What follows belongs to an exercise in optimizing a design on an open flow for small area, a short achievable clock period and few clock cycles per item; a production flow would make more cautious choices. In this exercise RTL edits were held to simulation tests only and were not proved equivalent to the original. Some runs may be left out. An edit can pass the tests and still lose a function that they never use.

Run 1, the metal 2 layer:
Bar = 200 um. Cells faint in the background.
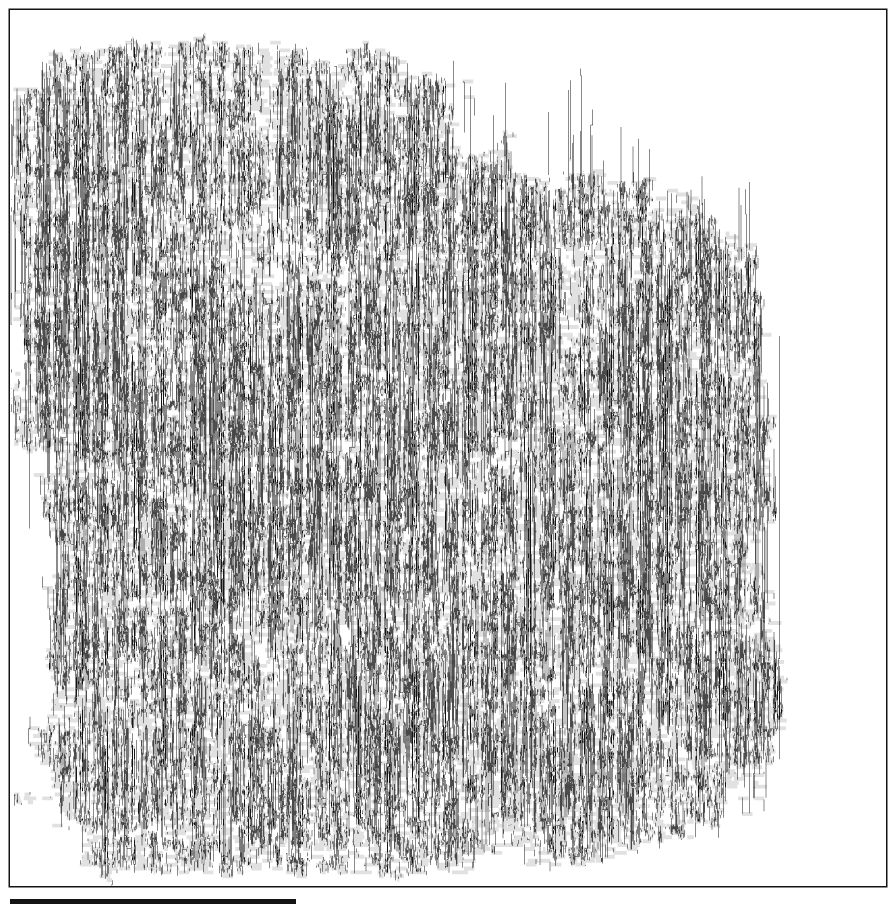
Run 1, cell placement:
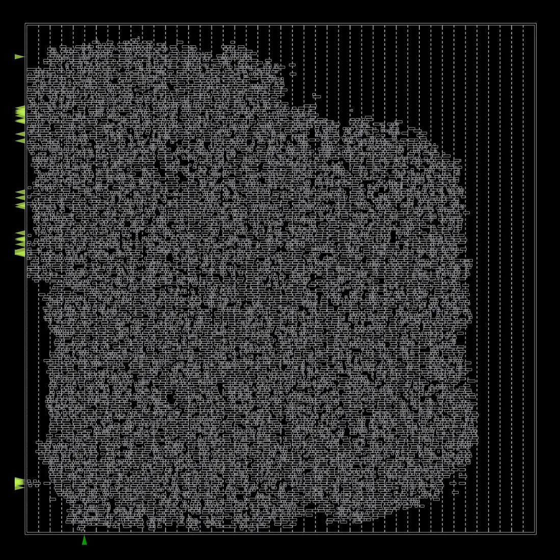
Run 1, wire density map:
Bar = 200 um. 31 x 31 tiles, from black (low) to pale yellow (high), scaled to the fullest tile. Values are wire area over tile area, all layers added.
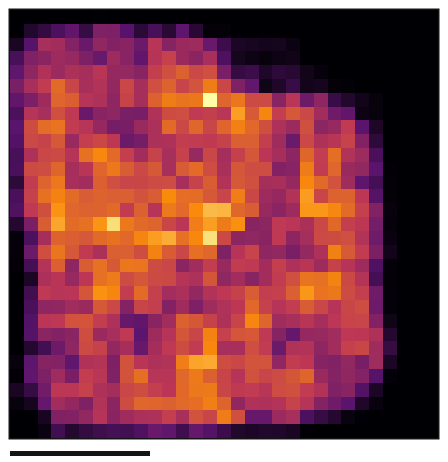
==> flow/design.v, too long to show whole: its modules and the start of the top module <==
// module JAM: 1649 lines
module JAM (
input CLK,
input RST,
output [2:0] W,
output [2:0] J,
input [6:0] Cost,
output [3:0] MatchCount,
output [9:0] MinCost,
output Valid );
  // ...
==> flow/run.sh <==
#!/bin/bash
# synth_recipe.tcl (not shown) runs the flow's synth.tcl, then flattens the netlist and writes it again
# the make line also repeats each setting of config.mk as NAME=value (left out here)
make -C /OpenROAD-flow-scripts/flow DESIGN_CONFIG=/design/flow/config.mk WORK_HOME=/design/flow/orfs CLKGATE_MAP_FILE= SYNTH_SCRIPT=/design/flow/synth_recipe.tcl finish
==> flow/config.mk <==
export PLATFORM = sky130hd
export DESIGN_NAME = JAM
export DESIGN_NICKNAME = JAM
export VERILOG_FILES = /design/flow/design.v
export SDC_FILE = /design/flow/constraint.sdc
export NUM_CORES = 4
export LEC_CHECK = 0
export CAP_MARGIN = 20
export CORE_MARGIN = 2
export CORE_UTILIZATION = 40
export SLEW_MARGIN = 20
==> flow/constraint.sdc <==
create_clock -name core_clock -period 12.0 [get_ports {CLK}]
set_input_delay 2.4000 -clock core_clock [delete_from_list [all_inputs] [get_ports {CLK}]]
set_output_delay 2.4000 -clock core_clock [all_outputs]
set_load 0.01 [all_outputs]
==> summary.md, run 1 <==
The logs give 44800 sq um for the register cell area after layout and 0 for the final routed DRC violation total. Dividing the synthesized area by the synthesized cell count gives 8.91 sq um. At the pin with the least slew margin, the transition time is 1160 ps. The top-level I/O count came out at 30. The most used flip-flop cell after synthesis is dfxtp_1.

The startpoint kind of the worst setup timing path is a flop. The run finished with no timing, DRC or antenna violations. Once detail routing completed, the nets flagged for antenna violations numbered 0. The level count of the clock H-tree was 5; the required time at the endpoint of the critical path was 12810 ps. In this run the cell area measured after placement is 154000 sq um.

The number of placed instances, taps included, is 21300. In this run the cell area of the synthesized design comes to 148000 sq um. Clock-pin slew was measured on the worst setup and hold paths at 60 ps. Entering global routing, the biggest net connects 98 pins. For the post-placement setup slack, the log shows 6000 ps.

Clock tree synthesis found a total of 2226 sinks. Ranked by total cell area, the synthesized netlist is headed by dfxtp_1, ha_1, mux2_2, inv_1, a21oi_1. Synthesis produced a netlist with a net count of 19200. The number of setup buffers added after CTS came out at 0. Before antenna repair, the detailed router went through 6 iterations. The growth of design area from synthesis to finish works out to 10.0%. The logs give 528000 um for the final routed wirelength across all metal layers and 0 for the number of max-capacitance violations reported. The area share of the leading cell type in the synthesized netlist is 0.299. The run gives 11300 as the first-iteration detailed-routing DRC count. The worst hold path belongs to the class reg2reg. The final critical-path share of the clock period came out at 0.503.

The logs give 58 for the initial antenna violation count and 0.222 for the worst slew margin relative to its limit. The logs give 114000 for the number of global-route vias before repair and 264 for the number of buffers created by CTS. The run gives 910 ps as the clock latency reported for the late side of the worst-skew pair. The overall die height is 612 um.

The overall fraction of global-route tracks in use came out at 0.276. Count of non-filler cells in the finished layout: 21700.

The start-to-end type of the worst setup path is reg2reg. The number of cells on the worst hold path was 0. The number of synthesis warnings is 1.

The quantity of hold-fixing buffers added after cts is 0, and the count of final hold-check violations is 0. The cell type with the largest total area after synthesis was dfxtp_1. The run gives 0.401 as the initial cell density of the core.

The clock passes through at most 4 buffers. The setup check on the worst reg-to-reg path leaves a slack of 5960 ps. After layout, the minimum clock period comes to 6040 ps. The number of enable-type register cells in the synthesized netlist is 14, and the distinct cell type count of the synthesized netlist is 88.

The category of the worst setup path capture point is a flop. The final estimated routing congestion in global placement was 0.981; the routed via count divided by cell count was 5.53. The routed wirelength normalized by instance count was 24.3 um; the worst path setup slack after routing was 5960 ps. The post-layout net count was 19300.

The post-cts repair resize count is 0.
Testbench counts for the RTL of run 1, summed over its fixed seeds: cycles 804, jobs 12.
## Picture notes: 'the metal 2 layer'
15854 nets have wire on it. The layer holds 43% of the routed length. The layer carries 226 mm of wire. The wires run mostly vertical.

## Picture notes: 'cell placement'
fill cell instance count of the final layout: 35800
core area: 368000 sq um
fraction of standard cell area that is sequential: 0.276
Core Util, Final: 0.441

## Picture notes: 'wire density map'
The fullest tile reaches 0.65. 36% of the tiles are over half the peak. The mean over all tiles is 0.24.

## run 1: cell usage after synthesis (128+ instances only)
cell and n:
inv_1 2167, xor2_1 232, nand2_1 991, buf_2 142, o21ai_0 1023, a21oi_1 1123
and2_1 200, nor2b_1 263, nor3_1 175, fa_1 226, nor2_1 1002, ha_1 2395
nand4_1 128, dfxtp_1 2205, xnor2_1 628, mux2_2 724, nand2b_1 148, a211oi_1 150
a21o_1 629, o22ai_1 279, nand3_1 241
## run 1: per-layer routing
metal / vias to the layer above / wire, um / global-route usage
met5: - / 115 / 0
met4: 20 / 28600 / 0.129
met3: 979 / 40400 / 0.0429
met2: 4164 / 226000 / 0.429
met1: 56900 / 233000 / 0.374
li1: 58100 / - / -
## run 1: cell families (layout without fill, tap and decap cells)
kind of cell / count (synthesis) / count (layout) / share of synthesized area
flops: 2226 / 2226 / 0.303
fa+ha+maj: 2621 / 2621 / 0.234
buf+inv: 2434 / 2747 / 0.0641
compound gates: 4068 / 4068 / 0.171
simple gates: 3576 / 3576 / 0.117
mux: 787 / 787 / 0.0602
other cells: 0 / 23 / 0
xor+xnor: 861 / 861 / 0.0511
## run 1: worst max-delay path, cell delays in order (launching register included)
cell	delay, ps
dfxtp_4	750
buf_4	480
buf_4	680
ha_1	310
a211oi_1	60
o21ai_0	190
and2_1	170
o21ai_0	120
a2111oi_0	620
xor2_1	180
ha_1	350
and4_1	230
o211ai_1	120
a31oi_1	670
nand2b_1	560
mux2_2	400
## run 1: cell usage in the layout, fill, tap and decap left out, types with 150 or more instances in the layout
master	instances
o22ai_1	279
clkbuf_16	271
nor2_1	1000
nor2b_1	263
xor2_1	232
inv_1	2166
a21oi_1	1123
fa_1	226
xnor2_1	628
mux2_2	724
nand2_1	990
nor3_1	175
ha_1	2395
dfxtp_1	2198
a21o_1	629
o21ai_0	1023
nand3_1	241
and2_1	199
a211oi_1	150
## run 1: area by class of cell
class / count / area share
clock buffer: 346 / 0.0455
timing repair buffer: 108 / 0.00605
tap: 4837 / 0.0372
antenna: 23 / 0.000354
inverter: 2167 / 0.0501
multi-input combinational: 11900 / 0.576
sequential: 2226 / 0.276
clock inverter: 126 / 0.00926
==> run 2: too many edits to list; what changed since run 1 <==
flow/design.v: 1649 -> 1669 lines; modules unchanged: 0
  JAM: edited, 1649 -> 1669 lines
Run 2, the metal 2 layer:
Bar = 200 um. Cells faint in the background.
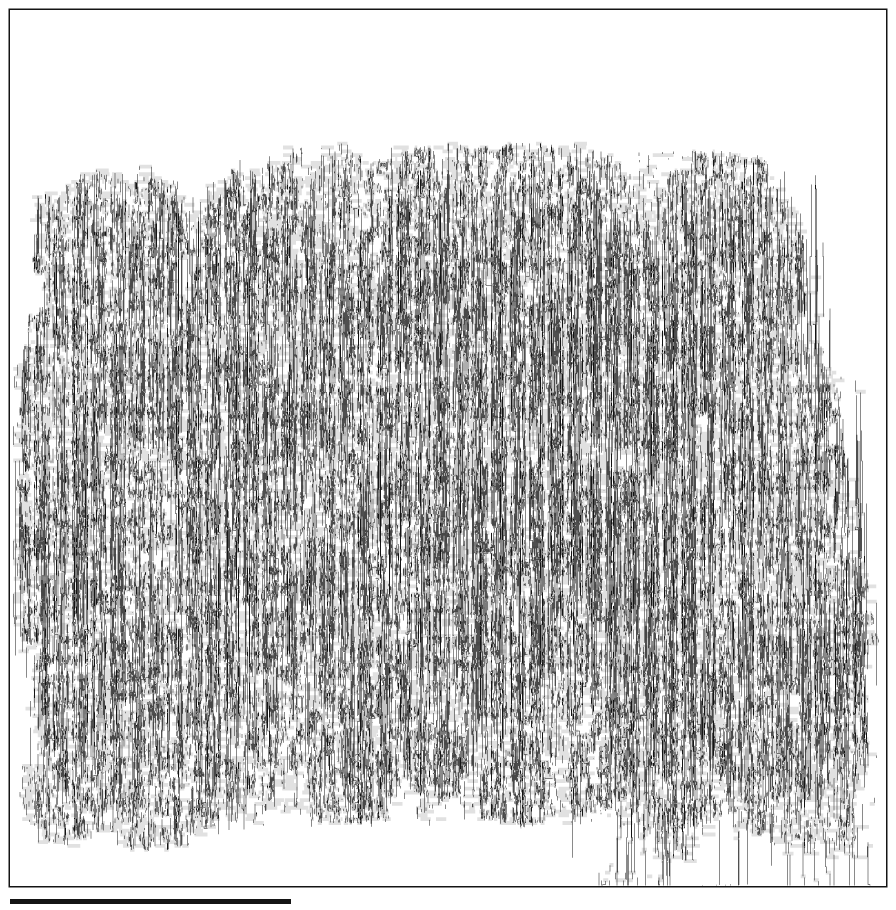
The longest straight run is 138 um. The layer carries 244 mm of wire. The layer holds 42% of the routed length. The wires run mostly vertical. 15956 nets have wire on it.

Run 2, cell placement:
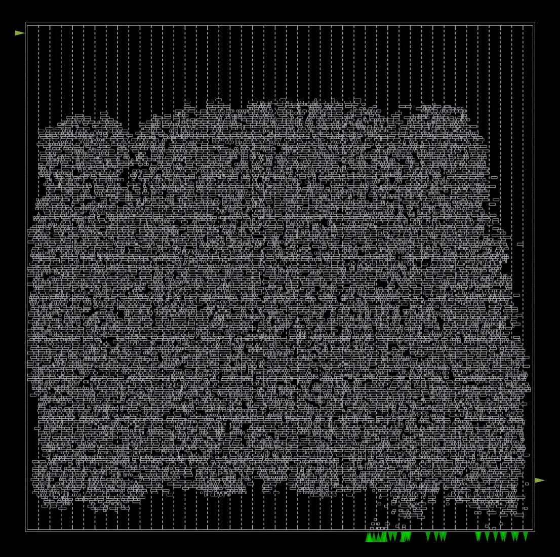
Core Rows: 227
fraction of standard cell area that is sequential: 0.270

Run 2, wire density map:
Bar = 200 um. 31 x 31 tiles, from black (low) to pale yellow (high), scaled to the fullest tile. Values are wire area over tile area, all layers added.
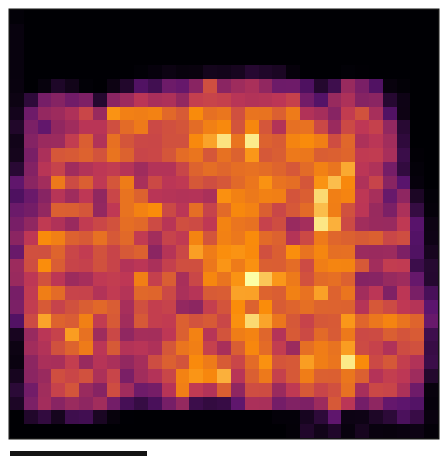
The mean over all tiles is 0.25. The densest ninth of the die: centre. The emptiest ninth of the die: upper right. 21% of the tiles are nearly empty. 45% of the tiles are over half the peak.

==> summary.md, run 2 <==
The run gives 52 as the initial antenna violation count. Post-CTS timing repair inserted 0 buffers for setup. The average instance in the mapped netlist occupies 9.34 sq um. Relative to the synthesized area, the layout overhead comes to 10.1%. The largest net degree at the start of global routing was 47. Walking the worst path, the cells encountered are inv_1, ha_1, o41ai_2, buf_4, nand4_1, buf_4, buf_4, or2_2, mux2_2, mux2_2. The tools report the overall fraction of global-route tracks in use as 0.286. The H-tree was split into 4 levels.

The detailed router finished its first iteration with 11900 violations. By instance count, the leading cell after synthesis is ha_1. The post-cts repair resize count was 0. No sink is reached through more buffers than the 4 on the longest clock path. The count of nets left with antenna violations once routing finished came out at 0.

The initial cell density of the core is 0.402. The clock net in this run drives a total of 2276 sinks. Counting instances, the worst hold path has a depth of 0. The final routed wirelength across all metal layers was 575000 um.

Most common flop cell mapped by yosys: dfxtp_1. Counting flops with a built-in enable in the synthesized netlist gives 14. For this run, design rule violations remaining after detail routing come to 0.

The flow ran to the end and the layout has no timing, DRC or antenna violations. At the worst endpoint, the required time is 12840 ps. The routed design could run at a clock period as short as 5700 ps. Start-to-end type of the worst setup path: reg2reg. Cell at the slowest stage of the critical path: nand4_1. After synthesis, the cell types taking the most area are dfxtp_1, ha_1, mux2_2, inv_1, xnor2_1.

Number of global-route vias before repair: 116000. Counting every net in the synthesized netlist gives 19100. In the layout the commonest cells are ha_1, dfxtp_1, inv_1.

Worst reg-to-reg setup slack: 6300 ps. The count of final hold-check violations came out at 0. The overall die height was 624 um; the number of buffers created by CTS was 249. The area share of the leading cell type in the synthesized netlist was 0.293.

At the end of routability-driven placement, the weighted congestion stood at 1.01.
Testbench counts for the RTL of run 2, summed over its fixed seeds: cycles 804, jobs 12.
==> run 2: cell types whose count changed after synthesis, sizes merged, moves of 219 or more <==
cell,change
a21o,-235
a21oi,-312
inv,-219
mux2,+674
nand2,-307
o22ai,-258
==> run 2: routing by layer <==
| metal | part of all wire | global-route usage |
|---|---|---|
| met5 | 0.00020 | 0 |
| met4 | 0.066 | 0.164 |
| met1 | 0.43 | 0.376 |
| met3 | 0.081 | 0.0542 |
| met2 | 0.42 | 0.436 |
==> run 2: cells by family after synthesis <==
group	synth area share
AO/OA/AOI/OAI	0.139
XOR/XNOR	0.0492
adder cells (fa/ha/maj)	0.225
buffers and inverters	0.0547
flip-flops	0.297
multiplexers	0.119
AND/OR/NAND/NOR	0.116
==> run 2: final cells by class <==
class	instances	area, sq um	area share
tap	5038	6300	0.0372
multi-input combinational	12000	100000	0.590
antenna	31	77.6	0.000458
clock buffer	320	7040	0.0416
timing repair buffer	143	1160	0.00686
inverter	1949	7320	0.0432
sequential	2276	45800	0.270
clock inverter	142	1750	0.0103
==> run 2: worst max-delay path: cells and delay by family (launching register included) <==
kind | cells | cell delay (ps)
AO/OA/AOI/OAI | 1 | 380
buffers and inverters | 4 | 2010
AND/OR/NAND/NOR | 2 | 1510
multiplexers | 2 | 550
flip-flops | 1 | 610
adder cells (fa/ha/maj) | 1 | 430
==> run 2: metrics by stage <==
stage               cells  setup slack (ps)  area (sq um)  hold slack (ps)
floorplan           16500              6240        154000              334
global placement    21400              6400        161000              344
detailed placement  21400              6450        161000              345
CTS                 21900              6440        169000              323
global route        21900              6090        169000              340
finish              21900              6300        170000              328
==> run 3: changes to the inputs <==
==> flow/flow/run.sh (new file) <==
#!/bin/bash
# Standard layout, with the timing repair steps aiming 8 ns above the required slack.
set -euo pipefail
export SETUP_SLACK_MARGIN=8
bash standard.sh > standard.log 2>&1
==> flow/standard.sh (new file) <==
#!/bin/bash
# synth_recipe.tcl (not shown) runs the flow's synth.tcl, then flattens the netlist and writes it again
# the make line also repeats each setting of config.mk as NAME=value (left out here)
make -C /OpenROAD-flow-scripts/flow DESIGN_CONFIG=/design/flow/config.mk WORK_HOME=/design/flow/orfs CLKGATE_MAP_FILE= SYNTH_SCRIPT=/design/flow/synth_recipe.tcl "${@:-finish}"
removed: flow/run.sh
Run 3, the metal 2 layer:
Bar = 200 um. Cells faint in the background.
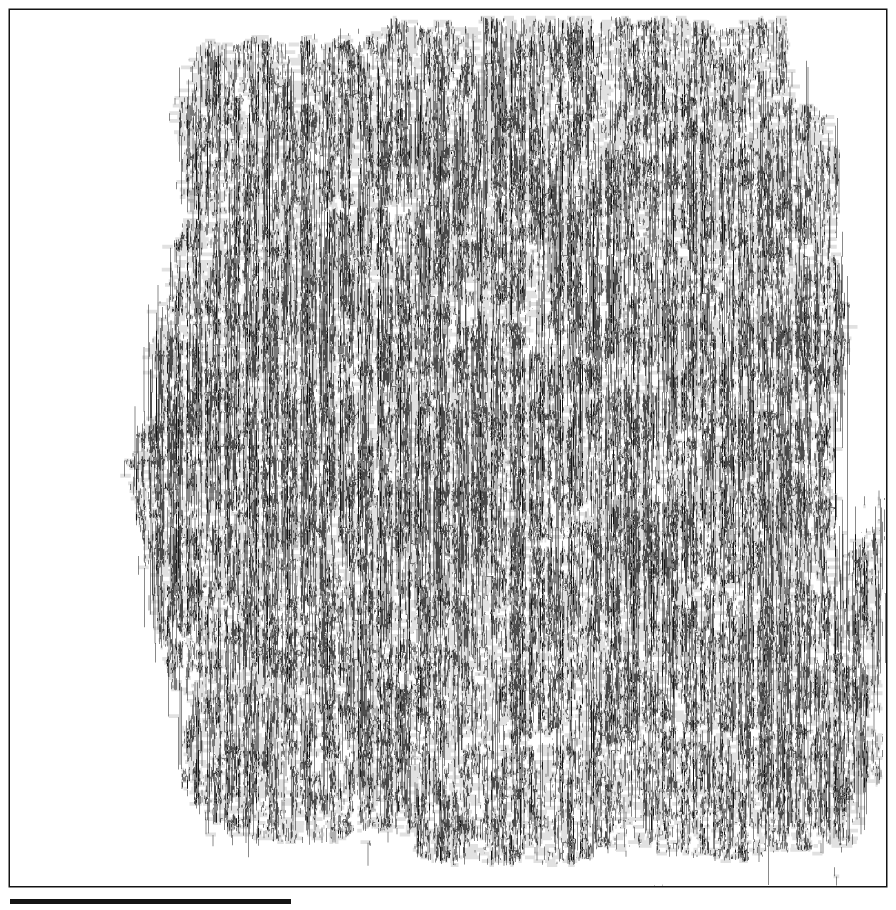
The layer holds 41% of the routed length. The layer carries 261 mm of wire.

Run 3, cell placement:
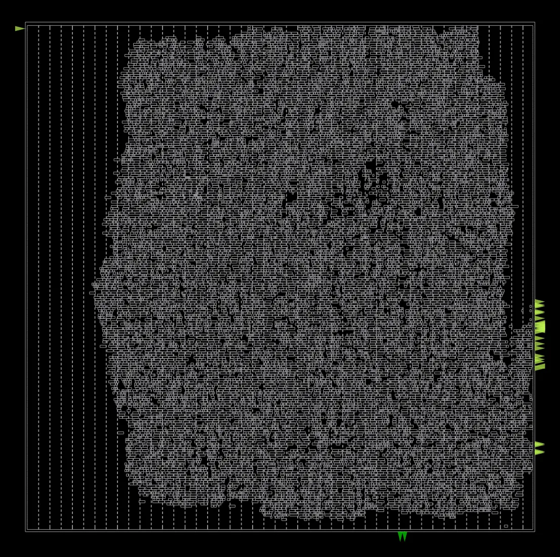
post-route insts no fill: 22900
inserted tap cell count: 5038
fraction of standard cell area that is sequential: 0.242
fill cell instance count of the final layout: 34700
number of flip-flops and latches: 2276

Run 3, wire density map:
Bar = 200 um. 31 x 31 tiles, from black (low) to pale yellow (high), scaled to the fullest tile. Values are wire area over tile area, all layers added.
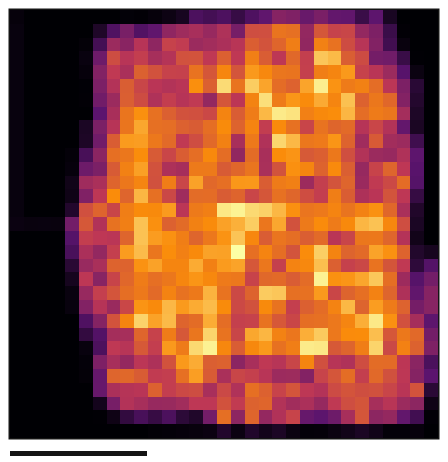
52% of the tiles are over half the peak. The fullest tile reaches 0.65. The mean over all tiles is 0.29. The densest ninth of the die: centre. 19% of the tiles are nearly empty.

==> summary.md, run 3 <==
The tools report the maximum count of clock buffers along a single path as 4. The library cells used most frequently in the layout, excluding fill and tap cells, are ha_1, dfxtp_1, inv_1. The worst hold slack across all endpoints was 354 ps.

At the worst endpoint, the required time is 12810 ps. The synthesized-area fraction occupied by ao, oa, aoi and oai cells came out at 0.139. Top-level I/O count: 30.

For the first-iteration detailed-routing DRC count, the log shows 13400. The library cell with the highest instance count after synthesis is ha_1. Clock-pin slew was measured on the worst setup and hold paths at 60 ps. Worst slew margin relative to its limit: 0.160. Final critical-path share of the clock period: 0.351.

In the synthesized netlist the dominant register cell turns out to be dfxtp_1. In this run the worst hold path is classified as reg2reg. Before antenna repair, the detailed router went through 7 iterations. The adder and majority gate portion of the synthesized area works out to 0.225. At the end of routability-driven placement, the weighted congestion stood at 0.999.

The net count of the finished layout is 20200. The number of global-route vias before repair was 120000; the placed cell area was 163000 sq um. STA classifies the critical path startpoint as a flop.

TritonCTS created 266 clock buffers. Once placement completed, the tool counted placed cells totaling 21400. The tools report the number of sinks driven by the clock tree as 2276. The tools report the total nets after synthesis as 19100.

The tool flagged a number of max-cap violations equal to 0. Once detail routing completed, the nets flagged for antenna violations numbered 0. After synthesis, the cell types taking the most area are dfxtp_1, ha_1, mux2_2, inv_1, xnor2_1. Simple-gate share of the synthesized area: 0.116.

Entering global routing, the biggest net connects 64 pins. Dividing the detail-routed wire length by the instance count gives 27.9 um. The tools report the overall fraction of global-route tracks in use as 0.305.

From synthesis to final layout, the design area changed by 23.0%. The number of synthesis warnings is 1, and the worst reg-to-reg setup slack is 7790 ps. In this design, the largest share of critical-path delay is due to simple AND/OR/NAND/NOR gates.

The run finished with no timing, DRC or antenna violations. The critical path is of the reg2reg type. The H-tree generated during clock tree synthesis spans 5 levels. In the routed design, unresolved DRC markers number 0.

Count of final hold-check violations: 0. STA classifies the critical path endpoint as a flop. The multiplexer fraction of the synthesized cell area was 0.119. The largest stage delay on the critical path was 520 ps; the area share of the leading cell type in the synthesized netlist was 0.293. The shortest period the worst path allows works out to 4210 ps. After synthesis the cells add up to 154000 sq um. Walking the worst path, the cells encountered are buf_16, buf_12, buf_8, ha_4, fa_2, a21o_1, a21oi_2, o21ai_2, or4_4, nand4_1, ha_1, nand4_1, or3_4, or2_4, mux2_4, mux2_4. Row generation in the floorplan step produced 227 rows. The clock latency reported for the late side of the worst-skew pair is 940 ps.
run 3: per-stage QoR:
| stage | utilization | worst slack, ps |
|---|---|---|
| 2_1_floorplan | - | 7720 |
| 3_3_place_gp | 0.425 | 6760 |
| 3_5_place_dp | 0.425 | 6700 |
| 4_1_cts | 0.466 | 7780 |
| 5_1_grt | 0.495 | 7710 |
| 6_report | 0.495 | 7790 |
run 3: layout make-up:
type,count,area [sq um]
Clock inverter,112,1410
Fill cell,34700,193000
Clock buffer,363,7690
Multi-Input combinational cell,12000,110000
Inverter,1949,7330
Timing Repair Buffer,1000,10800
Antenna cell,75,188
Timing Repair inverter,1,7.51
Sequential cell,2276,45900
Tap cell,5038,6300
run 3: what timing repair did:
item | CTS | global route
pin swaps | 201 | 810
cloned | 35 | 58
setup endpoints to repair | 1695 | 1629
resized for setup | 757 | 1420
buffers inserted | 353 | 451
hold buffers | 0 | 0
run 3: kinds of logic (layout without fill, tap and decap cells):
| logic type | after synthesis | count (layout) |
|---|---|---|
| AO/OA/AOI/OAI | 3360 | 3375 |
| XOR/XNOR | 865 | 865 |
| adder cells (fa/ha/maj) | 2629 | 2629 |
| buffers and inverters | 2206 | 3425 |
| flip-flops | 2276 | 2276 |
| multiplexers | 1648 | 1648 |
| other | 0 | 75 |
| AND/OR/NAND/NOR | 3498 | 3521 |
run 3: per-layer routing:
| layer | global-route usage | vias up | part of all wire |
|---|---|---|---|
| li1 | - | 60700 | - |
| met4 | 0.185 | 22 | 0.075 |
| met3 | 0.0631 | 1562 | 0.10 |
| met2 | 0.449 | 6365 | 0.41 |
| met5 | 0 | - | 0.00024 |
| met1 | 0.408 | 63400 | 0.41 |
run 3: worst reg2reg max path, stage by stage, from the launching register on:
cell	delay, ps
dfxtp_4	390
buf_16	160
buf_12	150
buf_8	140
ha_4	160
fa_2	360
a21o_1	200
a21oi_2	170
o21ai_2	90
or4_4	520
nand4_1	110
ha_1	170
nand4_1	130
or3_4	470
or2_4	300
mux2_4	310
mux2_4	250
## Run 4: large edit since run 3, in outline
flow/design.v: 1669 -> 3025 lines; modules unchanged: 0
  JAM: edited, 1669 -> 3025 lines
==> flow/flow/run.sh (replaced) <==
#!/bin/bash
# Standard layout; the timing repair steps aim 8 ns above the required slack
# and work on the worst 5% of the endpoints below that.
set -euo pipefail
export SETUP_SLACK_MARGIN=8
export TNS_END_PERCENT=5
bash standard.sh > standard.log 2>&1
Run 4, wire density map:
Bar = 200 um. 27 x 27 tiles, from black (low) to pale yellow (high), scaled to the fullest tile. Values are wire area over tile area, all layers added.
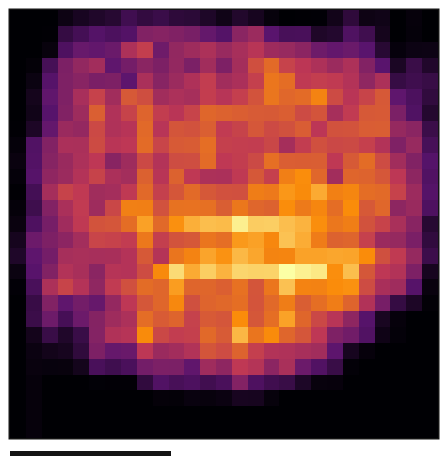
The fullest tile reaches 0.98. 20% of the tiles are nearly empty. The densest ninth of the die: centre. The mean over all tiles is 0.36. 37% of the tiles are over half the peak.

Run 4, cell placement:
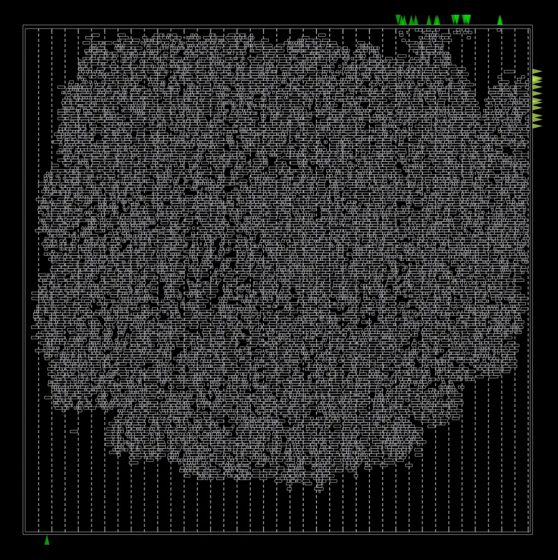
fraction of standard cell area that is sequential: 0.272
number of flip-flops and latches: 1815
post-route insts no fill: 16800
inserted tap cell count: 3705
core area: 276000 sq um

Run 4, the metal 2 layer:
Bar = 200 um. Cells faint in the background.
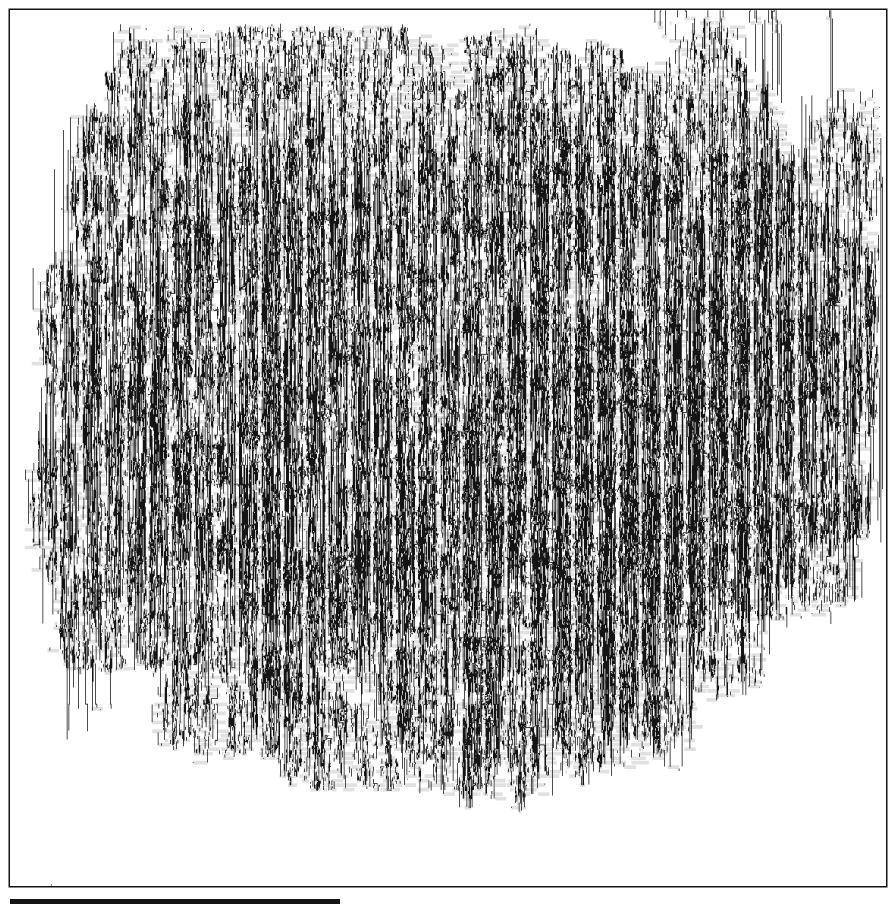
11991 nets have wire on it. The longest straight run is 245 um. The layer holds 38% of the routed length. The wires run mostly vertical. The layer carries 208 mm of wire.

==> summary.md, run 4 <==
Entering global routing, the biggest net connects 50 pins. After detailed routing, the total wire length is 541000 um. The routed wirelength normalized by instance count works out to 32.3 um.

For the clock latency reported for the late side of the worst-skew pair, the log shows 910 ps. The adder and majority gate portion of the synthesized area came out at 0.207. The most common flop cell mapped by yosys is dfxtp_1. The area share of the leading cell type in the synthesized netlist is 0.323. Initial cell density of the core: 0.402. Counting every net in the synthesized netlist gives 14000. The flow ran to the end and the layout has no timing, DRC or antenna violations.

The run gives 4 as the level count of the clock H-tree. The tightest min-delay check is of the reg2reg type.

Routed via count divided by cell count: 6.09. Ranked by total cell area, the synthesized netlist is headed by dfxtp_1, ha_1, o21ai_0, mux2i_1, a21oi_1. Once layout is done, the placed cells without fillers occupy 135000 sq um.

The mapped netlist covers 111000 sq um. The worst slew margin relative to its limit came out at 0.208. For the number of buffers created by CTS, the log shows 202. Leaving out fill and tap cells, the most frequent cells in the layout are dfxtp_1, ha_1, nand2_1. In this run the mean area of a mapped cell was 9.07 sq um.

Number of synthesis warnings: 1. For the required time at the endpoint of the critical path, the log shows 12750 ps. Across the run, the number of max-cap violations was 0.

The simple-gate share of the synthesized area is 0.137, and the iteration count of the initial detailed-routing pass is 13. The final critical-path share of the clock period is 0.388, and the count of standard-cell rows is 193. The run gives 0 as the count of final hold-check violations. The growth of design area from synthesis to finish works out to 21.1%. Category of the worst setup path capture point: a flop. In this run, distinct cell masters in the synthesized netlist total 80. The initial antenna violation count is 127.

Once placement finished, the instance area stood at 116000 sq um. The tools report the startpoint kind of the worst setup timing path as a flop. Library cell with the highest instance count after synthesis: dfxtp_1. The tools report the number of global-route vias before repair as 91100. The routed design uses 73400 um of met3 wire.

Leading cell type in the layout, fill and taps excluded: dfxtp_1.
Testbench counts for the RTL of run 4, summed over its fixed seeds: cycles 804, jobs 12.
run 4: cell count changes after synthesis, moves of 132 or more:
cell / delta
dfxtp_1: -461
mux2_2: -1312
xor2_1: +214
a22o_1: +270
mux2i_1: +255
and2_1: +204
nand2_1: +310
ha_1: -818
nand4_1: -146
inv_1: -1150
a21o_1: -132
xnor2_1: -438
nor2_1: -275
run 4: kinds of logic (layout without fill, tap and decap cells):
family          after synthesis  in the layout
xor+xnor                    641            641
other cells                   0             84
flops                      1815           1815
simple gates               3066           3102
mux                         575            575
fa+ha+maj                  1745           1745
buf+inv                    1232           1912
compound gates             3197           3207
run 4: area by class of cell:
| class | count | area [sq um] |
|---|---|---|
| well taps | 3705 | 4640 |
| multi-input cells | 9270 | 74400 |
| diodes | 84 | 210 |
| repair buffers | 734 | 8790 |
| fillers | 25800 | 142000 |
| inverters | 799 | 3020 |
| clock inverters | 112 | 1360 |
| flip-flops and latches | 1815 | 36600 |
| clock buffers | 267 | 5710 |
run 4: what timing repair did:
item	4_1_cts	5_1_grt
pin swaps	233	337
gates cloned	79	28
setup endpoints to repair	1123	1123
hold buffers	0	0
gates resized for setup	725	482
buffers inserted	295	203
hold endpoints to repair	0	0
run 4: worst max-delay path, cell delays in order, from the launching register on:
cell	delay, ps
dfxtp_4	360
buf_12	150
buf_12	160
bufbuf_16	310
a22o_4	280
fa_2	390
a21o_1	170
a21oi_2	190
o21ai_2	90
nor2_1	140
xor2_1	300
ha_1	320
and3_1	180
nand3_1	120
o22ai_2	100
o31a_4	350
buf_6	160
or3b_1	430
a211oi_2	200
a221oi_1	70
run 4: per-layer routing:
layer	GRT usage	vias to the layer above
met3	0.114	1999
met4	0.305	42
li1	-	44900
met1	0.454	48300
met2	0.495	7095
met5	0.00574	-
run 4: per-stage QoR:
stage / hold WS [ps] / worst slack [ps]
2_1_floorplan: 323 / 7720
3_3_place_gp: 329 / 5690
3_5_place_dp: 331 / 5610
4_1_cts: 318 / 7550
5_1_grt: 320 / 7270
6_report: 312 / 7350
--- run 5: outline of the changes from run 4 ---
flow/design.v: 3025 -> 3025 lines; modules unchanged: 0
  JAM: edited, 3025 -> 3025 lines
Run 5, cell placement:
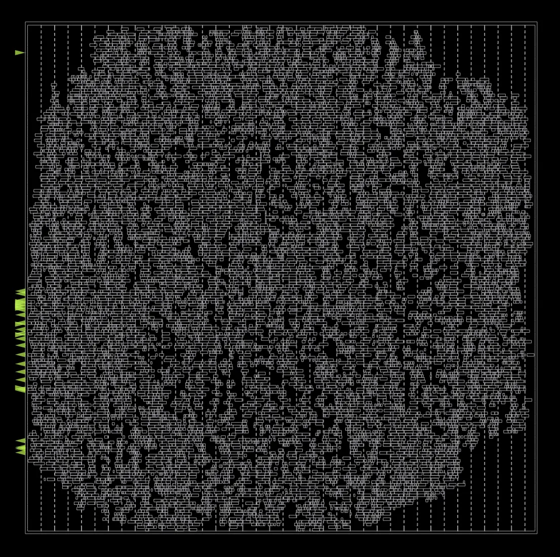
Core Util, Final: 0.478
Core Rows: 191
inserted tap cell count: 3570

Run 5, wire density map:
Bar = 200 um. 26 x 26 tiles, from black (low) to pale yellow (high), scaled to the fullest tile. Values are wire area over tile area, all layers added.
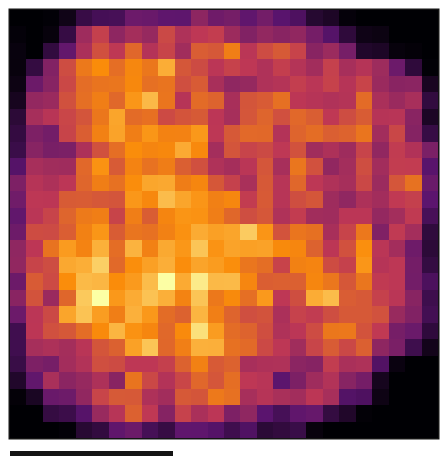
The mean over all tiles is 0.33. The densest ninth of the die: centre. The fullest tile reaches 0.68. 7.0% of the tiles are nearly empty. The emptiest ninth of the die: lower right. 51% of the tiles are over half the peak.

Run 5, the metal 2 layer:
Bar = 200 um. Cells faint in the background.
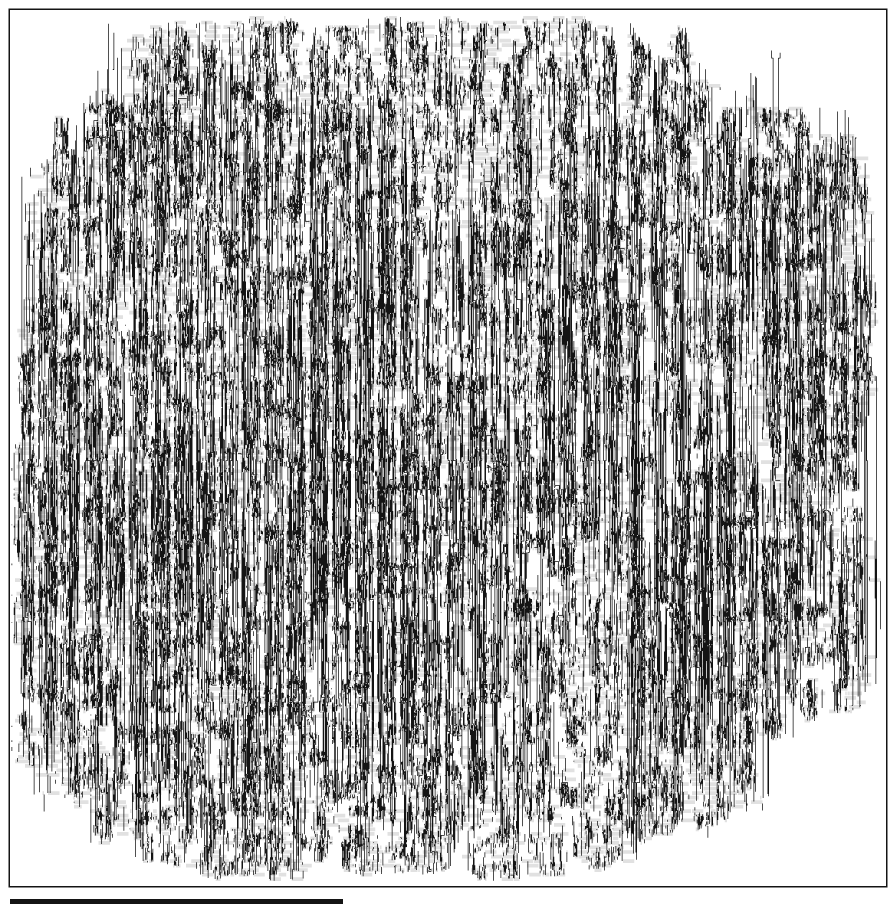
The layer carries 211 mm of wire. The layer holds 40% of the routed length. 12080 nets have wire on it. The wires run mostly vertical.

==> summary.md, run 5 <==
The summed instance area of the synthesized netlist was 109000 sq um. The met1 routing resource usage after global routing was 0.484; the area of the core was 271000 sq um. The run gives 6 as the iteration count of the initial detailed-routing pass. From synthesis to final layout, the design area changed by 18.9%. By count the netlist is led by dfxtp_1, ha_1, nand2_1. Summing all placed instances gives a cell area of 114000 sq um. The tightest min-delay check is of the reg2reg type. From bottom edge to top edge, the die measures 526 um. Mean area per synthesized cell: 9.28 sq um. The run gives 88400 as the number of global-route vias before repair. Leaving out fill and tap cells, the most frequent cells in the layout are dfxtp_1, ha_1, nand2_1.

The setup check on the worst reg-to-reg path leaves a slack of 7640 ps. The number of different library cells used by synthesis comes to 101. The synthesized design contains 14 enable-type register cells. The routed via count divided by cell count came out at 6.00. The leading cell type in the layout, fill and taps excluded is dfxtp_1.

The count of final hold-check violations came out at 0. The initial cell density of the core came out at 0.402. The critical path in this run is classified as reg2reg.

The number of buffers created by CTS is 215, and the final critical-path share of the clock period is 0.363. Before CTS, the worst setup slack after placement is 5960 ps.

Clock latency on the worst-skew pair, taken at its later pin, is 970 ps. For the worst slew margin relative to its limit, the log shows 0.205. The run finished with no timing, DRC or antenna violations.

The number of synthesis warnings is 1. After layout, the worst setup slack is 7640 ps. The global routing stage identified its most utilized layer as met2. For this run, the post-layout net count is 14100.

By area the synthesized netlist is led by dfxtp_1, ha_1, mux2i_1, o21ai_0, nand2_1. The setup TNS is 0 ps. At the worst endpoint, the arrival time is 5190 ps. The overall fraction of global-route tracks in use came out at 0.362. The worst hold path passes through 0 cells. The total nets after synthesis is 13500, and the routed wirelength normalized by instance count is 32.6 um. Counting I/O delays and the setup requirement, the final critical path takes 4360 ps. No sink is reached through more buffers than the 4 on the longest clock path. After clock tree synthesis, the flow added hold-fix buffers numbering 0. Summed over all layers, the routed wires come to 524000 um. Category of the worst setup path capture point: a flop. 30 I/O pins were placed. The run gives 25200 as the number of inserted filler cells in the final layout. For the met2 usage, the log shows 0.521. At the pin with the least slew margin, the transition time is 1190 ps.

Setup repair after global routing could not meet its margin everywhere. The cell type with the largest total area after synthesis was dfxtp_1. In the routed design, unresolved DRC markers number 0.

The number of max-capacitance violations reported is 0. The detailed router finished its first iteration with 11200 violations.

The met3 layer usage reported by global route came out at 0.0733. The most common cell in the synthesized netlist is dfxtp_1. The H-tree generated during clock tree synthesis spans 4 levels. Clock-pin slew reported for the worst setup and hold paths after clock tree synthesis: 70 ps. The area share of the leading cell type in the synthesized netlist works out to 0.330.
Testbench counts for the RTL of run 5, summed over its fixed seeds: cycles 804, jobs 12.
==> run 5: stage by stage <==
stage | cells | hold WS, ps | utilization
2_1_floorplan | 11700 | 323 | -
3_3_place_gp | 15200 | 334 | 0.420
3_5_place_dp | 15200 | 341 | 0.420
4_1_cts | 15800 | 316 | 0.464
5_1_grt | 16100 | 320 | 0.478
6_report | 16100 | 336 | 0.478
==> run 5: timing repair <==
item / 4_1_cts / 5_1_grt
resized for setup: 425 / 391
pin swaps: 106 / 183
setup endpoints to repair: 1123 / 1097
gates cloned: 30 / 17
buffers inserted: 205 / 211
==> run 5: worst max-delay path, cell delays in order (launching register included) <==
cell,delay (ps)
dfxtp_4,440
buf_12,120
buf_4,200
bufbuf_16,570
or2_1,780
nor2_2,40
buf_4,240
nor2_1,130
mux2i_2,100
ha_1,310
and4_1,230
nand3_2,120
or3_4,370
nor4_2,280
a211oi_1,90
a22oi_1,160
==> run 5: layout make-up <==
type                    instances  area (sq um)  area share
multi-input cells            8797         71500       0.552
well taps                    3570          4470      0.0345
clock buffers                 286          6180      0.0478
repair buffers                576          5890      0.0455
inverters                     896          3380      0.0261
flip-flops and latches       1815         36600       0.283
diodes                         31          77.6    0.000599
clock inverters               109          1350      0.0104
==> run 5: layer usage <==
metal  share of wire  up-vias
li1                -    43400
met1            0.41    47000
met2            0.40     4915
met3            0.10     1128
met4           0.081       12
met5         0.00020        -
==> run 5: cells by family (layout without fill, tap and decap cells) <==
kind of cell / Yosys count / count (layout) / share of synthesized area
compound gates: 2919 / 2946 / 0.174
simple gates: 2888 / 2893 / 0.131
flops: 1815 / 1815 / 0.335
fa+ha+maj: 1746 / 1746 / 0.212
buf+inv: 1146 / 1867 / 0.0418
mux: 618 / 618 / 0.0582
xor+xnor: 594 / 594 / 0.0478
other cells: 0 / 31 / 0
==> run 6: changes to the inputs <==
--- a/flow/config.mk
+++ b/flow/config.mk
@@ -9,3 +9,5 @@
 export CORE_MARGIN = 2
 export CORE_UTILIZATION = 40
+export CTS_CLUSTER_DIAMETER = 90
+export CTS_CLUSTER_SIZE = 25
 export SLEW_MARGIN = 20
Run 6, the metal 2 layer:
Bar = 200 um. Cells faint in the background.
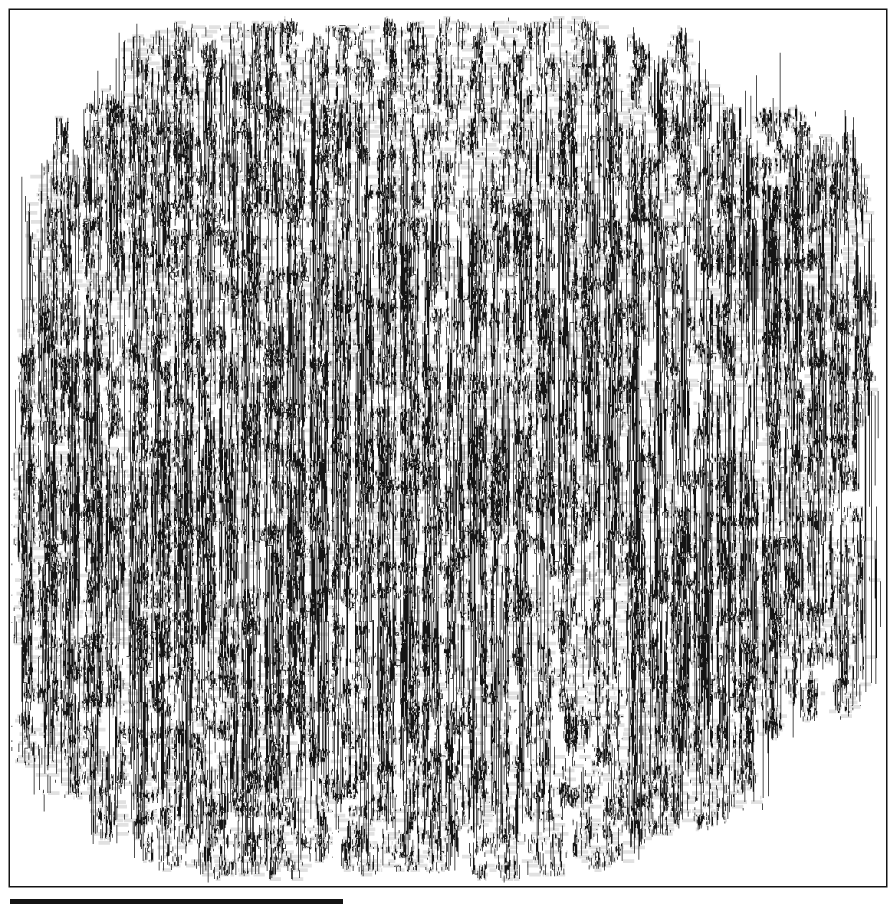
The wires run mostly vertical. The layer holds 41% of the routed length. The longest straight run is 192 um. The layer carries 212 mm of wire. 11997 nets have wire on it.

Run 6, cell placement:
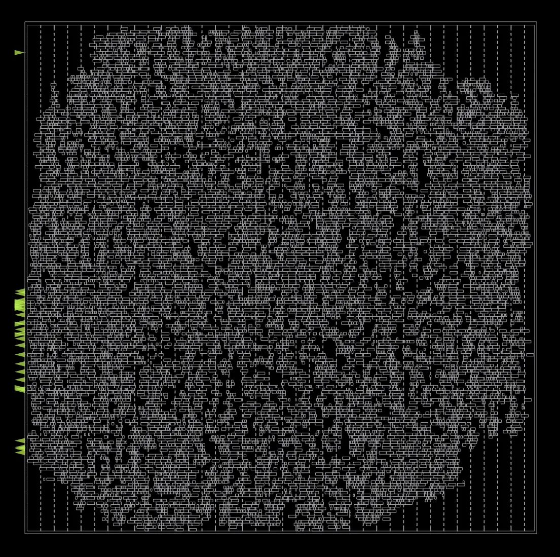
core area: 271000 sq um
fraction of standard cell area that is sequential: 0.290

Run 6, wire density map:
Bar = 200 um. 26 x 26 tiles, from black (low) to pale yellow (high), scaled to the fullest tile. Values are wire area over tile area, all layers added.
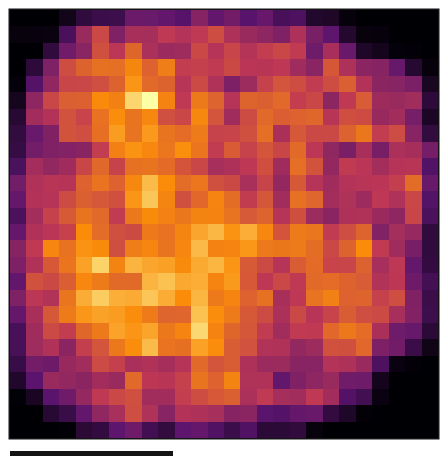
50% of the tiles are over half the peak. The emptiest ninth of the die: lower right. The densest ninth of the die: centre. The mean over all tiles is 0.33. The fullest tile reaches 0.70.

==> summary.md, run 6 <==
The worst register-to-register path has a setup slack of 7740 ps. In the synthesized netlist, the cells that appear most often are dfxtp_1, ha_1, nand2_1. The summed instance area of the synthesized netlist is 109000 sq um, and the required time at the endpoint of the critical path is 12760 ps. For the first-iteration detailed-routing DRC count, the log shows 11400. The flow ran to the end and the layout has no timing, DRC or antenna violations.

The congestion estimate from routability-driven global placement came to 1.02. The category of the worst setup path capture point is a flop. The growth of design area from synthesis to finish is 16.1%. The measured slew at the worst slew-check pin was 1370 ps; the clock latency reported for the late side of the worst-skew pair was 890 ps.

Data arrives at the worst endpoint at 5020 ps. The number of global-route vias before repair is 87500. The run gives 85 as the initial antenna violation count.

The initial cell density of the core came out at 0.402. The path class of the lowest-slack min-delay path is reg2reg. Clock-pin slew was measured on the worst setup and hold paths at 110 ps.

The library cell used most frequently in the layout, excluding fill and tap cells, is dfxtp_1. The count of final hold-check violations was 0; the distinct cell type count of the synthesized netlist was 101. Entering global routing, the biggest net connects 52 pins. The H-tree generated during clock tree synthesis spans 3 levels. In this run, synthesis inferred 14 flip-flops with an integrated enable.

The post-route antenna net violation count is 0. The overall die height is 526 um, and the top-level I/O count is 30. dfxtp_1 is the most common cell in the netlist. Setup repair after global routing could not meet its margin everywhere. After global routing, the most crowded layer is met2. After detailed routing, the number of remaining DRC violations is 0. Synthesis produced a netlist with a net count of 13500.
[run 6: area by class of cell]
type | count | area (sq um)
Antenna cell | 38 | 95.1
Clock buffer | 125 | 3000
Clock inverter | 81 | 1150
Fill cell | 25500 | 144000
Inverter | 896 | 3380
Multi-Input combinational cell | 8799 | 71800
Sequential cell | 1815 | 36600
Tap cell | 3570 | 4470
Timing Repair Buffer | 570 | 5870
[run 6: per-stage QoR]
stage               cells  setup slack (ps)  area (sq um)
global placement    15200              5940        114000
global route        15900              7650        126000
CTS                 15700              7710        123000
floorplan           11700              7890        109000
detailed placement  15200              5960        114000
finish              15900              7740        126000
[run 6: what timing repair did]
item	4_1_cts	5_1_grt
setup buffers	230	183
pin swaps	121	191
resized for setup	470	432
gates cloned	31	15
hold buffers	0	0
setup endpoints to repair	1123	1097
[run 6: layer usage]
metal	vias to the layer above	part of all wire
li1	43100	-
met1	46700	0.41
met5	-	0.00039
met2	4778	0.41
met3	1066	0.10
met4	26	0.080
[run 6: cell families after synthesis]
family                   after synthesis  synth area share
buffers and inverters               1146            0.0418
AO/OA/AOI/OAI                       2919             0.174
multiplexers                         618            0.0582
flip-flops                          1815             0.335
adder cells (fa/ha/maj)             1746             0.212
AND/OR/NAND/NOR                     2888             0.131
XOR/XNOR                             594            0.0478
[run 6: worst max-delay path: stages (launching register included)]
cell and delay, ps:
dfxtp_4 370, buf_16 170, or3_4 480, buf_12 180, ha_4 170, a21o_1 170
a21oi_1 170, xor2_1 790, ha_1 390, nand3_1 180, o221ai_1 180, a21oi_2 300
o21ai_4 150, o21ba_2 240, a311oi_2 210
==> run 7: too many edits to list; what changed since run 6 <==
flow/design.v: 3025 -> 3030 lines; modules unchanged: 0
  JAM: edited, 3025 -> 3030 lines
==> flow/flow/run.sh (replaced) <==
#!/bin/bash
# Standard layout, except: the timing repair steps aim 8 ns above the required
# slack and work on the worst 5% of the endpoints below that, and the port
# buffers are buf_4 cells.
set -euo pipefail
export SETUP_SLACK_MARGIN=8
export TNS_END_PERCENT=5
export BUFFER_PORTS_ARGS="-buffer_cell sky130_fd_sc_hd__buf_4"
bash standard.sh > standard.log 2>&1
Run 7, the metal 2 layer:
Bar = 200 um. Cells faint in the background.
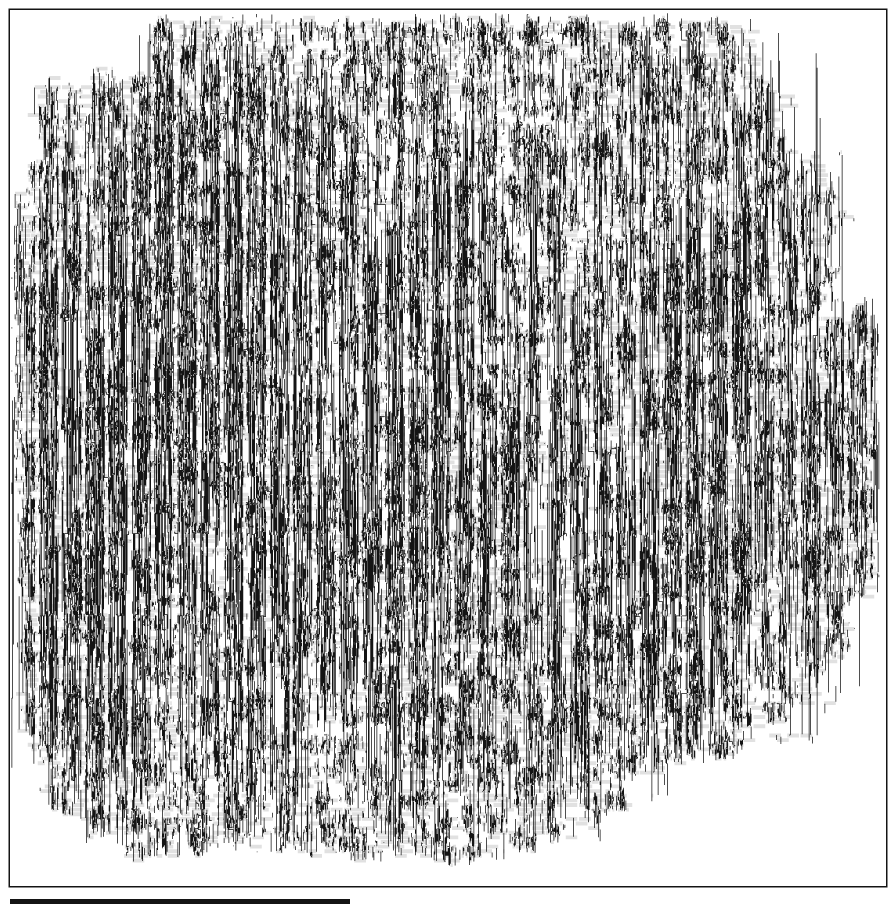
The longest straight run is 253 um. The wires run mostly vertical.

Run 7, cell placement:
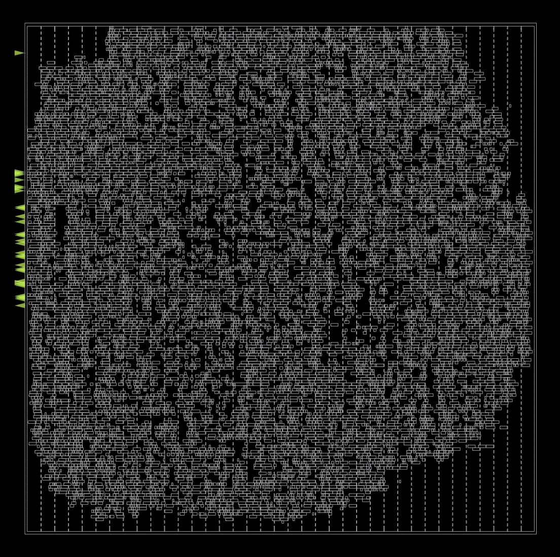
core area: 259000 sq um
fill cell instance count of the final layout: 24100

Run 7, wire density map:
Bar = 200 um. 26 x 26 tiles, from black (low) to pale yellow (high), scaled to the fullest tile. Values are wire area over tile area, all layers added.
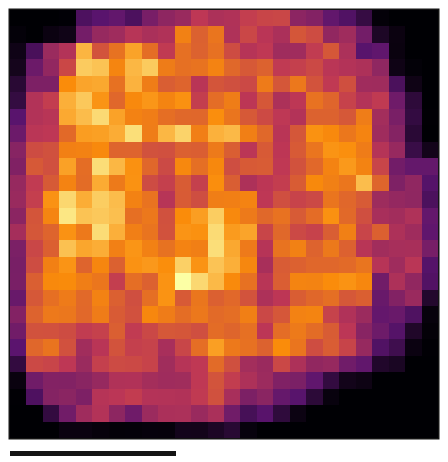
56% of the tiles are over half the peak. The emptiest ninth of the die: lower right. The mean over all tiles is 0.34. The fullest tile reaches 0.70. 9.6% of the tiles are nearly empty.

==> summary.md, run 7 <==
The run finished with no timing, DRC or antenna violations. The number of enable-type register cells in the synthesized netlist is 14. After routing, the total negative slack on setup checks comes to 0 ps.

After global routing, the most crowded layer is met2. After the first detailed-routing iteration, the DRC count stood at 10600. After synthesis, the most frequently instantiated cells are dfxtp_1, ha_1, inv_1. The clock reaches the later pin of the worst-skew pair after 860 ps.

In this run the deepest clock path goes through 3 buffers. The logs give 5140 ps for the worst path arrival time and 15100 for the count of non-filler cells in the finished layout. The smallest clock period supported by the final layout is computed as 4390 ps.

The floorplan step set the die height to 515 um.

Row generation in the floorplan step produced 187 rows. The tools report the required time at the endpoint of the critical path as 12750 ps. The tools report the final estimated routing congestion in global placement as 1.03. Initial antenna violation count: 85. Broken down by cell family, the worst path's largest delay share belongs to compound AO/OA/AOI/OAI gates. For the overall fraction of global-route tracks in use, the log shows 0.371. The initial cell density of the core came out at 0.402.

The worst setup path is captured at a flop. Timing analysis after detailed placement gives a worst setup slack of 6440 ps. Setup repair after global routing could not meet its margin everywhere. Pin placement for this block handled 30 I/O pins.

By instance count, the leading cell after synthesis is dfxtp_1. The total instance count after detailed placement is 14400, and the total nets after synthesis is 12900. The post-route antenna net violation count came out at 0.
Testbench counts for the RTL of run 7, summed over its fixed seeds: cycles 804, jobs 12.
[run 7: changes by cell type in the layout (fill, tap and decap cells not counted), moves of 33 or more]
cell / previous run / this run
nor2_1: 633 / 557
nor3_1: 209 / 162
nand3_1: 182 / 116
nand2_1: 910 / 842
a211o_1: 55 / 16
and2_1: 144 / 59
o311ai_0: 41 / 0
a21o_1: 296 / 330
xnor2_1: 201 / 258
a21oi_1: 623 / 678
buf_4: 406 / 456
a211oi_1: 166 / 74
xor2_1: 363 / 330
[run 7: through the flow]
stage                util  hold WS, ps
floorplan               -          323
global placement    0.421          339
detailed placement  0.422          340
CTS                 0.458          342
global route        0.468          361
finish              0.469          352
[run 7: layout make-up]
cell class	count	area, sq um
inverters	904	3430
multi-input cells	8146	66900
fillers	24100	138000
diodes	57	143
flip-flops and latches	1822	36700
clock inverters	85	1180
well taps	3402	4260
clock buffers	126	3040
repair buffers	591	5930
[run 7: kinds of logic (layout without fill, tap and decap cells)]
family	after synthesis	count (layout)	share of synthesized area
AO/OA/AOI/OAI	2776	2796	0.166
XOR/XNOR	629	629	0.0528
adder cells (fa/ha/maj)	1729	1729	0.219
buffers and inverters	1171	1706	0.0439
flip-flops	1822	1822	0.352
multiplexers	603	603	0.0592
other	0	57	0
AND/OR/NAND/NOR	2384	2389	0.107
[run 7: what timing repair did]
item,in CTS,in global routing
resized for setup,559,304
buffers inserted,249,129
cloned,36,11
pin swaps,219,162
endpoints found under the setup margin,1053,953
[run 7: per-layer routing]
layer	vias to the layer above	routed length, um
li1	40400	-
met1	44000	203000
met2	4925	208000
met3	1303	51300
met4	34	49300
met5	-	232
==> run 8: changes to the inputs <==
--- a/flow/config.mk
+++ b/flow/config.mk
@@ -8,5 +8,5 @@
 export CAP_MARGIN = 20
 export CORE_MARGIN = 2
-export CORE_UTILIZATION = 40
+export CORE_UTILIZATION = 50
 export CTS_CLUSTER_DIAMETER = 90
 export CTS_CLUSTER_SIZE = 25
Run 8, cell placement:
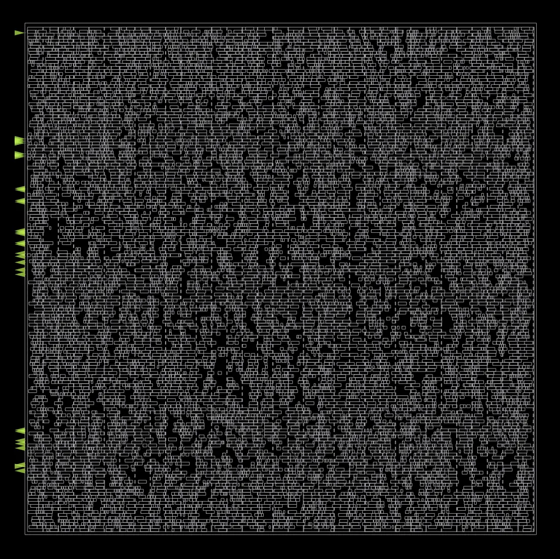
fill cell instance count of the final layout: 18100
Core Util, Final: 0.580
core area: 207000 sq um
inserted tap cell count: 2788

Run 8, drive-strength map:
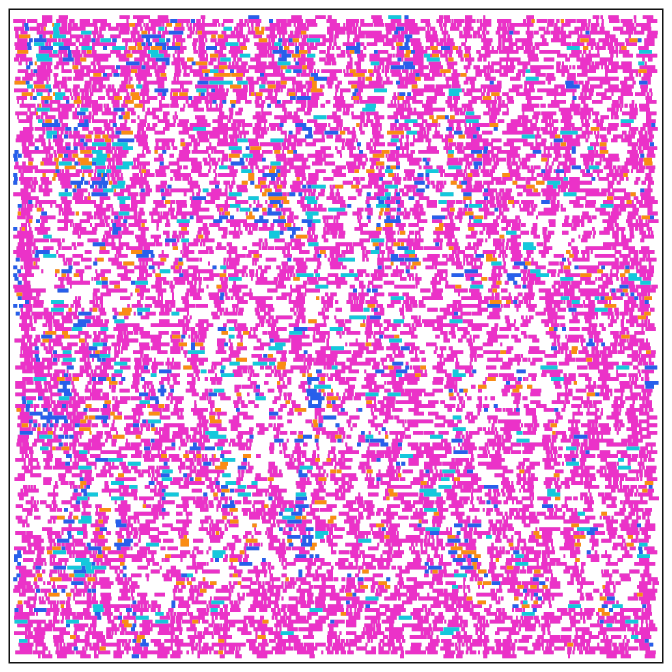
Blue shows _3 and _4 cells, cells 677, most used buf_4. Orange shows _2 cells, cells 528, most used mux2_2. Magenta shows _0 and _1 cells, cells 10120, most used dfxtp_1. Cyan shows _6 and larger, cells 310, most used clkbuf_16.

Run 8, wire density map:
Bar = 100 um. 23 x 23 tiles, from black (low) to pale yellow (high), scaled to the fullest tile. Values are wire area over tile area, all layers added.
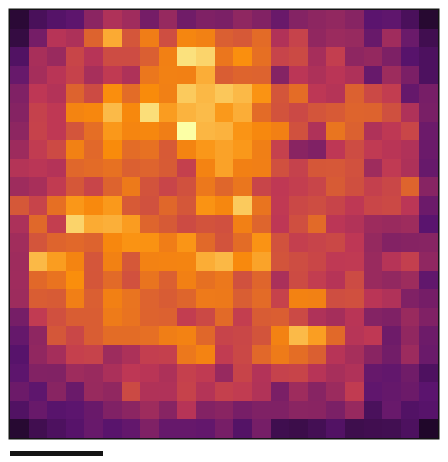
The mean over all tiles is 0.43. 57% of the tiles are over half the peak. The fullest tile reaches 0.82.

==> summary.md, run 8 <==
In the synthesized netlist the dominant register cell turns out to be dfxtp_1. The first routing iteration left 10600 violations. The logs give 0.503 for the initial cell density of the core and 84 for the distinct cell type count of the synthesized netlist.

The path class of the tightest hold or removal check is reg2reg. Final routed DRC violation total: 0. Traced cell by cell, the critical path runs through ha_1, a211oi_1, o21ai_0, a2111oi_0, or3_1, nor2_1, xnor2_1, ha_1, o31ai_2, a31oi_4, buf_2, buf_4, o32ai_1, a31oi_1. The worst slew margin relative to its limit was 0.0929. The number of cells on the worst hold path is 0. The start-to-end type of the worst setup path was reg2reg. Dividing the detail-routed wire length by the instance count gives 34.6 um.

The run finished with no timing, DRC or antenna violations. The worst register-to-register path has a setup slack of 7510 ps. The logs give 120000 sq um for the final standard cell area without fillers and 0 for the quantity of hold-fixing buffers added after cts. The area taken by multi-input logic gates is 66800 sq um, and the growth of design area from synthesis to finish is 15.3%. The top-level I/O count was 30. After detailed routing, the number of vias per cell comes to 6.27. Number of sinks driven by the clock tree: 1822. For the overall fraction of global-route tracks in use, the log shows 0.454.

Shortest period the worst path allows: 4490 ps. Startpoint kind of the worst setup timing path: a flop. The total nets after synthesis is 12900.

By instance count, the cell type seen most on the critical path is ha_1. The count of final hold-check violations is 0, and the area share of the leading cell type in the synthesized netlist is 0.346. Counting buffers and inverters, the worst setup path is 14 cells deep. By area the synthesized netlist is led by dfxtp_1, ha_1, mux2i_1, o21ai_0, a21oi_1. The tool flagged a number of max-cap violations equal to 0. The tools report the count of standard-cell rows as 167. Setup repair after global routing could not meet its margin everywhere. At the worst endpoint, the required time is 12710 ps. On the worst path, the slowest cell contributes a delay of 740 ps.

The number of synthesis warnings is 1, and the number of enable-type register cells in the synthesized netlist is 14. Before CTS, the worst setup slack after placement is 6210 ps. The average instance in the mapped netlist occupies 9.38 sq um.

The worst setup path is captured at a flop. The count of nets left with antenna violations once routing finished came out at 0. By count the netlist is led by dfxtp_1, ha_1, inv_1. The overall die height was 461 um; the worst path setup slack after routing was 7510 ps. The final critical-path share of the clock period was 0.374; the level count of the clock H-tree was 3. The logs give 501000 um for the final routed wirelength across all metal layers and 0 ps for the setup TNS. Measured slew at the worst slew-check pin: 1360 ps. The library cell used most frequently in the layout, excluding fill and tap cells, is dfxtp_1.

Yosys instantiated no cell more often than dfxtp_1. In the layout the commonest cells are dfxtp_1, ha_1, inv_1.

Entering global routing, the biggest net connects 33 pins. Data arrives at the worst endpoint at 5200 ps. Post-layout net count: 13300.
==> run 8: cell counts after synthesis <==
No cell type changed its count.
==> run 8: cell type report <==
type / instances / area share
well taps: 2788 / 0.0290
diodes: 51 / 0.00106
clock buffers: 124 / 0.0244
flip-flops and latches: 1822 / 0.305
repair buffers: 560 / 0.0473
multi-input cells: 8150 / 0.555
clock inverters: 75 / 0.00865
inverters: 904 / 0.0286
==> run 8: metal layers <==
layer	GRT usage	routed length [um]	vias to the layer above
li1	-	-	40300
met2	0.643	201000	5205
met1	0.550	190000	43700
met3	0.139	55200	1522
met4	0.408	54500	32
met5	0	210	-
==> run 8: stage by stage <==
stage           util  std cells  hold WS, ps
5_1_grt        0.580      14400          361
6_report       0.580      14500          350
3_3_place_gp   0.523      13800          337
2_1_floorplan      -      11100          323
3_5_place_dp   0.523      13800          343
4_1_cts        0.561      14200          353
==> run 8: logic make-up (layout without fill, tap and decap cells) <==
family / after synthesis / after routing / share of synthesized area
AO/OA/AOI/OAI: 2776 / 2798 / 0.166
AND/OR/NAND/NOR: 2384 / 2391 / 0.107
flip-flops: 1822 / 1822 / 0.352
adder cells (fa/ha/maj): 1729 / 1729 / 0.219
buffers and inverters: 1171 / 1663 / 0.0439
XOR/XNOR: 629 / 629 / 0.0528
multiplexers: 603 / 603 / 0.0592
other: 0 / 51 / 0
==> run 8: timing repair <==
| action | CTS | global route |
|---|---|---|
| pin swaps | 138 | 204 |
| cloned | 28 | 18 |
| resized for setup | 392 | 427 |
| setup endpoints to repair | 1073 | 997 |
| setup buffers | 184 | 185 |
==> run 9: changes to the inputs <==
==> flow/flow/run.sh (replaced) <==
#!/bin/bash
# Standard layout, except: the timing repair steps aim 8 ns above the required
# slack and work on the worst 10% of the endpoints below that, and the port
# buffers are buf_4 cells.
set -euo pipefail
export SETUP_SLACK_MARGIN=8
export TNS_END_PERCENT=10
export BUFFER_PORTS_ARGS="-buffer_cell sky130_fd_sc_hd__buf_4"
bash standard.sh > standard.log 2>&1
--- a/flow/config.mk
+++ b/flow/config.mk
@@ -8,5 +8,5 @@
 export CAP_MARGIN = 20
 export CORE_MARGIN = 2
-export CORE_UTILIZATION = 50
+export CORE_UTILIZATION = 40
 export CTS_CLUSTER_DIAMETER = 90
 export CTS_CLUSTER_SIZE = 25
Run 9, wire density map:
Bar = 200 um. 26 x 26 tiles, from black (low) to pale yellow (high), scaled to the fullest tile. Values are wire area over tile area, all layers added.
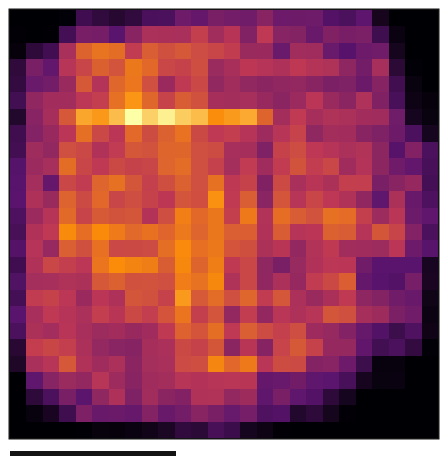
The emptiest ninth of the die: lower right. The mean over all tiles is 0.35. 8.1% of the tiles are nearly empty. 35% of the tiles are over half the peak.

Run 9, the metal 2 layer:
Bar = 200 um. Cells faint in the background.
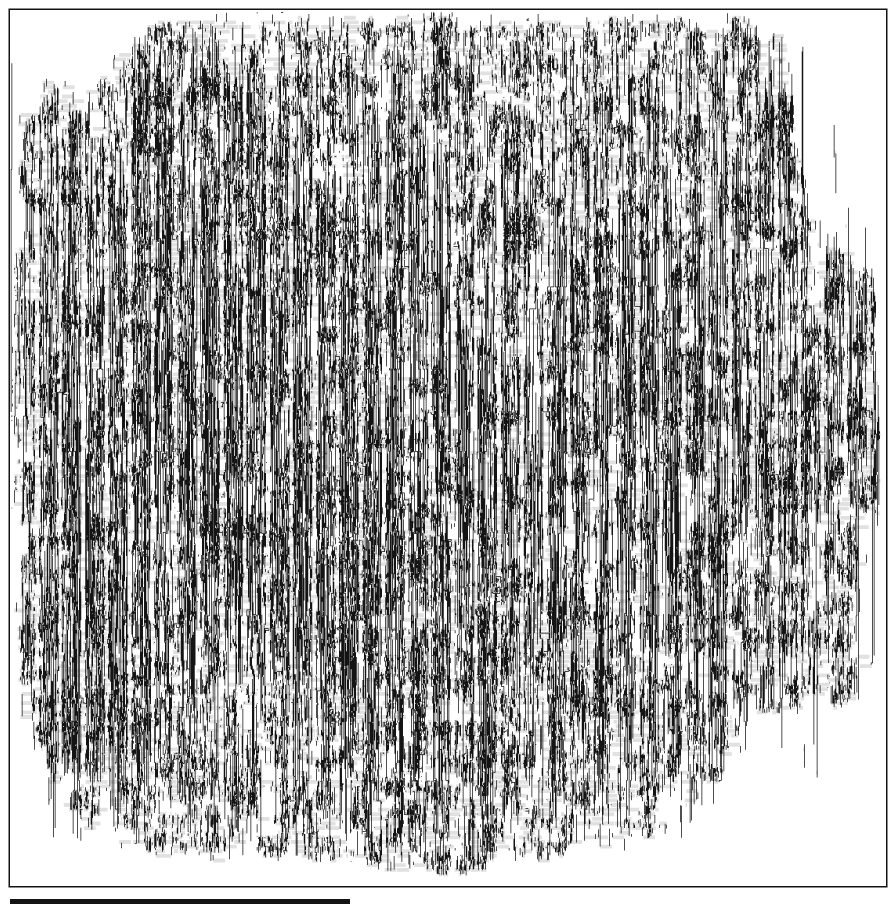
The longest straight run is 171 um. The layer holds 41% of the routed length.

Run 9, cell placement:
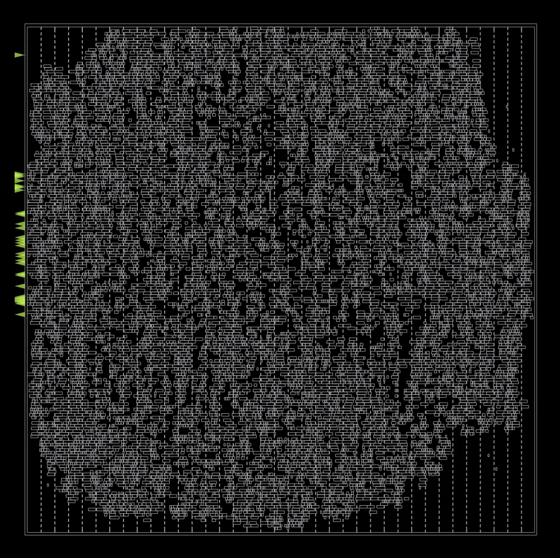
core area: 259000 sq um
post-route insts no fill: 15200
inserted tap cell count: 3402
number of flip-flops and latches: 1822

==> summary.md, run 9 <==
The area taken by multi-input logic gates came out at 68300 sq um. Traced cell by cell, the critical path runs through buf_12, or2_4, buf_12, buf_12, a22o_1, ha_4, nand3_1, o211ai_1, nand2b_1, nand4_1, xnor2_1, nand2_1, ha_1, nor3_1, nor2_1, o21a_4, or3b_4, a21oi_2, a211oi_2. The post-route antenna net violation count is 0, and the register cell area after layout is 36800 sq um. Setup repair after global routing could not meet its margin everywhere.

The tools report the startpoint kind of the worst setup timing path as a flop. The initial cell density of the core is 0.402. The logs give 24000 for the number of inserted filler cells in the final layout and 870 ps for the clock latency reported for the late side of the worst-skew pair.

Yosys mapped a number of flops with a built-in enable equal to 14. Entering global routing, the biggest net connects 53 pins.

Leading cell type in the layout, fill and taps excluded: dfxtp_1. The area growth from synthesis to layout is 18.6%. The worst setup path is of the reg2reg kind. The cell at the slowest stage of the critical path is or3b_4. The path class of the lowest-slack min-delay path is reg2reg.

The measured slew at the worst slew-check pin is 1330 ps. The largest total area in the synthesized netlist belongs to dfxtp_1. The worst slew margin relative to its limit came out at 0.110.

For this block, the initial DRC count from the detailed router was 10600. The number of different library cells used by synthesis comes to 84. Across the run, the number of max-cap violations was 0. The tools report the worst path setup slack after routing as 7680 ps.

The final critical-path share of the clock period was 0.360; the post-layout net count was 13400. The largest single stage delay on the critical path is 380 ps. Count of final hold-check violations: 0. The logs give 12900 for the total nets after synthesis and 187 for the count of standard-cell rows. The shortest period the worst path allows is 4320 ps, and the area share of the leading cell type in the synthesized netlist is 0.346.

The run finished with no timing, DRC or antenna violations. Together, buffers and inverters on the worst path number 3. In the layout the commonest cells are dfxtp_1, ha_1, inv_1. Final routed DRC violation total: 0. The cell that appears most often on the critical path is buf_12. TritonCTS created 107 clock buffers.
-- run 9: cell types whose count changed in the layout (fill, tap and decap cells not counted), sizes merged, moves of 2 or more --
cell,delta
clkinvlp,+6
diode,-3
buf,+116
bufbuf,+3
a21oi,-2
inv,-12
clkbuf,+2
-- run 9: cell type report --
class / count / share of cell area
Clock inverter: 68 / 0.00721
Clock buffer: 119 / 0.0223
Tap cell: 3402 / 0.0344
Antenna cell: 48 / 0.000971
Sequential cell: 1822 / 0.297
Inverter: 904 / 0.0280
Timing Repair Buffer: 686 / 0.0579
Multi-Input combinational cell: 8148 / 0.552
-- run 9: worst reg2reg max path, delay by kind of cell, from the launching register on --
family | cells | cell delay [ps]
AND/OR/NAND/NOR | 8 | 1560
AO/OA/AOI/OAI | 5 | 990
adder cells (fa/ha/maj) | 2 | 690
buffers and inverters | 3 | 450
XOR/XNOR | 1 | 180
flip-flops | 1 | 340
-- run 9: cell families (layout without fill, tap and decap cells) --
logic type	after synthesis	after routing	synth area share
compound gates	2776	2797	0.166
xor+xnor	629	629	0.0528
fa+ha+maj	1729	1729	0.219
buf+inv	1171	1777	0.0439
flops	1822	1822	0.352
mux	603	603	0.0592
other cells	0	48	0
simple gates	2384	2390	0.107
-- run 9: per-layer routing --
metal	GRT usage	wire (um)	vias to the layer above	share of wire
li1	-	-	40500	-
met2	0.544	211000	4928	0.41
met4	0.283	48500	41	0.093
met3	0.0822	51400	1259	0.099
met5	0.00621	528	-	0.0010
met1	0.482	208000	44500	0.40
-- run 9: per-stage QoR --
| step | area, sq um | std cells | utilization |
|---|---|---|---|
| after floorplan | 105000 | 11100 | - |
| after global placement | 109000 | 14400 | 0.421 |
| after detailed placement | 109000 | 14400 | 0.421 |
| after CTS | 118000 | 14900 | 0.455 |
| after global routing | 124000 | 15200 | 0.476 |
| final | 124000 | 15200 | 0.477 |
-- run 9: what timing repair did --
item                                    in CTS  in global routing
pin swaps                                  150                336
endpoints found under the setup margin    1058               1039
setup buffers                              230                242
cloned                                      40                 20
gates resized for setup                    545                705
==> run 10: changes to the inputs <==
==> flow/flow/run.sh (replaced) <==
#!/bin/bash
# Standard layout, except: the timing repair steps aim 8.4 ns above the required
# slack and work on the worst 5% of the endpoints below that, and the port
# buffers are buf_4 cells.
set -euo pipefail
export SETUP_SLACK_MARGIN=8.4
export TNS_END_PERCENT=5
export BUFFER_PORTS_ARGS="-buffer_cell sky130_fd_sc_hd__buf_4"
bash standard.sh > standard.log 2>&1
Run 10, cell placement:
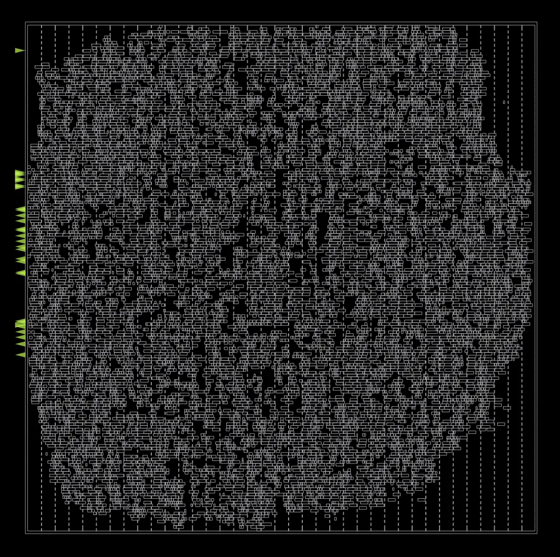
post-route insts no fill: 15200
Core Rows: 187

Run 10, wire density map:
Bar = 200 um. 26 x 26 tiles, from black (low) to pale yellow (high), scaled to the fullest tile. Values are wire area over tile area, all layers added.
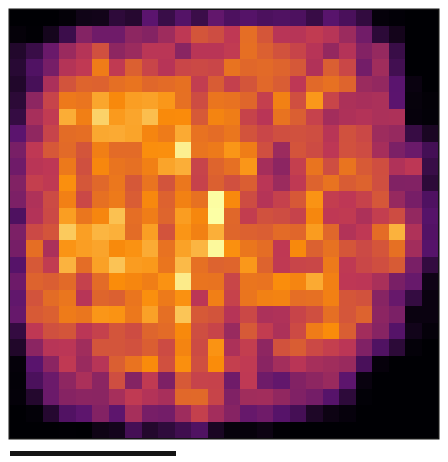
The mean over all tiles is 0.34. 55% of the tiles are over half the peak. The emptiest ninth of the die: lower right.

Run 10, the metal 2 layer:
Bar = 200 um. Cells faint in the background.
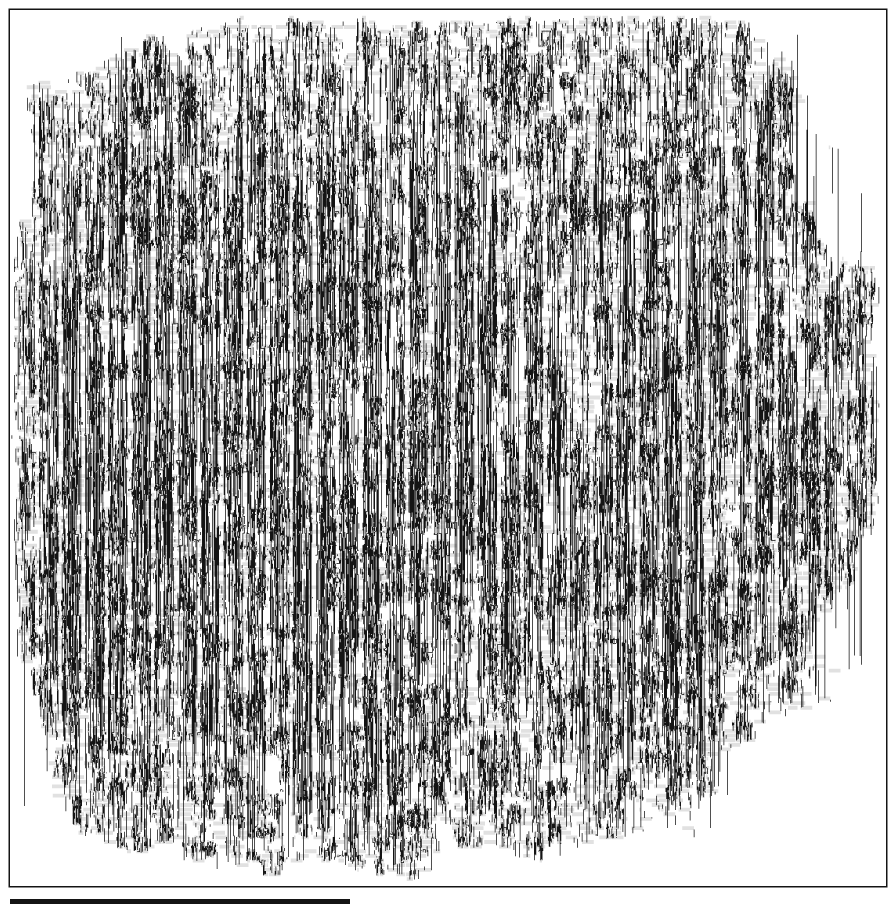
11422 nets have wire on it. The wires run mostly vertical. The layer carries 207 mm of wire. The layer holds 40% of the routed length. The longest straight run is 204 um.

==> summary.md, run 10 <==
In the layout the commonest cells are dfxtp_1, ha_1, inv_1. Summing all placed instances gives a cell area of 109000 sq um. The final standard cell area without fillers was 123000 sq um. Across all setup checks in the final design, the least slack found is 7690 ps. The synthesized netlist occupies a cell area of 104000 sq um. The tools report the number of synthesis warnings as 1. For the area taken by multi-input logic gates, the log shows 68100 sq um. After detailed routing, the average wire length per cell comes to 33.8 um. Across the whole layout, storage elements account for 36800 sq um. By instance count, the leading cell after synthesis is dfxtp_1.

The flow ran to the end and the layout has no timing, DRC or antenna violations. For this run, the detailed router's first-pass iteration total came to 6. The critical path runs through a total of 17 cells. In this run, post-CTS hold repair placed 0 buffers. The logs give 0.475 for the final core utilization and 0 for the count of final hold-check violations.

The number of enable-type register cells in the synthesized netlist came out at 14. Most common flop cell mapped by yosys: dfxtp_1. The logs give 76 for the initial antenna violation count and 259000 sq um for the area of the core.

The path class of the lowest-slack min-delay path is reg2reg. The top-level I/O count is 30, and the final routed wirelength across all metal layers is 512000 um. The distinct cell type count of the synthesized netlist came out at 84. Traced cell by cell, the critical path runs through buf_16, buf_16, buf_4, a22o_1, ha_1, a21o_1, a211oi_2, o21bai_1, xnor2_1, ha_1, a21o_1, a211oi_1, o22a_1, a211oi_4, or3b_4, a211oi_2, a221oi_2. CTS built an H-tree with a depth of 3. The clock period could shrink to 4310 ps. Relative to the synthesized area, the layout overhead comes to 18.3%. The worst path arrival time was 4990 ps.

The slowest stage of the critical path is the dfxtp_4 cell. The largest single stage delay on the critical path is 430 ps. Before CTS, the worst setup slack after placement is 6300 ps.

The final routed DRC violation total is 0. The initial cell density of the core is 0.402. After filler insertion, the fill cell instance count of the layout stands at 24000.

Leading cell type in the layout, fill and taps excluded: dfxtp_1. The overall fraction of global-route tracks in use is 0.369.
run 10: worst register-to-register path: cells and delay by family, from the launching register on:
kind	cells	cell delay, ps
buffers and inverters	3	550
and+or+nand+nor	1	430
AOI/OAI and AO/OA	10	1900
adders and majority gates	2	600
DFF	1	430
xor gates and xnor gates	1	240
run 10: metrics by stage:
stage,std cells
6_report,15200
5_1_grt,15100
4_1_cts,14900
3_5_place_dp,14400
3_3_place_gp,14400
2_1_floorplan,11100
run 10: repair_timing:
| action | 4_1_cts | 5_1_grt |
|---|---|---|
| gates cloned | 36 | 17 |
| pin swaps | 169 | 281 |
| setup endpoints to repair | 1124 | 1124 |
| resized for setup | 536 | 554 |
| setup buffers | 249 | 220 |
run 10: logic make-up (layout without fill, tap and decap cells):
| family | Yosys count | in the layout | synth area share |
|---|---|---|---|
| multiplexers | 603 | 603 | 0.0592 |
| adder cells (fa/ha/maj) | 1729 | 1729 | 0.219 |
| other | 0 | 25 | 0 |
| XOR/XNOR | 629 | 629 | 0.0528 |
| flip-flops | 1822 | 1822 | 0.352 |
| AND/OR/NAND/NOR | 2384 | 2388 | 0.107 |
| buffers and inverters | 1171 | 1771 | 0.0439 |
| AO/OA/AOI/OAI | 2776 | 2800 | 0.166 |
run 10: final cells by class:
type	count	share of cell area
antenna	25	0.000507
clock buffer	123	0.0233
clock inverter	71	0.00801
inverter	904	0.0279
multi-input combinational	8149	0.552
sequential	1822	0.298
tap	3402	0.0345
timing repair buffer	673	0.0554
run 10: routing by layer:
| metal | vias to the layer above | global-route usage | wire [um] | share of wire |
|---|---|---|---|---|
| met3 | 1294 | 0.0806 | 51000 | 0.099 |
| li1 | 40500 | - | - | - |
| met4 | 24 | 0.299 | 53000 | 0.10 |
| met1 | 43800 | 0.467 | 201000 | 0.39 |
| met5 | - | 0 | 161 | 0.00031 |
| met2 | 4714 | 0.537 | 207000 | 0.40 |
==> run 11: changes to the inputs <==
--- a/flow/config.mk
+++ b/flow/config.mk
@@ -8,6 +8,7 @@
 export CAP_MARGIN = 20
 export CORE_MARGIN = 2
-export CORE_UTILIZATION = 40
+export CORE_UTILIZATION = 45
 export CTS_CLUSTER_DIAMETER = 90
 export CTS_CLUSTER_SIZE = 25
+export PLACE_DENSITY = 0.65
 export SLEW_MARGIN = 20
Run 11, drive-strength map:
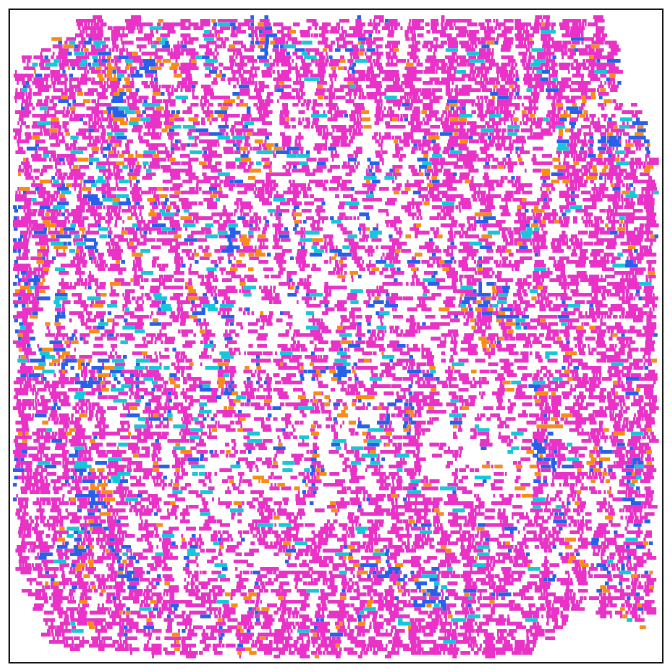
Cyan shows _6 and larger, cells 363, most used clkbuf_16. Orange shows _2 cells, cells 634, most used mux2_2. Magenta shows _0 and _1 cells, cells 9927, most used dfxtp_1. Blue shows _3 and _4 cells, cells 820, most used buf_4.

Run 11, wire density map:
Bar = 100 um. 24 x 24 tiles, from black (low) to pale yellow (high), scaled to the fullest tile. Values are wire area over tile area, all layers added.
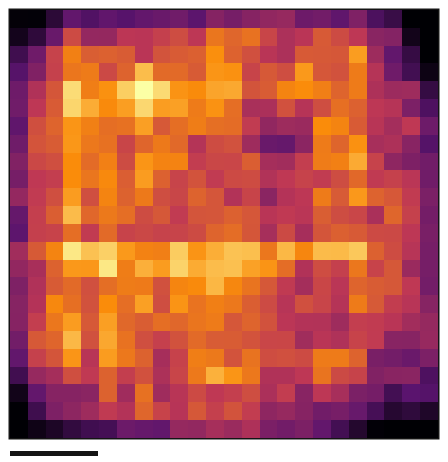
The emptiest ninth of the die: lower right. 2.1% of the tiles are nearly empty. The mean over all tiles is 0.39. 62% of the tiles are over half the peak. The fullest tile reaches 0.75.

Run 11, the metal 2 layer:
Bar = 100 um. Cells faint in the background.
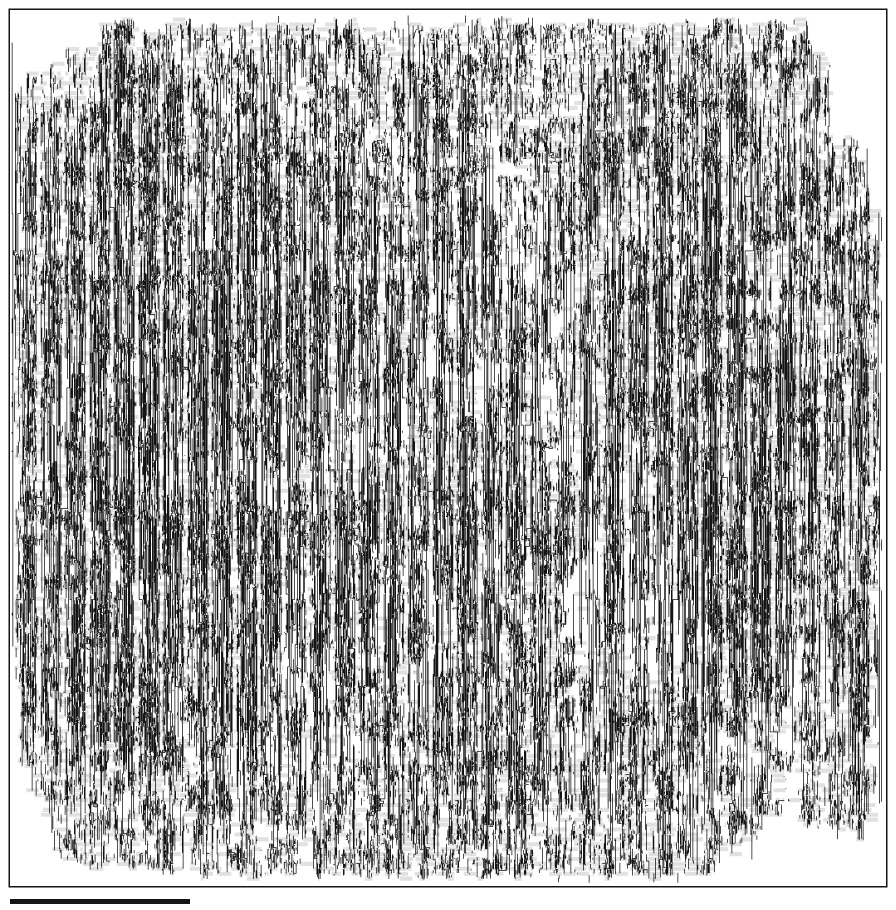
The wires run mostly vertical. The layer carries 211 mm of wire. The layer holds 41% of the routed length. The longest straight run is 240 um.

==> summary.md, run 11 <==
The count of final hold-check violations was 0; the number of cells on the worst hold path was 0. The initial cell density of the core is 0.453. Iteration count of the initial detailed-routing pass: 6.

Area share of xor/xnor cells in the synthesized design: 0.0528. The worst path arrival time is 5050 ps. The synthesized design contains 14 enable-type register cells. The library cell used most frequently in the layout, excluding fill and tap cells, is dfxtp_1. In the final timing run, aggregate negative setup slack is 0 ps.

The flow ran to the end and the layout has no timing, DRC or antenna violations. The largest net degree at the start of global routing is 43. Area share of the leading cell type in the synthesized netlist: 0.346. For the pin with the worst max-slew slack, the measured transition is 1350 ps. The adder and majority gate portion of the synthesized area works out to 0.219. The commonest cells after synthesis are dfxtp_1, ha_1, inv_1.

The number of buffers created by CTS was 113. The post-layout net count was 13400; the number of sinks driven by the clock tree was 1822. The routed via count divided by cell count is 6.16, and the final routed wirelength across all metal layers is 520000 um. The layout has 20700 filler cells. The mean area per synthesized cell was 9.38 sq um. For the post-route antenna net violation count, the log shows 0. The worst setup path is launched from a flop.
## run 11: cell type report
type,instances,share of cell area
multi-input cells,8142,0.552
flip-flops and latches,1822,0.299
repair buffers,673,0.0558
well taps,3026,0.0308
inverters,904,0.0281
clock buffers,126,0.0242
clock inverters,77,0.00872
diodes,94,0.00191
## run 11: routing by layer
| metal | up-vias | global-route usage | share of wire |
|---|---|---|---|
| met5 | - | 0 | 0.00047 |
| met3 | 1406 | 0.118 | 0.11 |
| met1 | 44500 | 0.525 | 0.39 |
| met2 | 5164 | 0.602 | 0.41 |
| met4 | 31 | 0.349 | 0.099 |
| li1 | 40500 | - | - |
## run 11: through the flow
step                worst slack, ps  utilization  instance area (sq um)  instances
floorplan                      7860            -                 105000      11100
global route                   7530        0.534                 123000      14800
detailed placement             6200        0.474                 109000      14100
global placement               6290        0.474                 109000      14100
finish                         7630        0.535                 123000      14900
CTS                            7780        0.514                 118000      14500
## run 11: what timing repair did
item	CTS	global route
endpoints found under the setup margin	1124	1124
buffers inserted	239	205
gates resized for setup	568	590
pin swaps	186	239
gates cloned	29	21
hold buffers	0	0
## run 11: cells by family (layout without fill, tap and decap cells)
kind of cell | after synthesis | count (layout)
and+or+nand+nor | 2384 | 2387
xor gates and xnor gates | 629 | 629
muxes | 603 | 603
adders and majority gates | 1729 | 1729
AOI/OAI and AO/OA | 2776 | 2794
buffers and inverters | 1171 | 1780
DFF | 1822 | 1822
other | 0 | 94
## run 11: worst max-delay path, cell delays in order, from the launching register on
cell      delay (ps)
dfxtp_1          340
inv_4            230
buf_8            270
ha_1             310
a21o_1           210
a21oi_2          190
o21ai_1          130
o21a_1           180
o21ai_1          140
xor2_1           310
ha_2             240
nor3_1            50
o211ai_1         190
o311ai_4         180
buf_12           220
a21o_1           180
a311oi_4         760
==> run 12: changes to the inputs <==
==> flow/flow/run.sh (replaced) <==
#!/bin/bash
# Standard layout, except: the timing repair steps aim 8.8 ns above the required
# slack and work on the worst 5% of the endpoints below that, and the port
# buffers are buf_4 cells.
set -euo pipefail
export SETUP_SLACK_MARGIN=8.8
export TNS_END_PERCENT=5
export BUFFER_PORTS_ARGS="-buffer_cell sky130_fd_sc_hd__buf_4"
bash standard.sh > standard.log 2>&1
--- a/flow/config.mk
+++ b/flow/config.mk
@@ -8,7 +8,6 @@
 export CAP_MARGIN = 20
 export CORE_MARGIN = 2
-export CORE_UTILIZATION = 45
+export CORE_UTILIZATION = 40
 export CTS_CLUSTER_DIAMETER = 90
 export CTS_CLUSTER_SIZE = 25
-export PLACE_DENSITY = 0.65
 export SLEW_MARGIN = 20
Run 12, wire density map:
Bar = 200 um. 26 x 26 tiles, from black (low) to pale yellow (high), scaled to the fullest tile. Values are wire area over tile area, all layers added.
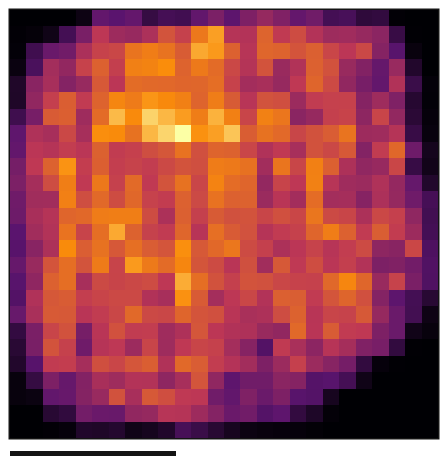
8.3% of the tiles are nearly empty. The fullest tile reaches 0.78. The mean over all tiles is 0.34.

Run 12, cell placement:
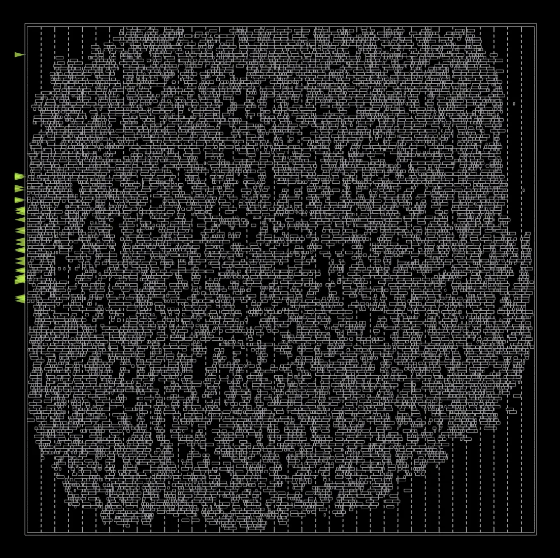
Core Util, Final: 0.474
fraction of standard cell area that is sequential: 0.299

Run 12, the metal 2 layer:
Bar = 200 um. Cells faint in the background.
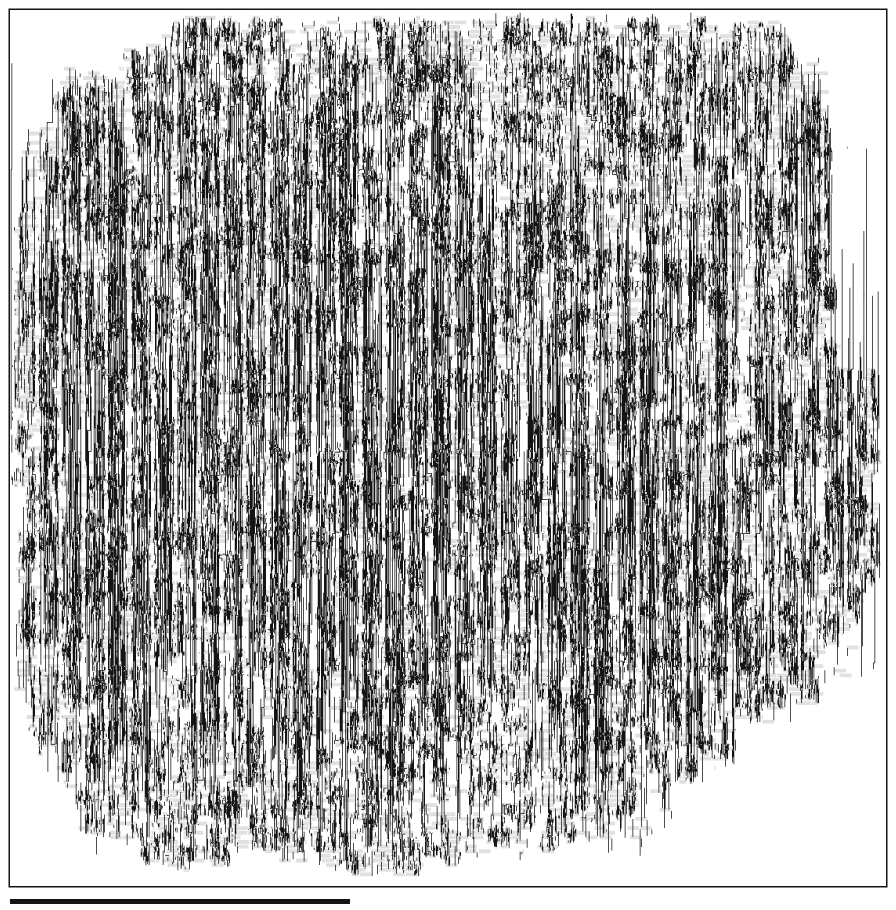
The wires run mostly vertical. The layer carries 208 mm of wire.

==> summary.md, run 12 <==
The run finished with no timing, DRC or antenna violations. In the synthesized netlist the dominant register cell turns out to be dfxtp_1. For flop-to-flop paths, the worst setup slack is 7640 ps. Sorting the synthesized cells by area gives the leading types as dfxtp_1, ha_1, mux2i_1, o21ai_0, a21oi_1. Leading cell type in the layout, fill and taps excluded: dfxtp_1. The congestion estimate from routability-driven global placement came to 1.05.

The top-level I/O count is 30, and the clock latency reported for the late side of the worst-skew pair is 880 ps. The logs give 5040 ps for the worst path arrival time and 510000 um for the final routed wirelength across all metal layers. The cell type with the largest total area after synthesis is dfxtp_1. Along the worst hold path, the cell count comes to 0. The net count of the finished layout is 13400. The tool flagged a number of max-cap violations equal to 0.

The total nets after synthesis was 12900. The worst setup path is captured at a flop.

The path class of the lowest-slack min-delay path is reg2reg. The iteration count of the initial detailed-routing pass came out at 7. Combinational family with the most area after synthesis: adder cells. The initial antenna violation count was 79. The simple-gate share of the synthesized area came out at 0.107. The synthesized-area fraction occupied by ao, oa, aoi and oai cells came out at 0.166. Including well taps, the total number of placed cells is 14400.

The adder and majority gate portion of the synthesized area was 0.219. In the routed layout, each cell is associated on average with a via count of 5.97. The clock net in this run drives a total of 1822 sinks. The worst slew margin relative to its limit was 0.0872; the number of global-route vias before repair was 83300. The start-to-end type of the worst setup path was reg2reg. Entering global routing, the biggest net connects 45 pins. The region available for standard cell placement spans 259000 sq um. The overall die height came out at 515 um. For the pin with the worst max-slew slack, the measured transition is 1360 ps.

The initialized floorplan defines 187 standard-cell rows. The tools report the final routed DRC violation total as 0. The summed instance area of the synthesized netlist came out at 104000 sq um. The area share of the leading cell type in the synthesized netlist is 0.346.

After clock tree synthesis, the clock-pin slew on the worst setup and hold paths is 90 ps. The distinct cell type count of the synthesized netlist is 84.

After synthesis, the most frequently instantiated cells are dfxtp_1, ha_1, inv_1. The mean area per synthesized cell was 9.38 sq um; the initial cell density of the core was 0.402.
run 12: cell families (layout without fill, tap and decap cells):
group | Yosys count | after routing
multiplexers | 603 | 603
adder cells (fa/ha/maj) | 1729 | 1729
flip-flops | 1822 | 1822
buffers and inverters | 1171 | 1738
other | 0 | 44
AO/OA/AOI/OAI | 2776 | 2798
AND/OR/NAND/NOR | 2384 | 2389
XOR/XNOR | 629 | 629
run 12: metal layers:
metal,wire (um),share of wire,track usage
met4,48700,0.095,0.296
met5,173,0.00034,0
met1,204000,0.40,0.474
met3,49300,0.097,0.0842
met2,208000,0.41,0.527
run 12: critical path: stages (launching register included):
cell	delay (ps)
dfxtp_4	380
buf_16	170
buf_4	170
buf_4	170
a22o_1	340
ha_2	430
o21ai_2	90
a21oi_2	190
o31ai_1	90
a21oi_1	250
xor2_2	300
ha_1	300
and3_4	180
nand3_4	60
o22ai_2	80
o21a_2	240
or3b_1	380
a211oi_2	250
a221oi_2	70
run 12: repair_timing:
action | in CTS | in global routing
setup buffers | 199 | 235
cloned | 32 | 23
endpoints found under the hold margin | 0 | 0
hold buffers | 0 | 0
gates resized for setup | 498 | 641
pin swaps | 147 | 295
endpoints found under the setup margin | 1124 | 1124
run 12: final cells by class:
| class | count | area, sq um |
|---|---|---|
| clock inverters | 72 | 920 |
| repair buffers | 644 | 6590 |
| multi-input cells | 8148 | 68100 |
| clock buffers | 118 | 2810 |
| fillers | 24100 | 136000 |
| well taps | 3402 | 4260 |
| flip-flops and latches | 1822 | 36800 |
| inverters | 904 | 3460 |
| diodes | 44 | 110 |
run 12: stage by stage:
stage / utilization / hold WS (ps) / instance area [sq um] / worst slack [ps]
floorplan: - / 323 / 105000 / 7880
CTS: 0.454 / 350 / 118000 / 7760
detailed placement: 0.422 / 346 / 110000 / 6370
finish: 0.474 / 349 / 123000 / 7640
global placement: 0.422 / 341 / 110000 / 6470
global route: 0.474 / 369 / 123000 / 7620
## Run 13: large edit since run 12, in outline
flow/design.v: 3030 -> 7240 lines; modules unchanged: 0
  JAM: edited, 3030 -> 7240 lines
==> flow/flow/run.sh (replaced) <==
#!/bin/bash
# Standard layout, with the timing repair steps aiming 7.2 ns above the required slack.
set -euo pipefail
export SETUP_SLACK_MARGIN=7.2
bash standard.sh > standard.log 2>&1
--- a/flow/config.mk
+++ b/flow/config.mk
@@ -9,5 +9,3 @@
 export CORE_MARGIN = 2
 export CORE_UTILIZATION = 40
-export CTS_CLUSTER_DIAMETER = 90
-export CTS_CLUSTER_SIZE = 25
 export SLEW_MARGIN = 20
Run 13, the metal 2 layer:
Bar = 200 um. Cells faint in the background.
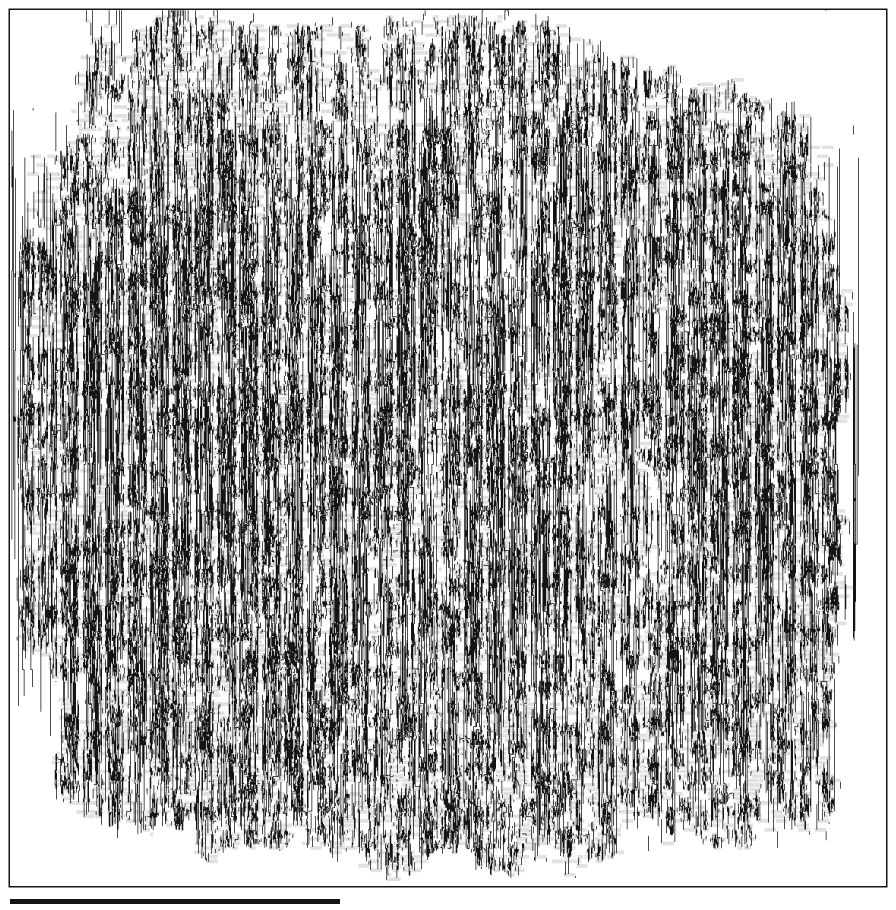
The wires run mostly vertical. The longest straight run is 230 um.

Run 13, wire density map:
Bar = 200 um. 27 x 27 tiles, from black (low) to pale yellow (high), scaled to the fullest tile. Values are wire area over tile area, all layers added.
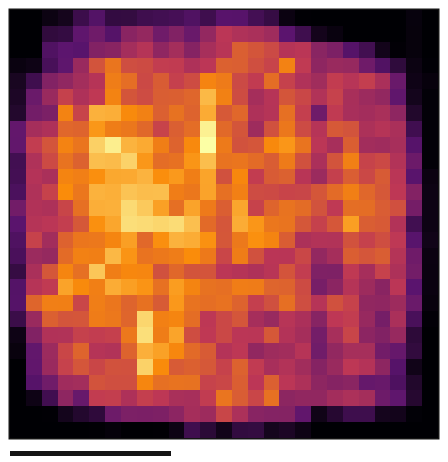
The mean over all tiles is 0.35. The fullest tile reaches 0.77. 8.5% of the tiles are nearly empty. 49% of the tiles are over half the peak.

Run 13, cell placement:
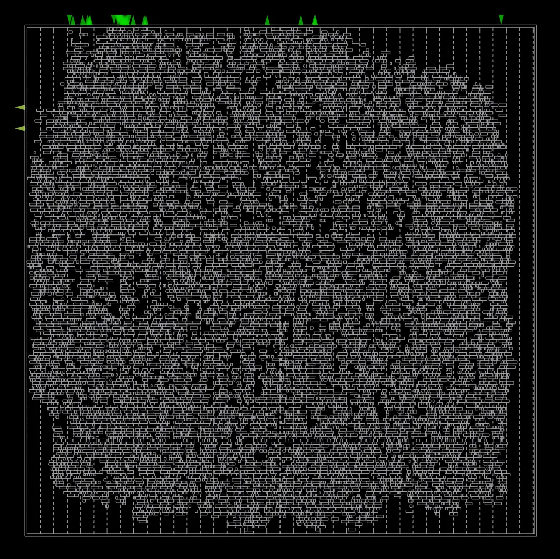
Core Util, Final: 0.479
core area: 276000 sq um

==> summary.md, run 13 <==
The growth of design area from synthesis to finish came out at 19.4%. dfxtp_1 takes more of the synthesized area than any other cell. The logs give 8 for the iteration count of the initial detailed-routing pass and 0 for the quantity of hold-fixing buffers added after cts. The run gives 0 ps as the setup TNS.

Clock latency on the worst-skew pair, taken at its later pin, is 960 ps. In this run the remaining antenna-violating nets after routing total 0. Entering global routing, the biggest net connects 80 pins. Counting instances in the post-synthesis netlist gives the leading cell types as dfxtp_1, ha_1, inv_1.

For this design, the slowest cell found on the critical path is inv_1. The start-to-end type of the worst setup path is reg2reg. The clock-pin slew reported for the worst setup and hold paths after clock tree synthesis came out at 60 ps. In the post-synthesis netlist, the cell with the most instances is dfxtp_1. Sorting the synthesized cells by area gives the leading types as dfxtp_1, ha_1, fa_1, mux2i_1, inv_1. The run gives 90 as the initial antenna violation count.

The mean area per synthesized cell is 9.47 sq um. Leaving out fill and tap cells, the most frequent cells in the layout are dfxtp_1, ha_1, inv_1. The logs give 14100 for the post-layout net count and 0.381 for the overall fraction of global-route tracks in use. STA classifies the critical path startpoint as a flop.

The count of final hold-check violations is 0, and the shortest period the worst path allows is 4850 ps. STA puts the critical path data required time at 12790 ps. After detailed routing, the number of remaining DRC violations is 0. The run gives 4 as the level count of the clock H-tree.

In this design, the stage delay of the slowest critical-path cell is 830 ps. The initial cell density of the core was 0.401; the total nets after synthesis was 13600. The placed cell area was 117000 sq um.

The congestion estimate from routability-driven global placement came to 1.04. Counting along the longest clock path gives a buffer depth of 4. The routed via count divided by cell count is 6.07, and the measured slew at the worst slew-check pin is 1280 ps. The flow ran to the end and the layout has no timing, DRC or antenna violations.

Leading cell type in the layout, fill and taps excluded: dfxtp_1. The tools report the number of synthesis warnings as 1. The tools report the number of inserted filler cells in the final layout as 25700. The run gives 1815 as the number of sinks driven by the clock tree. Across the run, the number of max-cap violations was 0. The most common flop cell mapped by yosys is dfxtp_1. After routing the design area is 132000 sq um. Measured along the y axis, the die boundary spans 531 um. The worst slew margin relative to its limit was 0.146; the worst path arrival time was 5650 ps.
Testbench counts for the RTL of run 13, summed over its fixed seeds: cycles 804, jobs 12.
[run 13: metal layers]
metal | global-route usage | vias to the layer above | share of wire
met3 | 0.100 | 1418 | 0.12
met5 | 0 | - | 0.00020
met1 | 0.506 | 48200 | 0.40
met4 | 0.267 | 16 | 0.085
li1 | - | 42400 | -
met2 | 0.532 | 5870 | 0.39
[run 13: cells by family (layout without fill, tap and decap cells)]
| logic type | Yosys count | after routing | share of synthesized area |
|---|---|---|---|
| buf+inv | 1464 | 2105 | 0.0511 |
| compound gates | 2642 | 2656 | 0.158 |
| mux | 699 | 699 | 0.0656 |
| simple gates | 2786 | 2791 | 0.128 |
| flops | 1815 | 1815 | 0.329 |
| fa+ha+maj | 1886 | 1886 | 0.234 |
| xor+xnor | 423 | 423 | 0.0334 |
| other cells | 0 | 42 | 0 |
[run 13: metrics by stage]
stage               setup slack (ps)  hold slack, ps  std cells   util
CTS                             7040             328      15900  0.465
global route                    7000             352      16100  0.479
floorplan                       7080             323      11700      -
finish                          7150             334      16100  0.479
detailed placement              5770             333      15300  0.422
global placement                5790             332      15300  0.422
[run 13: cell type report]
cell class / count / area share
multi-input cells: 8455 / 0.545
flip-flops and latches: 1815 / 0.276
repair buffers: 628 / 0.0546
clock buffers: 297 / 0.0472
well taps: 3705 / 0.0350
inverters: 1082 / 0.0309
clock inverters: 98 / 0.0103
diodes: 42 / 0.000794
[run 13: critical path: cells and delay by family (launching register included)]
| kind | cells | cell delay [ps] |
|---|---|---|
| AND/OR/NAND/NOR | 5 | 1520 |
| flip-flops | 1 | 310 |
| AO/OA/AOI/OAI | 1 | 200 |
| adder cells (fa/ha/maj) | 2 | 980 |
| buffers and inverters | 5 | 1640 |
[run 13: what timing repair did]
action                     in CTS  in global routing
pin swaps                     105                227
setup buffers                 188                174
setup endpoints to repair     947                579
gates cloned                   36                 25
resized for setup             326                393
==> run 14: too many edits to list; what changed since run 13 <==
flow/design.v: 7240 -> 10386 lines; modules unchanged: 0
  JAM: edited, 7240 -> 10386 lines
==> flow/flow/run.sh (replaced) <==
#!/bin/bash
# Standard layout, with the timing repair steps aiming 8 ns above the required slack.
set -euo pipefail
export SETUP_SLACK_MARGIN=8
bash standard.sh > standard.log 2>&1
Run 14, cell placement:
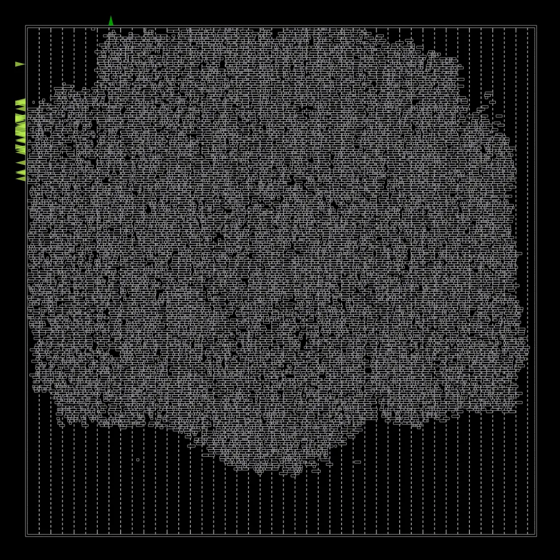
number of flip-flops and latches: 2276
post-route insts no fill: 21300

Run 14, the metal 2 layer:
Bar = 200 um. Cells faint in the background.
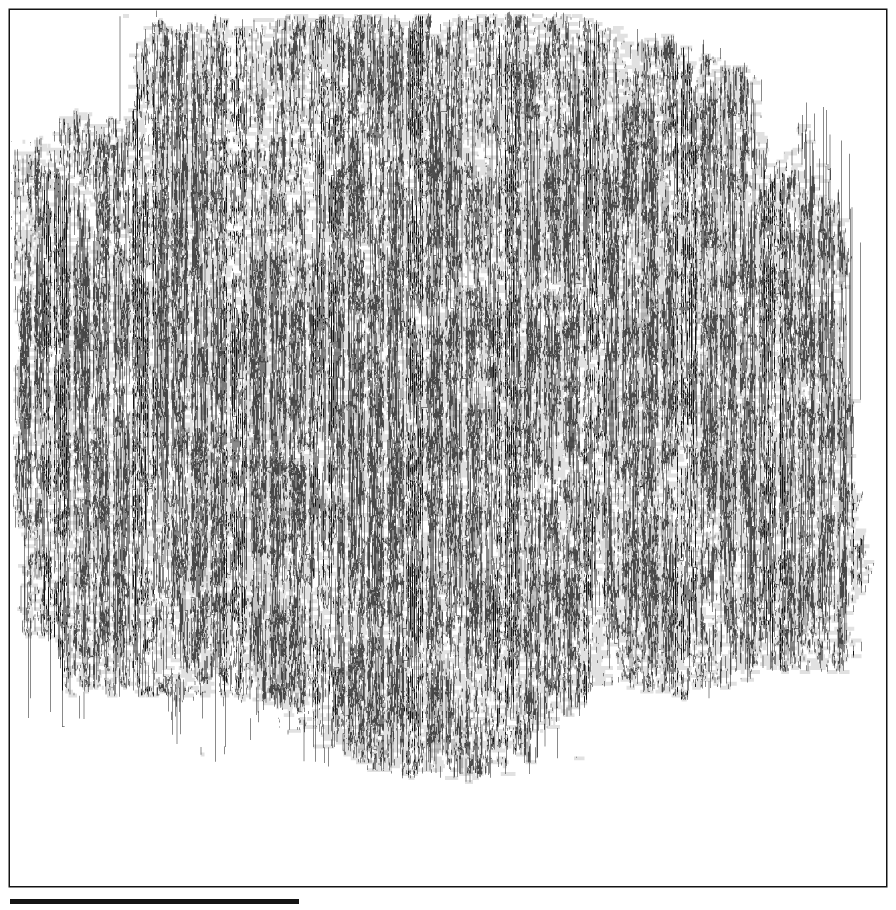
The longest straight run is 157 um. The layer carries 246 mm of wire. 16436 nets have wire on it. The layer holds 42% of the routed length. The wires run mostly vertical.

Run 14, wire density map:
Bar = 200 um. 30 x 30 tiles, from black (low) to pale yellow (high), scaled to the fullest tile. Values are wire area over tile area, all layers added.
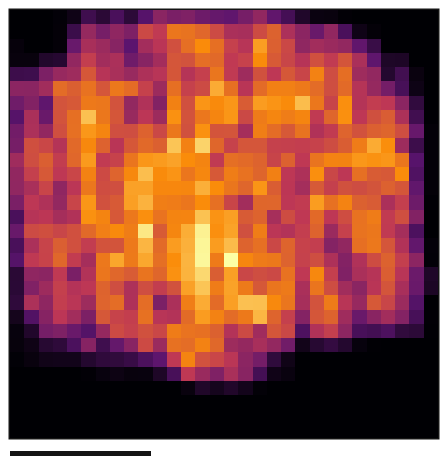
The emptiest ninth of the die: lower right. The densest ninth of the die: centre. 22% of the tiles are nearly empty. The mean over all tiles is 0.28.

==> summary.md, run 14 <==
The flow ran to the end and the layout has no timing, DRC or antenna violations. Counting flops with a built-in enable in the synthesized netlist gives 14.

The clock net in this run drives a total of 2276 sinks. The number of synthesis warnings was 1. After detailed placement, the design holds a cell count of 19700. The topmost layer with routed signal wires was met5.

Final routed wirelength across all metal layers: 583000 um. The level count of the clock H-tree is 4. In this run the core area contains 221 standard-cell rows. The final critical-path share of the clock period works out to 0.355. The clock reaches the later pin of the worst-skew pair after 980 ps. The final estimated routing congestion in global placement is 1.02. The mean area per synthesized cell came out at 9.73 sq um. Most common flop cell mapped by yosys: dfxtp_1. The quantity of hold-fixing buffers added after cts was 0.

STA classifies the critical path endpoint as a flop. The area of the core is 362000 sq um.

The initial antenna violation count is 61. The number of cells on the worst hold path works out to 0. The count of final hold-check violations came out at 0. The worst setup path is launched from a flop.

The top cell types in the final layout, fill and taps aside, are dfxtp_1, ha_1, inv_1.
Testbench counts for the RTL of run 14, summed over its fixed seeds: cycles 804, jobs 12.
[run 14: cell families after synthesis]
family,count (synthesis),synth area share
and+or+nand+nor,3136,0.109
adders and majority gates,2819,0.268
AOI/OAI and AO/OA,2702,0.119
DFF,2276,0.315
buffers and inverters,2015,0.0529
muxes,1337,0.0981
xor gates and xnor gates,643,0.0388
[run 14: timing repair]
action,CTS,global route
endpoints found under the hold margin,0,0
pin swaps,321,1022
setup buffers,427,603
setup endpoints to repair,1698,1418
resized for setup,1099,2161
cloned,45,50
[run 14: area by class of cell]
type | instances | share of cell area
Multi-Input combinational cell | 10700 | 0.565
Sequential cell | 2276 | 0.247
Timing Repair Buffer | 1305 | 0.0724
Clock buffer | 318 | 0.0371
Inverter | 1736 | 0.0354
Tap cell | 4794 | 0.0323
Clock inverter | 142 | 0.0108
Antenna cell | 24 | 0.000323
[run 14: worst reg2reg max path: stages, from the launching register on]
cell and delay, ps:
dfxtp_4 410, buf_12 180, buf_16 190, buf_6 170, ha_4 140, inv_2 50
fa_2 200, nor2b_2 50, o21ai_2 190, nand2_1 100, fa_1 420, xnor2_2 230
ha_1 280, a21oi_1 180, o21ai_2 80, o211ai_1 310, buf_4 190, a31oi_4 140
buf_4 200, buf_6 110, nand2b_1 150, o21ai_2 170
[run 14: metal layers]
layer,vias to the layer above,track usage
met3,1594,0.0591
met5,-,0
met4,16,0.203
met1,58200,0.383
met2,5070,0.451
li1,54900,-

==> static timing again, ports no longer ideal <==
How much do the figures lean on ideal ports? The routed layouts below were timed once more, with nothing changed but the port constraints. Step 1 (the two cells are an assumption about what drives the block):
set clk [get_ports {CLK}]
set_driving_cell -lib_cell sky130_fd_sc_hd__clkbuf_16 $clk
set_driving_cell -lib_cell sky130_fd_sc_hd__buf_2 [delete_from_list [all_inputs] $clk]
Step 2, shift: input delay + t, output delay - t, t = (earliest + latest rising clock arrival at the registers) / 2. This alone moves slack from input paths to output paths. Three values: ideal, step 1, step 2; two values: the first two.
| run | t, ns | setup slack, ns | worst setup path at the end |
|---|---|---|---|
| run 1 | 1.004 | 5.960 / 5.960 / 5.960 | register to register |
| run 2 | 1.041 | 6.303 / 6.303 / 6.303 | register to register |
| run 3 | 1.034 | 7.788 / 7.788 / 7.788 | register to register |
| run 4 | 0.988 | 7.347 / 7.347 / 7.347 | register to register |
| run 5 | 1.021 | 7.639 / 7.632 / 7.639 | register to register |
| run 6 | 0.957 | 7.743 / 7.652 / 7.743 | register to register |
| run 7 | 0.926 | 7.609 / 7.609 / 7.609 | register to register |
| run 8 | 0.947 | 7.511 / 7.511 / 7.511 | register to register |
| run 9 | 0.930 | 7.676 / 7.676 / 7.676 | register to register |
| run 10 | 0.939 | 7.694 / 7.694 / 7.694 | register to register |
| run 11 | 0.933 | 7.626 / 7.626 / 7.626 | register to register |
| run 12 | 0.939 | 7.643 / 7.643 / 7.643 | register to register |
| run 13 | 1.019 | 7.147 / 7.147 / 7.147 | register to register |
| run 14 | 1.056 | 7.743 / 7.743 / 7.635 | input to register |
After both steps setup and hold are still met in every run listed. For run 14, which loses most, drivers alone change the setup slack by 0.000 ns; drivers and shift together by -0.108 ns.
